Background: an optimization exercise with open tools, aiming at small area and a short achievable clock period. Do not read the settings as production practice.
Only simulation tests tie the RTL to the original design; equivalence was not proved.
The series may have gaps, and a smaller design here may also do less where the tests do not look.
Power figures rest on the tool's default switching activity, not on a simulated workload.

<file path="design/flow/design.v">
module adder #(parameter N = 64)
				(input logic [N-1:0] a, b,
				output logic [N-1:0] y);
	assign y = a + b;
endmodule
module mux2 #(parameter N = 64)
				(input logic [N-1:0] d0, d1,
				input logic s,
				output logic [N-1:0] y);
	assign y = s ? d1 : d0;
endmodule
module flopr #(parameter N = 64)
	(input logic [N-1:0] d,
	 input logic clk, reset,
	output logic [N-1:0] q);
	always_ff @(posedge clk, posedge reset)
		if (reset) q <= '0;
		else q <= d;
endmodule
module sl2 #(parameter N = 64)
				(input logic [N-1:0] a,					
				output logic [N-1:0] y);
	assign y[0] = 1'b0;
	assign y[1] = 1'b0;
	assign y[63:2] = a[61:0];
endmodule
module signext(input logic [31:0] a,
				  output logic [63:0] y); 
	logic [10:0] opcode;
	always_comb begin
		opcode = a[31:21];
		casez(opcode)
			11'b101_1010_????: y = {{46{a[23]}}, a[22: 5]};  
			11'b111_1100_00?0: y = {{56{a[20]}}, a[19:12]};  
			11'b100_1000_100?: y = {{53{a[21]}}, a[20:10]};  
			default: y = '0;
		endcase
	end
endmodule
module alu #(parameter N = 64)
			 (input logic [N-1:0] a, b,
			  input logic  [3:0] ALUControl,
			 output logic [N-1:0] result,
			 output logic zero);
	logic [N-1:0] res;
	always_comb begin
		case(ALUControl)
			4'b0000: res = a & b;
			4'b0001: res = a | b;
			4'b0010: res = a + b;
			4'b0110: res = a - b;
			4'b0111: res = b;
			4'b1100: res = ~(a | b);
			4'b1111: res = b;
			default: res = a;
		endcase
		result = res;
		zero = ~|res + &ALUControl;
	end
endmodule
module aludec (input  logic [10:0] funct,
					input  logic [1:0]  aluop,
					output logic [3:0] alucontrol);
	always_comb
		if (aluop == 2'b00) alucontrol = 4'b0010;			 
		else if (aluop == 2'b01) alucontrol = 4'b0111; 	 
		else if (aluop == 2'b11) alucontrol = 4'b1111; 	 
		else if(aluop == 2'b10)
			casez(funct)
				11'b1001000100?: alucontrol = 4'b0010;	 
				11'b10001011000: alucontrol = 4'b0010;	 
				11'b11001011000: alucontrol = 4'b0110;	 
				11'b10001010000: alucontrol = 4'b0000;	 
				11'b10101010000: alucontrol = 4'b0001;	 
				default: alucontrol = 4'b0000;
			endcase
		else alucontrol = 4'b0000;
endmodule
module maindec( input logic [10:0] Op,
					output logic Reg2Loc, ALUSrc,
					output logic MemtoReg, RegWrite, 
					output logic MemRead, MemWrite, Branch,
					output logic [1:0] ALUOp);
	always_comb
		casez(Op)
				11'b111_1100_0010:  
					{Reg2Loc, ALUSrc, MemtoReg, RegWrite,
					 MemRead, MemWrite, Branch, ALUOp} = 9'b011110000;
				11'b111_1100_0000:  
					{Reg2Loc, ALUSrc, MemtoReg, RegWrite,
					 MemRead, MemWrite, Branch, ALUOp} = 9'b110001000;
				11'b101_1010_0???:  
					{Reg2Loc, ALUSrc, MemtoReg, RegWrite,
					 MemRead, MemWrite, Branch, ALUOp} = 9'b100000101;
				11'b101_1010_1???:  
					{Reg2Loc, ALUSrc, MemtoReg, RegWrite,
					 MemRead, MemWrite, Branch, ALUOp} = 9'b100000111;
				11'b1?0_0101_1000:  
					{Reg2Loc, ALUSrc, MemtoReg, RegWrite,
					 MemRead, MemWrite, Branch, ALUOp} = 9'b000100010;
				11'b10?_0101_0000:  
					{Reg2Loc, ALUSrc, MemtoReg, RegWrite,
					 MemRead, MemWrite, Branch, ALUOp} = 9'b000100010;
				11'b100_1000_100?:  
					{Reg2Loc, ALUSrc, MemtoReg, RegWrite,
					 MemRead, MemWrite, Branch, ALUOp} = 9'b010100010;
				default:
					{Reg2Loc, ALUSrc, MemtoReg, RegWrite,
					 MemRead, MemWrite, Branch, ALUOp} = 9'b0;
		endcase
endmodule
module controller(input logic [10:0] instr,
						output logic [3:0] AluControl,						
						output logic reg2loc, regWrite, AluSrc, Branch,
											memtoReg, memRead, memWrite);
	logic [1:0] AluOp_s;
	maindec 	decPpal 	(.Op(instr), 
							.Reg2Loc(reg2loc), 
							.ALUSrc(AluSrc), 
							.MemtoReg(memtoReg), 
							.RegWrite(regWrite), 
							.MemRead(memRead), 
							.MemWrite(memWrite), 
							.Branch(Branch), 
							.ALUOp(AluOp_s));	
	aludec 	decAlu 	(.funct(instr), 
							.aluop(AluOp_s), 
							.alucontrol(AluControl));
endmodule
module regfile(input logic clk, we3,
					input logic [4:0] ra1, ra2, wa3,
					input logic [63:0] wd3,
				  output logic [63:0] rd1, rd2);
	logic [63:0] regs [31];
	always_ff @(posedge clk) begin
		if (we3 && wa3 != 31)
			regs[wa3] <= wd3;
	end
	always_comb begin
		if (wa3 == ra1 && we3 && wa3 != 31) rd1 = wd3;
		else if (ra1 == 31) rd1 = '0;
		else rd1 = regs[ra1];
		if (wa3 == ra2 && we3 && wa3 != 31) rd2 = wd3;
		else if (ra2 == 31) rd2 = '0;
		else rd2 = regs[ra2];
	end
endmodule
module fetch #(parameter N = 64)
				(input logic PCSrc_F, clk, reset,
				 input logic [N-1:0] PCBranch_F,
				output logic [N-1:0] imem_addr_F);
	logic [N-1:0] ADDER_OUT, MUX_OUT, PC_OUT;
	mux2  #(N) MUX(ADDER_OUT, PCBranch_F, PCSrc_F, MUX_OUT);
	flopr #(N) PC(MUX_OUT, clk, reset, PC_OUT);
	adder #(N) ADD(PC_OUT, {{(N-3){1'b0}}, 3'd4}, ADDER_OUT);
	assign imem_addr_F = PC_OUT;
endmodule
module decode #(parameter N = 64)
					(input logic regWrite_D, reg2loc_D, clk,
					input logic [N-1:0] writeData3_D,
					input logic [31:0] instr_D,
					output logic [N-1:0] signImm_D, readData1_D, readData2_D, 
					input logic [4:0] wa3_D);  
	logic [4:0] ra2;			
	mux2 	#(5) 	ra2mux	(.d0(instr_D[20:16]), .d1(instr_D[4:0]), .s(reg2loc_D), .y(ra2));
	regfile 		registers(.clk(clk), .we3(regWrite_D), .ra1(instr_D[9:5]), .ra2(ra2), .wa3(wa3_D), 
								 .wd3(writeData3_D), .rd1(readData1_D), .rd2(readData2_D));
	signext 		ext		(.a(instr_D), .y(signImm_D));	
endmodule
module execute #(parameter N = 64)
					(input logic AluSrc,
					 input logic  [3:0] AluControl,
					 input logic [N-1:0] PC_E, signImm_E,
					 input logic [N-1:0] readData1_E, readData2_E,
					output logic [N-1:0] PCBranch_E, aluResult_E, writeData_E,
					output logic zero_E);
	logic [N-1:0] SHIFT_OUT, MUX_OUT;
	adder #(N) ADD(PC_E, SHIFT_OUT, PCBranch_E);
	sl2   #(N) LSHIFT2(signImm_E, SHIFT_OUT);
	alu   #(N) ALU(readData1_E, MUX_OUT, AluControl, aluResult_E, zero_E);
	mux2  #(N) MUX(readData2_E, signImm_E, AluSrc, MUX_OUT);
	assign writeData_E = readData2_E;
endmodule
module memory 	(input logic Branch_W, zero_W,					
					output logic PCSrc_W);
	assign PCSrc_W = Branch_W & zero_W;
endmodule
module writeback #(parameter N = 64)
					(input logic [N-1:0] aluResult_W, DM_readData_W,
					input logic memtoReg,
					output logic [N-1:0] writeData3_W);					
	mux2 #(64) MtoRmux (.d0(aluResult_W), .d1(DM_readData_W), .s(memtoReg), .y(writeData3_W));
endmodule
module datapath #(parameter N = 64)
					(input logic reset, clk,
					input logic reg2loc,									
					input logic AluSrc,
					input logic [3:0] AluControl,
					input logic	Branch,
					input logic memRead,
					input logic memWrite,
					input logic regWrite,	
					input logic memtoReg,									
					input logic [31:0] IM_readData,
					input logic [N-1:0] DM_readData,
					output logic [N-1:0] IM_addr, DM_addr, DM_writeData,
					output logic DM_writeEnable, DM_readEnable );					
	logic PCSrc;
	logic [N-1:0] PCBranch_E, aluResult_E, writeData_E, writeData3; 
	logic [N-1:0] signImm_D, readData1_D, readData2_D;
	logic zero_E;
	logic [95:0] qIF_ID;
	logic [270:0] qID_EX;
	logic [202:0] qEX_MEM;
	logic [134:0] qMEM_WB;
	fetch 	#(64) 	FETCH 	(.PCSrc_F(PCSrc),
										.clk(clk),
										.reset(reset),
										.PCBranch_F(qEX_MEM[197:134]),
										.imem_addr_F(IM_addr));								
	flopr 	#(96)		IF_ID 	(.clk(clk),
										.reset(reset), 
										.d({IM_addr, IM_readData}),
										.q(qIF_ID));
	decode 	#(64) 	DECODE 	(.regWrite_D(qMEM_WB[134]),
										.reg2loc_D(reg2loc), 
										.clk(clk),
										.writeData3_D(writeData3),
										.instr_D(qIF_ID[31:0]), 
										.signImm_D(signImm_D), 
										.readData1_D(readData1_D),
										.readData2_D(readData2_D),
										.wa3_D(qMEM_WB[4:0]));				
	flopr 	#(271)	ID_EX 	(.clk(clk),
										.reset(reset), 
										.d({AluSrc, AluControl, Branch, memRead, memWrite, regWrite, memtoReg,	
											qIF_ID[95:32], signImm_D, readData1_D, readData2_D, qIF_ID[4:0]}),
										.q(qID_EX));	
	execute 	#(64) 	EXECUTE 	(.AluSrc(qID_EX[270]),
										.AluControl(qID_EX[269:266]),
										.PC_E(qID_EX[260:197]), 
										.signImm_E(qID_EX[196:133]), 
										.readData1_E(qID_EX[132:69]), 
										.readData2_E(qID_EX[68:5]), 
										.PCBranch_E(PCBranch_E), 
										.aluResult_E(aluResult_E), 
										.writeData_E(writeData_E), 
										.zero_E(zero_E));											
	flopr 	#(203)	EX_MEM 	(.clk(clk),
										.reset(reset), 
										.d({qID_EX[265:261], PCBranch_E, zero_E, aluResult_E, writeData_E, qID_EX[4:0]}),
										.q(qEX_MEM));	
	memory				MEMORY	(.Branch_W(qEX_MEM[202]), 
										.zero_W(qEX_MEM[133]), 
										.PCSrc_W(PCSrc));
	assign DM_writeData = qEX_MEM[68:5];
	assign DM_addr = qEX_MEM[132:69];
	assign DM_writeEnable = qEX_MEM[200];
	assign DM_readEnable = qEX_MEM[201];
	flopr 	#(135)	MEM_WB 	(.clk(clk),
										.reset(reset), 
										.d({qEX_MEM[199:198], qEX_MEM[132:69],	DM_readData, qEX_MEM[4:0]}),
										.q(qMEM_WB));
	writeback #(64) 	WRITEBACK (.aluResult_W(qMEM_WB[132:69]), 
										.DM_readData_W(qMEM_WB[68:5]), 
										.memtoReg(qMEM_WB[133]), 
										.writeData3_W(writeData3));		
endmodule
module processor_arm #(parameter N = 64)
							(input logic CLOCK_50, reset,
							output logic [N-1:0] IM_addr,
							input  logic [31:0] IM_readData,
							output logic [N-1:0] DM_writeData, DM_addr,
							output logic DM_writeEnable, DM_readEnable,
							input  logic [N-1:0] DM_readData);
	logic [31:0] q;		
	logic [3:0] AluControl;
	logic reg2loc, regWrite, AluSrc, Branch, memtoReg, memRead, memWrite;
	logic [10:0] instr;
	assign q = IM_readData;
	controller 		c 			(.instr(instr), 
									.AluControl(AluControl), 
									.reg2loc(reg2loc), 
									.regWrite(regWrite), 
									.AluSrc(AluSrc), 
									.Branch(Branch),
									.memtoReg(memtoReg), 
									.memRead(memRead), 
									.memWrite(memWrite));
	datapath #(64) dp 		(.reset(reset), 
									.clk(CLOCK_50), 
									.reg2loc(reg2loc), 
									.AluSrc(AluSrc), 
									.AluControl(AluControl), 
									.Branch(Branch), 
									.memRead(memRead),
									.memWrite(memWrite), 
									.regWrite(regWrite), 
									.memtoReg(memtoReg), 
									.IM_readData(q), 
									.DM_readData(DM_readData), 
									.IM_addr(IM_addr), 
									.DM_addr(DM_addr), 
									.DM_writeData(DM_writeData), 
									.DM_writeEnable(DM_writeEnable), 
									.DM_readEnable(DM_readEnable));				
	flopr #(11)		IF_ID_TOP(.clk(CLOCK_50),
									.reset(reset), 
									.d(q[31:21]), 
									.q(instr));
endmodule
</file>
<file path="design/flow/run.sh">
#!/bin/bash
# synth_recipe.tcl (not shown) runs the flow's synth.tcl, then flattens the netlist and writes it again
# the make line also repeats each setting of config.mk as NAME=value (left out here)
make -C /OpenROAD-flow-scripts/flow DESIGN_CONFIG=/design/flow/config.mk WORK_HOME=/design/flow/orfs CLKGATE_MAP_FILE= SYNTH_SCRIPT=/design/flow/synth_recipe.tcl finish
</file>
<file path="design/flow/config.mk">
export PLATFORM = sky130hd
export DESIGN_NAME = processor_arm
export DESIGN_NICKNAME = processor_arm
export VERILOG_FILES = /design/flow/design.v
export SDC_FILE = /design/flow/constraint.sdc
export NUM_CORES = 4
export LEC_CHECK = 0
export CAP_MARGIN = 20
export CORE_MARGIN = 2
export CORE_UTILIZATION = 40
export SLEW_MARGIN = 20
</file>
<file path="design/flow/constraint.sdc">
create_clock -name core_clock -period 7.5 [get_ports {CLOCK_50}]
set_input_delay 1.5000 -clock core_clock [delete_from_list [all_inputs] [get_ports {CLOCK_50}]]
set_output_delay 1.5000 -clock core_clock [all_outputs]
set_load 0.01 [all_outputs]
</file>
==> run_1/ff_map.png <==
(1 px per um) Other sequential cells in the stronger grey, the rest of the logic in the fainter grey.
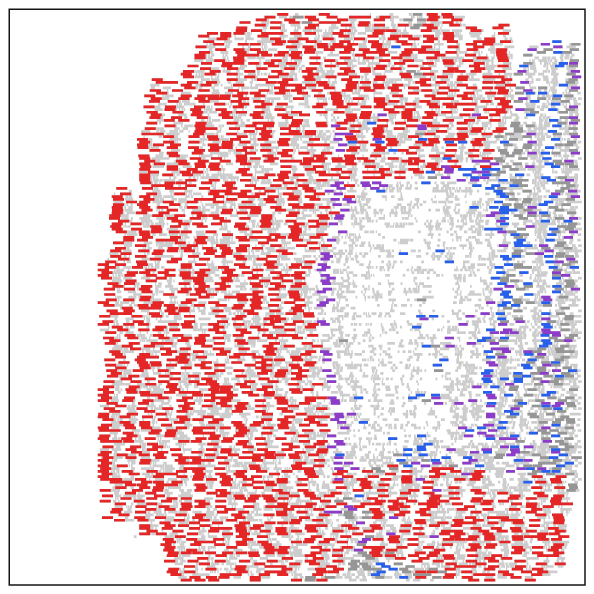
| name in the netlist | colour | placed flops |
|---|---|---|
| dp.EX_MEM.q | blue | 202 |
| dp.ID_EX.q | purple | 225 |
| dp.DECODE.registers.regs | red | 1984 |

==> run_1/congestion_map.png <==
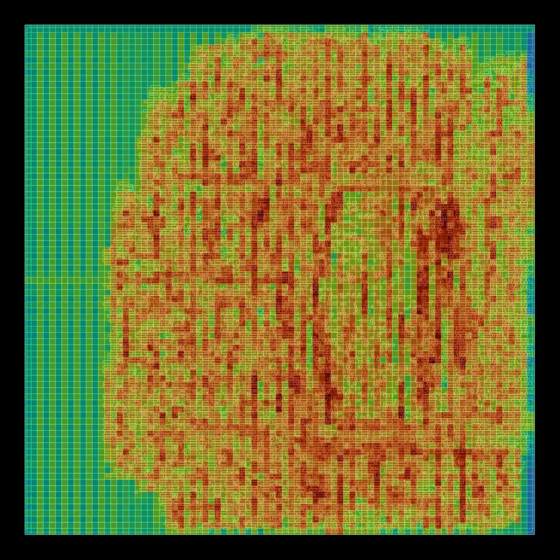
all-layer global routing usage: 28.0%
GR Layer Usage met1: 38.8%
fin util: 45.8%
global route hottest layer: met2

==> impl_results.rst, run 1 <==
.. list-table::
   :header-rows: 1

   * - Metric
     - Value
   * - Slew HR
     - 19.1%
   * - CP required
     - just over 8000 ps
   * - First-pass iteration count of the detailed router
     - 8
   * - Final worst-path cycle share
     - 96.1%
   * - Ports placed on the boundary
     - 292
   * - Unrepaired setup endpoints after global routing
     - no
   * - Clock-pin slew reported for the worst setup and hold paths after clock tree synthesis
     - ~60 ps
   * - Status
     - complete, no violations
   * - Global-route track usage on met3
     - 5.87%
   * - Most instantiated cells after synthesis
     - sky130_fd_sc_hd__nand2_1, sky130_fd_sc_hd__edfxtp_1, sky130_fd_sc_hd__dfrtp_1
   * - Yosys warns
     - 11
   * - Final WS setup
     - 294 ps
   * - Area share of fa/ha/maj cells after synthesis
     - 1.27%
   * - CTS sink cnt
     - 2706
   * - Internal Power
     - a little under 30000 uW
   * - Post-CTS setup buffer count
     - 1
   * - Beginning of the worst hold path
     - dp.IF_ID.q[43]$_DFF_PP0_
   * - Maximum cell stage delay along the critical path
     - 590 ps
   * - Number of hold-repair buffers added at the cts stage
     - 0
   * - Grt met2 use
     - a little over two fifths
   * - Final hold vios
     - 0
   * - Cell area after synthesis
     - between 0.1 and 0.15 sq mm
   * - Layout Cells excl Fill
     - 15104
   * - Half-perimeter wire length after placement
     - 280000 um
   * - Area Growth Syn to Fin
     - 13.9%
   * - Xor/xnor share of the synthesized area
     - between 1.5 and 2%
   * - Port buffer count
     - 291
   * - Number of design rule violations left after detail routing
     - 0
   * - Flip-flop cell with the highest count after synthesis
     - sky130_fd_sc_hd__edfxtp_1
   * - Synthesized netlist cell count
     - 10508
   * - Worst Setup SP
     - dp.ID_EX.q[270]$_DFF_PP0_
   * - Design area
     - 0.148 sq mm
   * - Slack of the worst reg-to-reg path
     - roughly 290 ps
   * - Startpoint types
     - flop
   * - Cell family with the largest share of critical-path delay
     - simple AND/OR/NAND/NOR gates
   * - Crit path max fanout
     - 33
   * - Start of the worst register-to-register path
     - dp.ID_EX.q[270]$_DFF_PP0_
   * - Part of the power in registers
     - 46.9%
   * - Clock latency at the later pin of the worst-skew pair
     - ~880 ps
   * - Met1 Routed Length
     - 189000 um
   * - Number of register bits inferred by synthesis
     - 2706
   * - Switch share
     - approximately 29%
   * - Die extent in x
     - roughly 570 um
   * - Num CTS Buffers
     - 291
   * - Final-report max-slew violation count
     - 0
   * - Number of buffers and inverters on the critical path
     - 3
   * - Final total negative setup slack
     - 0 ps
   * - Count of cell types in the netlist
     - 94
   * - Data arrival, critical path
     - 7970 ps
   * - Sequential share of the synthesized area
     - between 50% and 60%
   * - Relative contribution of the clock network to total power
     - 35.8%
   * - Die Footprint
     - 0.330 sq mm
==> run_1/m1.png <==
(1 px per um)
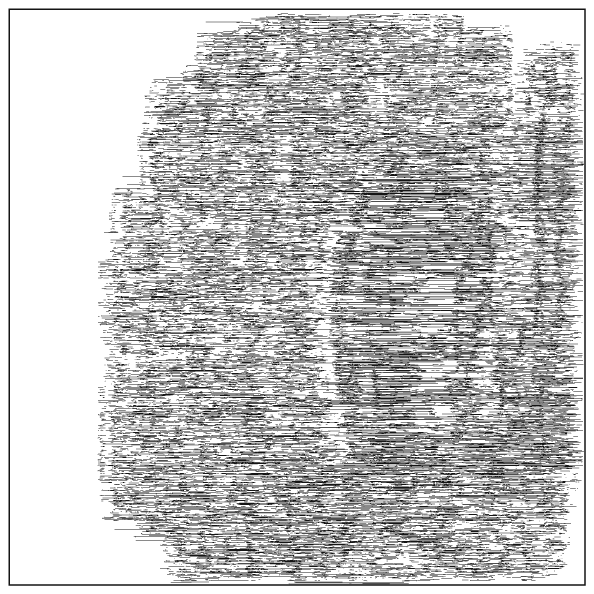
wire length on this layer: 189 mm
share of all routed wire: 40%

==> run 1: sequential cells by signal, indices dropped and copies added, names as in the netlist <==
| register | cells |
|---|---|
| dp.DECODE.registers.regs | 1984 |
| dp.ID_EX.q | 225 |
| dp.EX_MEM.q | 202 |
| dp.MEM_WB.q | 135 |
| dp.IF_ID.q | 86 |
| dp.FETCH.PC.q | 64 |
| IF_ID_TOP.q | 10 |
==> run 1: layout make-up <==
| cell class | count | area (sq um) |
|---|---|---|
| Antenna cell | 13 | 32.5 |
| Clock buffer | 374 | 7950 |
| Clock inverter | 144 | 1480 |
| Fill cell | 28702 | 176000 |
| Inverter | 123 | 465 |
| Multi-Input combinational cell | 6773 | 48600 |
| Sequential cell | 2706 | 77700 |
| Tap cell | 4325 | 5410 |
| Timing Repair Buffer | 646 | 6500 |
==> run 1: worst register-to-register path, cell delays in order, from the launching register on <==
cell	delay (ps)
sky130_fd_sc_hd__dfrtp_4	510
sky130_fd_sc_hd__buf_12	190
sky130_fd_sc_hd__nor4_2	360
sky130_fd_sc_hd__o211ai_1	170
sky130_fd_sc_hd__or3_4	400
sky130_fd_sc_hd__or2_2	320
sky130_fd_sc_hd__or3_4	390
sky130_fd_sc_hd__nor3_4	290
sky130_fd_sc_hd__a31oi_1	140
sky130_fd_sc_hd__xnor2_1	150
sky130_fd_sc_hd__ha_1	370
sky130_fd_sc_hd__a21oi_1	120
sky130_fd_sc_hd__o21ai_0	480
sky130_fd_sc_hd__a21oi_1	180
sky130_fd_sc_hd__nand4_1	140
sky130_fd_sc_hd__o31a_1	140
sky130_fd_sc_hd__o21ai_1	60
sky130_fd_sc_hd__or4_1	500
sky130_fd_sc_hd__or4_1	590
sky130_fd_sc_hd__nor4_4	210
sky130_fd_sc_hd__buf_4	160
sky130_fd_sc_hd__or4b_1	490
sky130_fd_sc_hd__nor4b_2	280
sky130_fd_sc_hd__buf_4	170
sky130_fd_sc_hd__nand4b_1	110
sky130_fd_sc_hd__xor2_1	180
==> run 1: path summary, 6_finish.rpt <==
kind / endpoint
hold reg to reg: dp.ID_EX.q[208]$_DFF_PP0_
setup / recovery: dp.EX_MEM.q[133]$_DFF_PP0_
setup reg to reg: dp.EX_MEM.q[133]$_DFF_PP0_
max in group asynchronous: dp.IF_ID.q[6]$_DFF_PP0_
hold / removal: dp.ID_EX.q[208]$_DFF_PP0_
min in group asynchronous: dp.MEM_WB.q[5]$_DFF_PP0_
--- run 2 (diff from run 1) ---
==> design/flow/design.v (replaced) <==
module alu(input  logic [63:0] a, b, bop,
           input  logic        sub, land, lor,
           output logic [63:0] result);
	logic [64:0] s;
	assign s = {a, 1'b1} + {bop ^ {64{sub}}, sub};
	always_comb
		if (land)     result = a & b;
		else if (lor) result = a | b;
		else          result = s[64:1];
endmodule
module regfile(input  logic        clk, we,
               input  logic [4:0]  wa,
               input  logic [63:0] wd,
               input  logic [4:0]  ra1, ra2,
               output logic [63:0] rd1, rd2);
	logic [30:0][63:0] regs;
	always_ff @(posedge clk)
		for (int r = 0; r < 31; r++)
			if (we && wa == r) regs[r] <= wd;
	always_comb begin
		rd1 = '0;
		rd2 = '0;
		for (int r = 0; r < 31; r++) begin
			rd1 = rd1 | (regs[r] & {64{ra1 == r}});
			rd2 = rd2 | (regs[r] & {64{ra2 == r}});
		end
	end
endmodule
module processor_arm #(parameter N = 64)
							(input logic CLOCK_50, reset,
							output logic [N-1:0] IM_addr,
							input  logic [31:0] IM_readData,
							output logic [N-1:0] DM_writeData, DM_addr,
							output logic DM_writeEnable, DM_readEnable,
							input  logic [N-1:0] DM_readData);
	logic clk;
	assign clk = CLOCK_50;
	logic [63:0] pc;
	logic        pcsrc_M;
	logic [63:0] res_M;
	always_ff @(posedge clk, posedge reset)
		if (reset) pc <= '0;
		else       pc <= pcsrc_M ? res_M : pc + 64'd4;
	assign IM_addr = pc;
	logic [10:0] op_D;       
	logic [20:0] f_D;        
	logic [63:0] pc_D;
	always_ff @(posedge clk, posedge reset)
		if (reset) op_D <= '0;
		else       op_D <= IM_readData[31:21];
	always_ff @(posedge clk) begin
		f_D  <= IM_readData[20:0];
		pc_D <= pc;
	end
	logic isLD, isST, isCBZ, isCBNZ, isADD, isSUB, isAND, isORR, isADDI, isCB;
	assign isLD   = op_D == 11'b11111000010;
	assign isST   = op_D == 11'b11111000000;
	assign isCBZ  = op_D[10:3] == 8'b10110100;
	assign isCBNZ = op_D[10:3] == 8'b10110101;
	assign isADD  = op_D == 11'b10001011000;
	assign isSUB  = op_D == 11'b11001011000;
	assign isAND  = op_D == 11'b10001010000;
	assign isORR  = op_D == 11'b10101010000;
	assign isADDI = op_D[10:1] == 10'b1001000100;
	assign isCB   = isCBZ | isCBNZ;
	logic [4:0]  ra2;
	logic [63:0] rd1, rd2;
	logic        we_M, ld_M, st_M;
	logic [4:0]  rd_M;
	logic [63:0] wd_M;
	assign ra2 = (isST | isCB) ? f_D[4:0] : f_D[20:16];
	regfile registers (.clk(clk), .we(we_M), .wa(rd_M), .wd(wd_M),
	                   .ra1(f_D[9:5]), .ra2(ra2), .rd1(rd1), .rd2(rd2));
	logic [20:0] imm_D;
	logic        imms_D;
	always_comb
		if (isCB) begin
			imm_D  = {op_D[2:0], f_D[20:5], 2'b00};
			imms_D = op_D[2];
		end else if (isADDI) begin
			imm_D  = {{9{op_D[0]}}, op_D[0], f_D[20:10]};
			imms_D = op_D[0];
		end else begin
			imm_D  = {{12{f_D[20]}}, f_D[20:12]};
			imms_D = f_D[20];
		end
	logic [63:0] a_E, b_E;
	logic [20:0] imm_E;
	logic        imms_E, isImm_E, sub_E, and_E, orr_E;
	logic [4:0]  rd_E;
	logic        cbz_E, cbnz_E, we_E, ld_E, st_E;
	always_ff @(posedge clk) begin
		a_E     <= isCB ? pc_D : rd1;
		b_E     <= rd2;
		imm_E   <= imm_D;
		imms_E  <= imms_D;
		isImm_E <= isCB | isADDI | isLD | isST;
		sub_E   <= isSUB;
		and_E   <= isAND;
		orr_E   <= isORR;
		rd_E    <= f_D[4:0];
	end
	always_ff @(posedge clk, posedge reset)
		if (reset) {cbz_E, cbnz_E, we_E, ld_E, st_E} <= '0;
		else       {cbz_E, cbnz_E, we_E, ld_E, st_E} <=
		             {isCBZ, isCBNZ, isLD | isADD | isSUB | isAND | isORR | isADDI, isLD, isST};
	logic [63:0] bop, res_E;
	logic        bz, pcsrc_E;
	assign bop = isImm_E ? {{43{imms_E}}, imm_E} : b_E;
	alu ALU (.a(a_E), .b(b_E), .bop(bop), .sub(sub_E), .land(and_E), .lor(orr_E),
	         .result(res_E));
	assign bz      = b_E == 64'd0;
	assign pcsrc_E = (cbz_E & bz) | (cbnz_E & ~bz);
	logic [63:0] sd_M;
	always_ff @(posedge clk) begin
		res_M <= res_E;
		sd_M  <= b_E;
		rd_M  <= rd_E;
	end
	always_ff @(posedge clk, posedge reset)
		if (reset) {pcsrc_M, we_M, ld_M, st_M} <= '0;
		else       {pcsrc_M, we_M, ld_M, st_M} <= {pcsrc_E, we_E, ld_E, st_E};
	assign DM_addr        = res_M;
	assign DM_writeData   = sd_M;
	assign DM_writeEnable = st_M;
	assign DM_readEnable  = ld_M;
	assign wd_M = ld_M ? DM_readData : res_M;
endmodule
==> run_2/m1.png <==
(1 px per um)
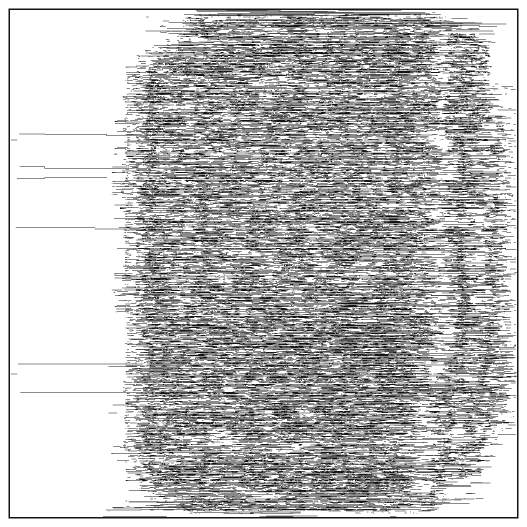
GR Layer Usage met1: 48.1%
drt total wl: 535000 um
detailed-route via count: 87409

==> run 2 against run 1 <==
Against the previous run: utilization increased by 0.98 points; critical path type unchanged; non-clock buffer count decreased by 110; combinational power decreased by 25%; register-to-register slack improved by 1800 ps; clock power decreased by 17%; clock skew decreased by 4.6 ps.
==> impl_results.rst, run 2 <==
.. list-table::
   :header-rows: 1

   * - Metric
     - Value
   * - Worst hold path cell count
     - 0
   * - Die extent in x
     - 507 um (-12%)
   * - Most instantiated cells after synthesis
     - sky130_fd_sc_hd__edfxtp_1, sky130_fd_sc_hd__a22oi_1, sky130_fd_sc_hd__a22o_1
   * - Cell area after synthesis
     - 0.101 sq mm (-22%)
   * - Slew HR
     - 12.4% (-6.8 points)
   * - Ports placed on the boundary
     - 292 (unchanged)
   * - CTS sink cnt
     - 2444 (-9.7%)
   * - Number of hold-repair buffers added at the cts stage
     - 0 (unchanged)
   * - EDFF count, synth
     - 1984
   * - Unrepaired setup endpoints after global routing
     - no
   * - Layout Cells excl Fill
     - 11058 (-27%)
   * - Max FFs per register
     - 1984 (unchanged)
   * - Final total negative setup slack
     - 0 ps (unchanged)
   * - Half-perimeter wire length after placement
     - 292000 um (+4.0%)
   * - Xor/xnor share of the synthesized area
     - 1.59% (about the same)
   * - Number of register bits inferred by synthesis
     - 2444 (-9.7%)
   * - Design area
     - 0.117 sq mm (-21%)
   * - Largest Register
     - registers.regs
   * - Synthesized netlist cell count
     - 7187 (-32%)
   * - Status
     - complete, no violations
   * - First-pass iteration count of the detailed router
     - 13 (+5)
   * - Reg-to-Reg End
     - res_M[47]$_DFF_P_
   * - Clock latency at the later pin of the worst-skew pair
     - 920 ps (+40 ps)
   * - Number of design rule violations left after detail routing
     - 0 (unchanged)
   * - Area Growth Syn to Fin
     - 16.1%
   * - Die Footprint
     - 0.257 sq mm (-22%)
   * - Slack of the worst reg-to-reg path
     - 2050 ps (+1760 ps)
   * - Beginning of the worst hold path
     - rd_E[2]$_DFF_P_
   * - Port buffer count
     - 291 (unchanged)
   * - Fin util
     - 46.7% (+0.98 points)
   * - Sequential share of the synthesized area
     - 68.4% (+8.7 points)
   * - Capture endpoint of the worst hold path
     - rd_M[2]$_DFF_P_
   * - Start of the worst register-to-register path
     - isImm_E$_DFF_P_
   * - Post-CTS setup buffer count
     - 0 (-1)
   * - Yosys warns
     - 3 (-8)
   * - Num CTS Buffers
     - 231 (-21%)
   * - CP required
     - 8270 ps (about the same)
   * - ANT nets after route
     - 0
   * - Count of cell types in the netlist
     - 77 (-18%)
   * - Area share of fa/ha/maj cells after synthesis
     - 0.792% (-0.48 points)
   * - Final WS setup
     - 2050 ps (+1760 ps)
   * - Clock-pin slew reported for the worst setup and hold paths after clock tree synthesis
     - 70 ps (about the same)
   * - Final-report max-slew violation count
     - 0 (unchanged)
   * - Layout filler cell count
     - 21766 (-24%)
   * - Data arrival, critical path
     - 6220 ps (-1750 ps)
   * - Crit path max fanout
     - 17 (-48%)
==> run_2/congestion_map.png <==
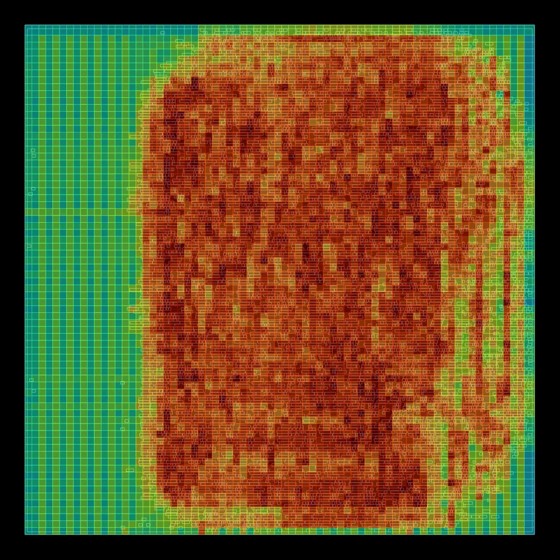
all-layer global routing usage: 40.0%
detailed-route wire length per cell: 48.4 um
global-route track usage on met3: 22.4%

==> run 2: final cells by class <==
class,count,area [sq um],share of cell area [%]
repair buffers,536,5420,4.61
well taps,3348,4190,3.57
clock inverters,101,998,0.850
flip-flops and latches,2444,69200,58.9
multi-input cells,4130,30500,26.0
clock buffers,337,6620,5.63
inverters,92,348,0.296
diodes,70,175,0.149
==> run 2: worst max path at each step <==
stage	cells after the start	start	endpoint	slack (ps)
finish	13	isImm_E$_DFF_P_	res_M[47]$_DFF_P_	2050
CTS	14	isImm_E$_DFF_P_	res_M[59]$_DFF_P_	1880
floorplan	16	isImm_E$_DFF_P_	res_M[51]$_DFF_P_	3250
detailed placement	14	isImm_E$_DFF_P_	res_M[63]$_DFF_P_	1920
global placement	14	isImm_E$_DFF_P_	res_M[63]$_DFF_P_	1750
global route	14	isImm_E$_DFF_P_	res_M[63]$_DFF_P_	1950
==> run 2: per-layer routing <==
metal	global-route usage [%]	vias up	share of wire [%]
li1	-	30553	-
met1	48.1	42303	32
met2	53.8	11233	39
met5	0.815	-	0.16
met4	27.4	74	9.0
met3	22.4	3246	20
==> run 2: worst max-delay path, stage by stage, from the launching register on <==
cell                        delay (ps)
sky130_fd_sc_hd__dfxtp_2           720
sky130_fd_sc_hd__mux2i_1           280
sky130_fd_sc_hd__xnor2_1           140
sky130_fd_sc_hd__ha_1              300
sky130_fd_sc_hd__a21oi_1           250
sky130_fd_sc_hd__o221ai_1          180
sky130_fd_sc_hd__a211oi_1          930
sky130_fd_sc_hd__nand2_1           250
sky130_fd_sc_hd__a21oi_1           550
sky130_fd_sc_hd__o221ai_1          490
sky130_fd_sc_hd__a2111oi_2         710
sky130_fd_sc_hd__o21ai_1           160
sky130_fd_sc_hd__xnor2_1           230
sky130_fd_sc_hd__a21oi_1           100
==> run 2: kinds of logic (layout without fill, tap and decap cells) <==
logic type | count (synthesis) | after routing
compound gates | 2677 | 2677
xor+xnor | 184 | 184
fa+ha+maj | 64 | 64
buf+inv | 613 | 1066
flops | 2444 | 2444
mux | 100 | 100
other cells | 0 | 70
simple gates | 1105 | 1105
==> run 2: report_power, final <==
part,internal (uW),switching [uW]
clock network,6690,5360
registers,16800,1200
logic,1550,3720
==> run_2/ff_map.png <==
(1 px per um) Other sequential cells in the stronger grey, the rest of the logic in the fainter grey.
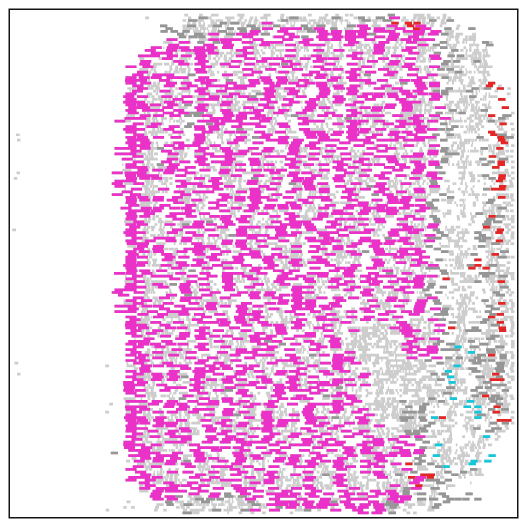

==> run 3: a larger rewrite; changed files in full <==
==> design/flow/design.v <==
module alu(input  logic [63:0] p, g,
           input  logic        cin, land, lor,
           output logic [63:0] result);
	logic [63:0] gg, pp, gn, pn, sum;
	always_comb begin
		gg = g;
		pp = p;
		for (int k = 1; k < 64; k = k * 2) begin
			for (int i = 0; i < 64; i++)
				if (i >= k) begin
					gn[i] = gg[i] | (pp[i] & gg[i-k]);
					pn[i] = pp[i] & pp[i-k];
				end else begin
					gn[i] = gg[i];
					pn[i] = pp[i];
				end
			gg = gn;
			pp = pn;
		end
		sum = p ^ {gg[62:0], cin};
		if (land)     result = g;
		else if (lor) result = g | p;
		else          result = sum;
	end
endmodule
module regfile(input  logic        clk, we,
               input  logic [4:0]  wa,
               input  logic [63:0] wd,
               input  logic [4:0]  ra1, ra2,
               output logic [63:0] rd1, rd2);
	logic [30:0][63:0] regs;
	always_ff @(posedge clk)
		for (int r = 0; r < 31; r++)
			if (we && wa == r) regs[r] <= wd;
	always_comb begin
		rd1 = '0;
		rd2 = '0;
		for (int r = 0; r < 31; r++) begin
			rd1 = rd1 | (regs[r] & {64{ra1 == r}});
			rd2 = rd2 | (regs[r] & {64{ra2 == r}});
		end
	end
endmodule
module processor_arm #(parameter N = 64)
							(input logic CLOCK_50, reset,
							output logic [N-1:0] IM_addr,
							input  logic [31:0] IM_readData,
							output logic [N-1:0] DM_writeData, DM_addr,
							output logic DM_writeEnable, DM_readEnable,
							input  logic [N-1:0] DM_readData);
	logic clk;
	assign clk = CLOCK_50;
	logic [63:0] pc;
	logic        pcsrc_M;
	logic [63:0] res_M;
	always_ff @(posedge clk, posedge reset)
		if (reset) pc <= '0;
		else       pc <= pcsrc_M ? res_M : pc + 64'd4;
	assign IM_addr = pc;
	logic [31:0] in;
	logic [10:0] op;
	logic isLD, isST, isCBZ, isCBNZ, isADD, isSUB, isAND, isORR, isADDI, isCB;
	assign in     = IM_readData;
	assign op     = in[31:21];
	assign isLD   = op == 11'b11111000010;
	assign isST   = op == 11'b11111000000;
	assign isCBZ  = op[10:3] == 8'b10110100;
	assign isCBNZ = op[10:3] == 8'b10110101;
	assign isADD  = op == 11'b10001011000;
	assign isSUB  = op == 11'b11001011000;
	assign isAND  = op == 11'b10001010000;
	assign isORR  = op == 11'b10101010000;
	assign isADDI = op[10:1] == 10'b1001000100;
	assign isCB   = isCBZ | isCBNZ;
	logic [20:0] imm_F;
	logic        imms_F;
	always_comb
		if (isCB) begin
			imm_F  = {in[23:5], 2'b00};
			imms_F = in[23];
		end else if (isADDI) begin
			imm_F  = {{9{in[21]}}, in[21:10]};
			imms_F = in[21];
		end else begin
			imm_F  = {{12{in[20]}}, in[20:12]};
			imms_F = in[20];
		end
	logic [63:0] pc_D;
	logic [4:0]  ra1_D, ra2_D, rd_D;
	logic [20:0] imm_D;
	logic        imms_D, cb_D, imm_sel_D, sub_D, and_D, orr_D;
	logic        cbz_D, cbnz_D, we_D, ld_D, st_D;
	always_ff @(posedge clk) begin
		pc_D      <= pc;
		ra1_D     <= in[9:5];
		ra2_D     <= (isST | isCB) ? in[4:0] : in[20:16];
		rd_D      <= in[4:0];
		imm_D     <= imm_F;
		imms_D    <= imms_F;
		cb_D      <= isCB;
		imm_sel_D <= isCB | isADDI | isLD | isST;
		sub_D     <= isSUB;
		and_D     <= isAND;
		orr_D     <= isORR;
	end
	always_ff @(posedge clk, posedge reset)
		if (reset) {cbz_D, cbnz_D, we_D, ld_D, st_D} <= '0;
		else       {cbz_D, cbnz_D, we_D, ld_D, st_D} <=
		             {isCBZ, isCBNZ, isLD | isADD | isSUB | isAND | isORR | isADDI, isLD, isST};
	logic [63:0] rd1, rd2, a_D, bx_D;
	logic        we_M;
	logic [4:0]  rd_M;
	logic [63:0] wd_M;
	regfile registers (.clk(clk), .we(we_M), .wa(rd_M), .wd(wd_M),
	                   .ra1(ra1_D), .ra2(ra2_D), .rd1(rd1), .rd2(rd2));
	assign a_D  = cb_D ? pc_D : rd1;
	assign bx_D = (imm_sel_D ? {{43{imms_D}}, imm_D} : rd2) ^ {64{sub_D}};
	logic [63:0] p_E, g_E, b_E;
	logic        sub_E, and_E, orr_E;
	logic [4:0]  rd_E;
	logic        cbz_E, cbnz_E, we_E, ld_E, st_E;
	always_ff @(posedge clk) begin
		p_E   <= a_D ^ bx_D;
		g_E   <= (a_D & bx_D) | {63'd0, (a_D[0] ^ bx_D[0]) & sub_D};
		b_E   <= rd2;
		sub_E <= sub_D;
		and_E <= and_D;
		orr_E <= orr_D;
		rd_E  <= rd_D;
	end
	always_ff @(posedge clk, posedge reset)
		if (reset) {cbz_E, cbnz_E, we_E, ld_E, st_E} <= '0;
		else       {cbz_E, cbnz_E, we_E, ld_E, st_E} <= {cbz_D, cbnz_D, we_D, ld_D, st_D};
	logic [63:0] res_E;
	logic        bz, pcsrc_E;
	alu ALU (.p(p_E), .g(g_E), .cin(sub_E), .land(and_E), .lor(orr_E),
	         .result(res_E));
	assign bz      = b_E == 64'd0;
	assign pcsrc_E = (cbz_E & bz) | (cbnz_E & ~bz);
	logic [63:0] sd_M;
	logic        ld_M, st_M;
	always_ff @(posedge clk) begin
		res_M <= res_E;
		sd_M  <= b_E;
		rd_M  <= rd_E;
	end
	always_ff @(posedge clk, posedge reset)
		if (reset) {pcsrc_M, we_M, ld_M, st_M} <= '0;
		else       {pcsrc_M, we_M, ld_M, st_M} <= {pcsrc_E, we_E, ld_E, st_E};
	assign DM_addr        = res_M;
	assign DM_writeData   = sd_M;
	assign DM_writeEnable = st_M;
	assign DM_readEnable  = ld_M;
	assign wd_M = ld_M ? DM_readData : res_M;
endmodule
==> design/flow/config.mk <==
export PLATFORM = sky130hd
export DESIGN_NAME = processor_arm
export DESIGN_NICKNAME = processor_arm
export VERILOG_FILES = /design/flow/design.v
export SDC_FILE = /design/flow/constraint.sdc
export NUM_CORES = 4
export LEC_CHECK = 0
export CAP_MARGIN = 20
export CELL_PAD_IN_SITES_DETAIL_PLACEMENT = 1
export CORE_MARGIN = 2
export CORE_UTILIZATION = 40
export PLACE_DENSITY = 0.5
export SETUP_SLACK_MARGIN = 4.3
export SLEW_MARGIN = 20
==> run_3/ff_map.png <==
(1 px per um) Other sequential cells in the stronger grey, the rest of the logic in the fainter grey.
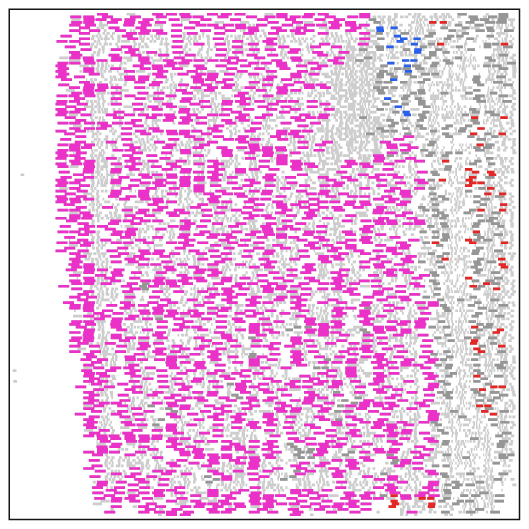
Seq power: 18200 uW
fraction of standard cell area that is sequential: 57.2%
area taken by flip-flops and latches: 0.0705 sq mm
fin util: 48.6%

==> run_3/m1.png <==
(1 px per um)
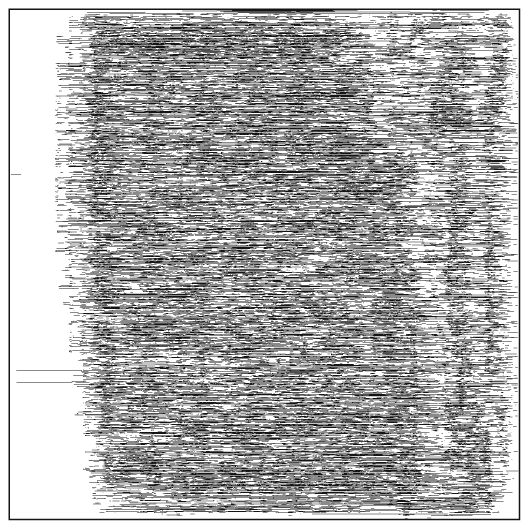
drt total wl: 596000 um
GR Layer Usage met1: 54.5%

==> run 3 against run 2 <==
Against the previous run: worst hold slack worse by 2.3 ps; still clean on timing, DRC and antenna; global-route usage up 3.2 points; clock skew up 10 ps; critical path depth down 4; synthesized cell count up 0.33%; non-clock buffer count up 237; via count up 2.3%; first-iteration DRC count down 10%; combinational power up 11%; highest routed layer unchanged; largest power group unchanged; sequential cell count up 56; wire length up 11%.
==> impl_results.rst, run 3 <==
.. list-table::
   :header-rows: 1

   * - Metric
     - Value
   * - Critical path, cell by cell
     - or3b_4, nor2_4, buf_12, a22oi_1, nand4_1, or4_4, o21ai_1, xnor2_1, ha_1
   * - Crit path max fanout
     - 64 (+47)
   * - Worst hold path cell count
     - 0 (unchanged)
   * - Cell area after synthesis
     - 0.102 sq mm (+0.76%)
   * - Number of hold-repair buffers added at the cts stage
     - 0 (unchanged)
   * - Top pwr grp
     - registers
   * - Beginning of the worst hold path
     - rd_D[2]$_DFF_P_
   * - Net load switching power
     - 11200 uW (+8.4%)
   * - Y dimension of the die
     - 509 um
   * - Share of power burned in combinational logic
     - 15.6% (+0.7 points)
   * - Combinational gate power
     - 5870 uW (+11%)
   * - All-layer global routing usage
     - 43.1% (+3.2 points)
   * - Number of buffers and inverters on the critical path
     - 1 (+1)
   * - Switch share
     - 29.6% (+0.52 points)
   * - Number of design rule violations left after detail routing
     - 0 (unchanged)
   * - EDFF count, synth
     - 1984 (unchanged)
   * - CTS H-tree lvls
     - 5
   * - Part of the power in registers
     - 48.4% (-2.6 points)
   * - Largest Register
     - registers.regs
   * - CP required
     - 8330 ps (+60 ps)
   * - Final WS setup
     - 3840 ps (+1790 ps)
   * - Detailed-route via count
     - 89420 (+2.3%)
   * - Die Footprint
     - 0.259 sq mm (+0.76%)
   * - Ports placed on the boundary
     - 292 (unchanged)
   * - Data arrival, critical path
     - 4490 ps (-1730 ps)
   * - Library cell contributing the largest single delay on the critical path
     - sky130_fd_sc_hd__or4_4
   * - Synthesized netlist cell count
     - 7211 (+0.33%)
   * - Port buffer count
     - 291 (unchanged)
   * - Clock latency at the later pin of the worst-skew pair
     - 970 ps (+50 ps)
   * - Number of register bits inferred by synthesis
     - 2500 (+2.3%)
   * - Relative contribution of the clock network to total power
     - 36.0% (+1.9 points)
   * - Max FFs per register
     - 1984 (unchanged)
   * - Power Clock
     - 13600 uW (+12%)
   * - Syn Nets
     - 7374
   * - Half-perimeter wire length after placement
     - 303000 um (+3.9%)
   * - Clock-pin slew reported for the worst setup and hold paths after clock tree synthesis
     - 60 ps (about the same)
   * - Final worst-path cycle share
     - 48.8%
   * - Cell family with the largest share of critical-path delay
     - simple AND/OR/NAND/NOR gates
   * - Start of the worst register-to-register path
     - ra2_D[4]$_DFF_P_
   * - Area Growth Syn to Fin
     - 20.9%
   * - Unrepaired setup endpoints after global routing
     - yes
   * - Area of the multi-input gates
     - 0.0308 sq mm (+0.83%)
   * - Status
     - complete, no violations
   * - Final-report max-slew violation count
     - 0 (unchanged)
   * - Detailed-route wire length per cell
     - 52.3 um (+8.1%)
   * - Final Total Pwr
     - 37700 uW
   * - Internal Power
     - 26500 uW (+5.8%)
   * - ANT nets after route
     - 0 (unchanged)
   * - Die extent in x
     - 509 um (+0.38%)
   * - Count of cell types in the netlist
     - 91 (+18%)
   * - Reg-to-Reg End
     - p_E[20]$_DFF_P_
   * - Total of max-cap violations
     - 0
   * - Final total negative setup slack
     - 0 ps (unchanged)
   * - CTS sink cnt
     - 2500 (+2.3%)
   * - First-pass iteration count of the detailed router
     - 12 (-1)
   * - Most instantiated cells after synthesis
     - sky130_fd_sc_hd__edfxtp_1, sky130_fd_sc_hd__a22oi_1, sky130_fd_sc_hd__a22o_1
   * - Maximum cell stage delay along the critical path
     - 650 ps (-280 ps)
   * - Sequential share of the synthesized area
     - 69.0% (+0.55 points)
   * - Num CTS Buffers
     - 283 (+23%)
   * - Slack of the worst reg-to-reg path
     - 3840 ps (+1790 ps)
[run 3: cell count changes after synthesis, sizes merged, moves of 33 or more]
cell   delta
a22oi    +34
nand2    -58
inv      +34
nand3    +54
buf      -33
o32a     -63
o21ai    +52
a21oi    -46
or4      +51
nor2     +34
dfxtp    +62
o22ai    -51
[run 3: layer usage]
layer / routed length, um / track usage [%] / up-vias
li1: - / - / 31160
met1: 204000 / 54.5 / 44842
met2: 236000 / 59.7 / 10551
met3: 110000 / 20.7 / 2819
met4: 45400 / 25.1 / 48
met5: 883 / 1.35 / -
[run 3: timing repair]
| item | 4_1_cts | 5_1_grt |
|---|---|---|
| endpoints found under the setup margin | 440 | 226 |
| buffers inserted | 146 | 70 |
| gates cloned | 8 | 30 |
| pin swaps | 33 | 62 |
| resized for setup | 508 | 191 |
[run 3: how the worst max path moves through the flow]
stage | slack (ps) | from | end | cells after the start
after floorplan | 3540 | we_M$_DFF_PP0_ | registers.regs[1000]$_DFFE_PP_ | 3
after global placement | 3070 | ra2_D[0]$_DFF_P_ | p_E[57]$_DFF_P_ | 10
after detailed placement | 3060 | ra2_D[0]$_DFF_P_ | p_E[57]$_DFF_P_ | 10
after CTS | 4210 | ra1_D[3]$_DFF_P_ | p_E[57]$_DFF_P_ | 11
after global routing | 4080 | ra2_D[4]$_DFF_P_ | p_E[50]$_DFF_P_ | 10
final | 3840 | ra2_D[4]$_DFF_P_ | p_E[20]$_DFF_P_ | 9
[run 3: final cells by class]
class | count | area share [%]
timing repair buffer | 773 | 6.83
clock inverter | 122 | 0.801
clock buffer | 359 | 6.26
timing repair inverter | 1 | 0.00406
sequential | 2500 | 57.2
antenna | 63 | 0.128
multi-input combinational | 4083 | 25.0
inverter | 125 | 0.387
tap | 3366 | 3.42
[run 3: kinds of logic after synthesis]
group / count (synthesis) / synth area share [%]
AND/OR/NAND/NOR: 1193 / 6.14
adder cells (fa/ha/maj): 65 / 0.798
AO/OA/AOI/OAI: 2571 / 19.2
flip-flops: 2500 / 69.0
multiplexers: 106 / 1.13
buffers and inverters: 628 / 2.45
XOR/XNOR: 148 / 1.27
[run 3: through the flow]
step	instance area, sq um	hold WS, ps	instances
after floorplan	102000	310	7211
after global placement	110000	311	10591
after detailed placement	110000	315	10594
after CTS	121000	326	11229
after global routing	123000	322	11340
final	123000	326	11392
==> run_3/congestion_map.png <==
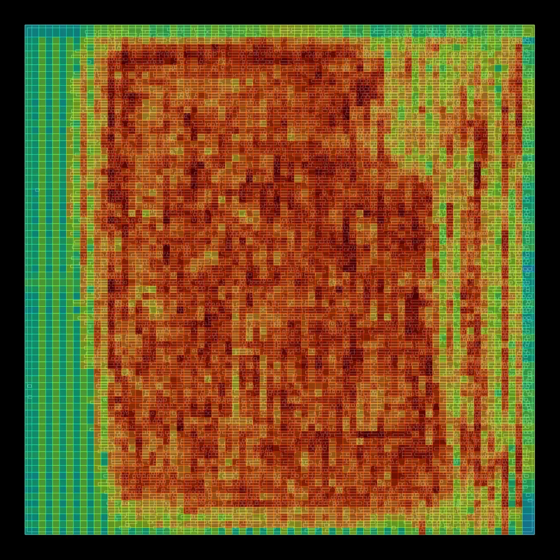

--- run 4 (diff from run 3) ---
--- a/design/flow/design.v
+++ b/design/flow/design.v
@@ -27,5 +27,5 @@
                input  logic [4:0]  wa,
                input  logic [63:0] wd,
-               input  logic [4:0]  ra1, ra2,
+               input  logic [30:0] rs1, rs2,    
                output logic [63:0] rd1, rd2);
 	logic [30:0][63:0] regs;
@@ -37,6 +37,6 @@
 		rd2 = '0;
 		for (int r = 0; r < 31; r++) begin
-			rd1 = rd1 | (regs[r] & {64{ra1 == r}});
-			rd2 = rd2 | (regs[r] & {64{ra2 == r}});
+			rd1 = rd1 | (regs[r] & {64{rs1[r]}});
+			rd2 = rd2 | (regs[r] & {64{rs2[r]}});
 		end
 	end
@@ -86,6 +86,10 @@
 			imms_F = in[20];
 		end
+	assign ra1_F = in[9:5];
+	assign ra2_F = (isST | isCB) ? in[4:0] : in[20:16];
 	logic [63:0] pc_D;
-	logic [4:0]  ra1_D, ra2_D, rd_D;
+	logic [30:0] rs1_D, rs2_D;    
+	logic [4:0]  rd_D;
+	logic [4:0]  ra1_F, ra2_F;
 	logic [20:0] imm_D;
 	logic        imms_D, cb_D, imm_sel_D, sub_D, and_D, orr_D;
@@ -93,6 +97,8 @@
 	always_ff @(posedge clk) begin
 		pc_D      <= pc;
-		ra1_D     <= in[9:5];
-		ra2_D     <= (isST | isCB) ? in[4:0] : in[20:16];
+		for (int r = 0; r < 31; r++) begin
+			rs1_D[r] <= ra1_F == r;
+			rs2_D[r] <= ra2_F == r;
+		end
 		rd_D      <= in[4:0];
 		imm_D     <= imm_F;
@@ -113,5 +119,5 @@
 	logic [63:0] wd_M;
 	regfile registers (.clk(clk), .we(we_M), .wa(rd_M), .wd(wd_M),
-	                   .ra1(ra1_D), .ra2(ra2_D), .rd1(rd1), .rd2(rd2));
+	                   .rs1(rs1_D), .rs2(rs2_D), .rd1(rd1), .rd2(rd2));
 	assign a_D  = cb_D ? pc_D : rd1;
 	assign bx_D = (imm_sel_D ? {{43{imms_D}}, imm_D} : rd2) ^ {64{sub_D}};
--- a/design/flow/config.mk
+++ b/design/flow/config.mk
@@ -9,6 +9,8 @@
 export CELL_PAD_IN_SITES_DETAIL_PLACEMENT = 1
 export CORE_MARGIN = 2
-export CORE_UTILIZATION = 40
-export PLACE_DENSITY = 0.5
-export SETUP_SLACK_MARGIN = 4.3
+export CORE_UTILIZATION = 50
+export CTS_CLUSTER_DIAMETER = 90
+export CTS_CLUSTER_SIZE = 20
+export PLACE_DENSITY = 0.55
+export SETUP_SLACK_MARGIN = 4.5
 export SLEW_MARGIN = 20
==> run_4/congestion_map.png <==
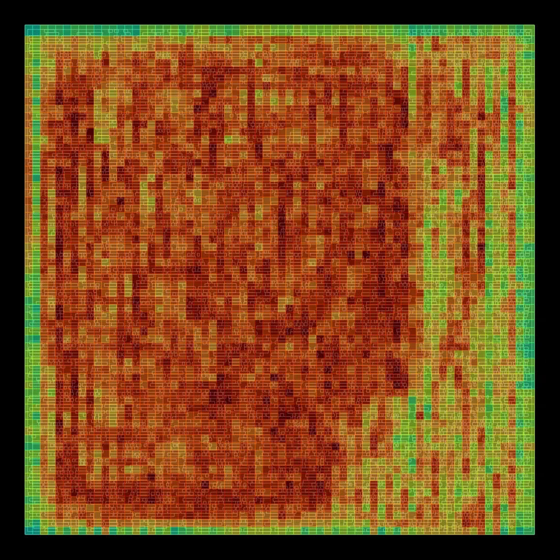
GR Layer Usage met1: 63.6%
grt met2 use: 67.8%
detailed-route wire length per cell: 52.9 um
global-route track usage on met3: 24.4%

==> run 4 against run 3 <==
Against the previous run: critical path depth fell by 2; cell area fell by 4.8%; highest routed layer unchanged; sequential share of layout area rose by 4.0 points; worst hold slack improved by 6.2 ps; clock power fell by 37%; largest power group unchanged; total power fell by 13%; critical path type unchanged; clock skew rose by 2.2 ps; die area fell by 19%.
==> impl_results.rst, run 4 <==
.. list-table::
   :header-rows: 1

   * - Metric
     - Value
   * - Status
     - complete, no violations
   * - Area Growth Syn to Fin
     - 13.7%
   * - Reg-to-Reg End
     - p_E[53]$_DFF_P_
   * - Area of the multi-input gates
     - 0.0302 sq mm (-1.8%)
   * - Final total negative setup slack
     - 0 ps (unchanged)
   * - Library cell contributing the largest single delay on the critical path
     - sky130_fd_sc_hd__or4_4
   * - Fraction of synthesized area in multiplexers
     - 1.15% (+0.014 points)
   * - Switch share
     - 30.3% (+0.67 points)
   * - Num CTS Buffers
     - 148 (-48%)
   * - Fin util
     - 57.3% (+8.7 points)
   * - Capture point of the worst path
     - p_E[53]$_DFF_P_
   * - Part of the power in registers
     - 56.0% (+7.6 points)
   * - Max FFs per register
     - 1984 (unchanged)
   * - Standard cell area after detailed placement
     - 0.110 sq mm (-0.51%)
   * - Cell area after synthesis
     - 0.103 sq mm (+1.2%)
   * - Xor/xnor share of the synthesized area
     - 1.30% (+0.027 points)
   * - Number of hold-repair buffers added at the cts stage
     - 0 (unchanged)
   * - Area share of fa/ha/maj cells after synthesis
     - 0.788% (-0.0096 points)
   * - Slack of the worst reg-to-reg path
     - 4320 ps (+470 ps)
   * - Ports placed on the boundary
     - 292 (unchanged)
   * - Count of cell types in the netlist
     - 94 (+3.3%)
   * - CTS sink cnt
     - 2552 (+2.1%)
   * - Syn Nets
     - 7470 (+1.3%)
   * - First-pass iteration count of the detailed router
     - 10 (-2)
   * - Critical path, cell by cell
     - buf_12, a222oi_1, nand3_1, or4_4, o21ai_0, xnor2_1, ha_1
   * - Share of power burned in combinational logic
     - 17.8% (+2.2 points)
   * - EDFF count, synth
     - 1984 (unchanged)
   * - All-layer global routing usage
     - 50.0% (+6.8 points)
   * - Final Total Pwr
     - 32800 uW (-13%)
   * - Area taken by flip-flops and latches
     - 0.0718 sq mm (+1.8%)
   * - Dominant combinational cell family by area after synthesis
     - compound AO/OA/AOI/OAI gates
   * - Crit path max fanout
     - 64 (unchanged)
   * - Number of buffers and inverters on the critical path
     - 1 (unchanged)
   * - Most instantiated cells after synthesis
     - sky130_fd_sc_hd__edfxtp_1, sky130_fd_sc_hd__a22oi_1, sky130_fd_sc_hd__dfxtp_1
   * - Synthesized netlist cell count
     - 7307 (+1.3%)
   * - Largest Register
     - registers.regs
   * - Number of design rule violations left after detail routing
     - 0 (unchanged)
   * - Internal Power
     - 22900 uW (-14%)
   * - Drt total wl
     - 549000 um (-7.8%)
   * - Detailed-route via count
     - 86972 (-2.7%)
   * - Total of max-cap violations
     - 0 (unchanged)
   * - Clock-pin slew reported for the worst setup and hold paths after clock tree synthesis
     - 90 ps (+30 ps)
   * - Post-synthesis share of cell area spent on and, or, nand and nor gates
     - 6.10% (-0.039 points)
   * - Worst Setup SP
     - rs2_D[27]$_DFF_P_
   * - Sequential share of the synthesized area
     - 69.1% (+0.18 points)
   * - Cell family with the largest share of critical-path delay
     - compound AO/OA/AOI/OAI gates
   * - Relative contribution of the clock network to total power
     - 26.2% (-9.8 points)
==> run_4/ff_map.png <==
(1 px per um) Other sequential cells in the stronger grey, the rest of the logic in the fainter grey.
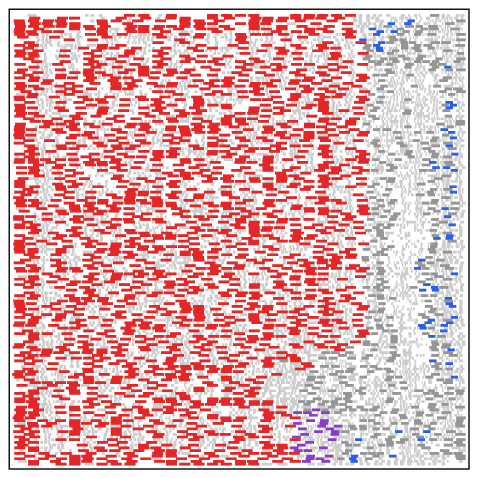
| name in the netlist | colour | placed flops |
|---|---|---|
| sd_M | blue | 64 |
| registers.regs | red | 1984 |
| rs2_D | purple | 31 |
not coloured: 473

[run 4: worst min-delay path by stage]
stage | endpoint | depth (start not counted)
4_1_cts | orr_E$_DFF_P_ | 0
3_5_place_dp | rd_M[2]$_DFF_P_ | 0
3_3_place_gp | orr_E$_DFF_P_ | 0
6_report | and_E$_DFF_P_ | 0
5_1_grt | orr_E$_DFF_P_ | 0
2_1_floorplan | and_E$_DFF_P_ | 0
[run 4: repair_timing]
item / CTS / global route
setup endpoints to repair: 1001 / 454
cloned: 5 / 8
pin swaps: 14 / 38
setup buffers: 125 / 79
gates resized for setup: 688 / 161
[run 4: cell type report]
| class | instances | share of cell area (%) |
|---|---|---|
| well taps | 2688 | 2.87 |
| repair inverters | 1 | 0.00427 |
| inverters | 113 | 0.371 |
| clock inverters | 15 | 0.121 |
| flip-flops and latches | 2552 | 61.2 |
| repair buffers | 713 | 6.19 |
| diodes | 42 | 0.0896 |
| clock buffers | 181 | 3.39 |
| multi-input cells | 4077 | 25.8 |
[run 4: metrics by stage]
| stage | cells | setup WS [ps] |
|---|---|---|
| after floorplan | 7307 | 3540 |
| final | 10382 | 4320 |
| after CTS | 10252 | 4220 |
| after global routing | 10342 | 4420 |
| after detailed placement | 9926 | 3210 |
| after global placement | 9925 | 3180 |
[run 4: power groups by stage]
stage,Clock (uW),Sequential (uW),Combinational [uW]
after floorplan,0,18200,2430
after CTS,8510,18300,5330
after global routing,8930,18400,5910
after global placement,0,18700,4970
final,8590,18400,5850
after detailed placement,0,18700,5100
[run 4: cells by family (layout without fill, tap and decap cells)]
group | count (synthesis) | in the layout
compound gates | 2561 | 2561
fa+ha+maj | 65 | 65
other cells | 0 | 42
flops | 2552 | 2552
buf+inv | 678 | 1023
mux | 109 | 109
xor+xnor | 153 | 153
simple gates | 1189 | 1189
[run 4: per-layer routing]
metal / up-vias / wire [um]
met2: 10015 / 217000
li1: 30658 / -
met4: 72 / 43600
met5: - / 1190
met3: 2749 / 102000
met1: 43478 / 185000
==> run_4/m1.png <==
(1 px per um)
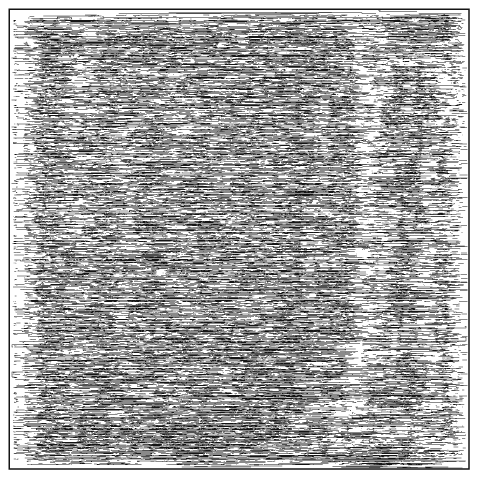

--- run 5 (diff from run 4) ---
==> design/flow/flow/run.sh (new file) <==
#!/bin/bash
set -euo pipefail
sed 's|CLKGATE_MAP_FILE= |CLKGATE_MAP_FILE= MATCH_CELL_FOOTPRINT=0 "BUFFER_PORTS_ARGS=-buffer_cell sky130_fd_sc_hd__buf_2" |' \
  standard.sh > standard_own.sh
grep -q 'MATCH_CELL_FOOTPRINT=0' standard_own.sh
bash standard_own.sh > flow.log 2>&1
==> design/flow/standard.sh (new file) <==
#!/bin/bash
# synth_recipe.tcl (not shown) runs the flow's synth.tcl, then flattens the netlist and writes it again
# the make line also repeats each setting of config.mk as NAME=value (left out here)
make -C /OpenROAD-flow-scripts/flow DESIGN_CONFIG=/design/flow/config.mk WORK_HOME=/design/flow/orfs CLKGATE_MAP_FILE= SYNTH_SCRIPT=/design/flow/synth_recipe.tcl "${@:-finish}"
removed: design/flow/run.sh
==> run_5/m1.png <==
(1 px per um)
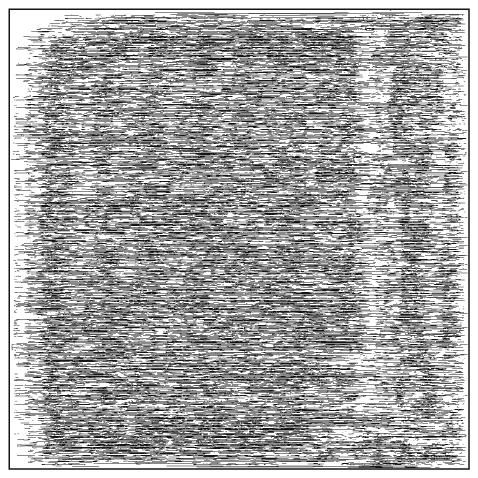
nets with wire on the layer: 7220
wire length on this layer: 184 mm

==> run 5 against run 4 <==
Against the previous run: synthesized area stayed put; via count is 1.2% lower; clock power is 0.8% higher; wire length is 1.6% lower; clock skew is 10 ps lower; global-route usage is 0.46 points lower; combinational power is 5.6% lower; cell area is 2.0% lower; register-to-register slack worse by 99 ps; first-iteration DRC count is 1.6% lower; critical endpoint is now p_E[54]$_DFF_P_; highest routed layer unchanged.
==> impl_results.rst, run 5 <==
.. list-table::
   :header-rows: 1

   * - Metric
     - Value
   * - Cell family with the largest share of critical-path delay
     - compound AO/OA/AOI/OAI gates
   * - CP required
     - 8240 ps
   * - Area taken by flip-flops and latches
     - 0.0717 sq mm (-0.11%)
   * - Final total negative setup slack
     - 0 ps (unchanged)
   * - Total of max-cap violations
     - 0 (unchanged)
   * - Clock-pin slew reported for the worst setup and hold paths after clock tree synthesis
     - 90 ps (about the same)
   * - Num CTS Buffers
     - 148 (unchanged)
   * - Worst ir drop on vdd
     - 0.280 mV
   * - Synthesized netlist cell count
     - 7307 (unchanged)
   * - Setup Viol. Count Final
     - 0
   * - Largest Register
     - registers.regs
   * - First-pass iteration count of the detailed router
     - 10 (unchanged)
   * - Area of the multi-input gates
     - 0.0301 sq mm (-0.33%)
   * - Sequential share of the synthesized area
     - 69.1% (unchanged)
   * - Fin util
     - 56.1% (-1.1 points)
   * - Ports placed on the boundary
     - 292 (unchanged)
   * - Worst Setup SP
     - rs2_D[8]$_DFF_P_
   * - Area Growth Syn to Fin
     - 11.4%
   * - Final Total Pwr
     - 32600 uW (-0.75%)
   * - Most instantiated cells after synthesis
     - sky130_fd_sc_hd__edfxtp_1, sky130_fd_sc_hd__a22oi_1, sky130_fd_sc_hd__dfxtp_1
   * - Y dimension of the die
     - about 460 um
   * - Number of design rule violations left after detail routing
     - 0 (unchanged)
   * - CTS sink cnt
     - 2552 (unchanged)
   * - Number of buffers and inverters on the critical path
     - 1 (unchanged)
   * - Crit path max fanout
     - 64 (unchanged)
   * - Final-report max-slew violation count
     - 0
   * - Fin nets
     - 7650
   * - Slew HR
     - 19.3%
   * - Starting density of the core
     - 50.4%
   * - EDFF count, synth
     - 1984 (unchanged)
   * - Max FFs per register
     - 1984 (unchanged)
   * - Detailed-route via count
     - 85945 (-1.2%)
   * - Syn Nets
     - 7470 (unchanged)
   * - Number of antenna violations at the first check in global routing
     - 34
   * - ANT nets after route
     - 0
   * - Final WS setup
     - 4220 ps (-98.6 ps)
   * - Library cell contributing the largest single delay on the critical path
     - sky130_fd_sc_hd__or4_4
   * - Drt total wl
     - 541000 um (-1.6%)
   * - Status
     - complete, no violations
   * - Cell area after synthesis
     - 0.103 sq mm (unchanged)
   * - Critical path, cell by cell
     - buf_12, a22o_1, a221oi_1, nand3_1, or4_4, o21ai_0, xnor2_1, ha_1
   * - Startpoint types
     - flop
   * - Count of cell types in the netlist
     - 94 (unchanged)
   * - Post-placement setup slack
     - 3490 ps (+283 ps)
   * - Largest cells by area after synthesis
     - sky130_fd_sc_hd__edfxtp_1, sky130_fd_sc_hd__dfxtp_1, sky130_fd_sc_hd__a22oi_1
   * - Synth Area per Inst
     - 14.1 sq um
   * - Most used standard cell by instance count after synthesis
     - sky130_fd_sc_hd__edfxtp_1
   * - Standard cell area after detailed placement
     - 0.108 sq mm (-1.4%)
==> run_5/congestion_map.png <==
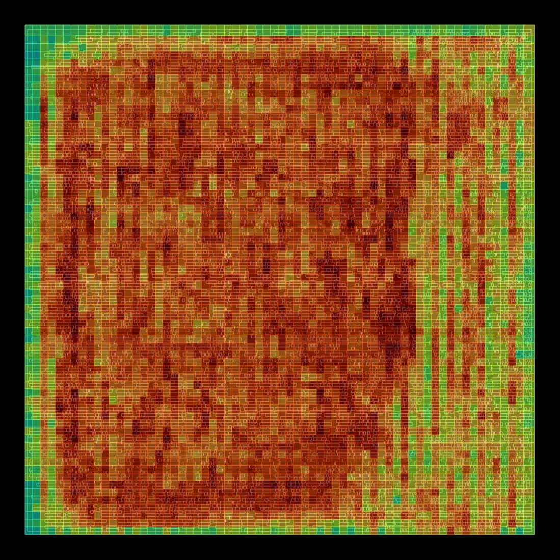
grt met2 use: 68.4%
detailed-route wire length per cell: 52.6 um
all-layer global routing usage: 49.5%
GR Layer Usage met1: 63.7%
global-route track usage on met3: 23.8%

==> run 5: cell counts after synthesis <==
Identical to the previous run, type by type.
==> run 5: logic make-up (layout without fill, tap and decap cells) <==
family	count (synthesis)	in the layout	share of synthesized area (%)
xor gates and xnor gates	153	153	1.30
buffers and inverters	678	916	2.57
adders and majority gates	65	65	0.788
muxes	109	109	1.15
AOI/OAI and AO/OA	2561	2561	19.0
other	0	49	0
and+or+nand+nor	1189	1189	6.10
DFF	2552	2552	69.1
==> run 5: path summary, 6_finish.rpt <==
path,endpoint,slack [ps],depth (start not counted)
max reg2reg,p_E[54]$_DFF_P_,4220,8
max,p_E[54]$_DFF_P_,4220,8
min reg2reg,rd_E[1]$_DFF_P_,330,0
max in group asynchronous,pc[55]$_DFF_PP0_,5510,3
min in group asynchronous,st_M$_DFF_PP0_,740,2
min,rd_E[1]$_DFF_P_,330,0
==> run 5: through the flow <==
| step | cells | hold WS, ps |
|---|---|---|
| 3_5_place_dp | 9909 | 313 |
| 6_report | 10282 | 331 |
| 4_1_cts | 10177 | 334 |
| 2_1_floorplan | 7307 | 310 |
| 3_3_place_gp | 9907 | 312 |
| 5_1_grt | 10246 | 346 |
==> run 5: power breakdown <==
group          internal, uW  switching (uW)  total (uW)  leakage [uW]
combinational          1340            4190        5520        0.0127
clock                  3810            4850        8660       0.00205
sequential            17500             870       18400        0.0230
==> run 5: timing repair <==
action	in CTS	in global routing
gates resized for setup	213	108
hold buffers	0	0
pin swaps	2	26
buffers inserted	58	52
endpoints found under the hold margin	0	0
gates cloned	2	4
setup endpoints to repair	718	261
==> run 5: cell type report <==
cell class / instances / area share [%]
Sequential cell: 2552 / 62.4
Clock buffer: 186 / 3.47
Inverter: 113 / 0.380
Antenna cell: 49 / 0.107
Timing Repair Buffer: 595 / 4.37
Tap cell: 2688 / 2.93
Multi-Input combinational cell: 4077 / 26.2
Clock inverter: 22 / 0.188
==> run 5: per-layer routing <==
layer  GRT usage (%)  vias to the layer above  routed length [um]
met2            68.4                     9839              216000
met1            63.7                    43058              184000
met4            26.9                       38               39700
met3            23.8                     2586              100000
met5           0.643                        -                 955
li1                -                    30424                   -

-- separate check: timing with driven ports --
In the flow no input, the clock included, has a driving cell. The finished layouts below were timed again as built, in two steps. Step 1 (the two cells are an assumption about what drives the block):
set clk [get_ports {CLOCK_50}]
set_driving_cell -lib_cell sky130_fd_sc_hd__clkbuf_16 $clk
set_driving_cell -lib_cell sky130_fd_sc_hd__buf_2 [delete_from_list [all_inputs] $clk]
Step 2, shift: input delay + t, output delay - t, t = (earliest + latest rising clock arrival at the registers) / 2. This alone moves slack from input paths to output paths. a / b / c = no drivers / after step 1 / after step 2; a / b = the first two.
run | shift t [ns] | setup slack, ns | hold WS [ns] | worst data-port slew with drivers (ns)
run 1 | 0.968 | 0.294 / 0.294 / 0.294 | 0.343 / 0.343 / 0.343 | 0.11
run 2 | 1.002 | 2.054 / 2.054 / 2.054 | 0.328 / 0.328 / 0.328 | 0.14
run 3 | 1.047 | 3.843 / 3.843 / 3.505 | 0.326 / 0.326 / 0.326 | 0.10
run 4 | 0.948 | 4.317 / 4.317 / 3.710 | 0.332 / 0.332 / 0.332 | 0.10
run 5 | 0.955 | 4.218 / 4.218 / 3.857 | 0.331 / 0.331 / 0.331 | 0.08
After both steps every run listed still meets setup and hold. The setup slack of run 4, which loses most, moves by 0.000 ns with the drivers and by -0.607 ns with both steps.
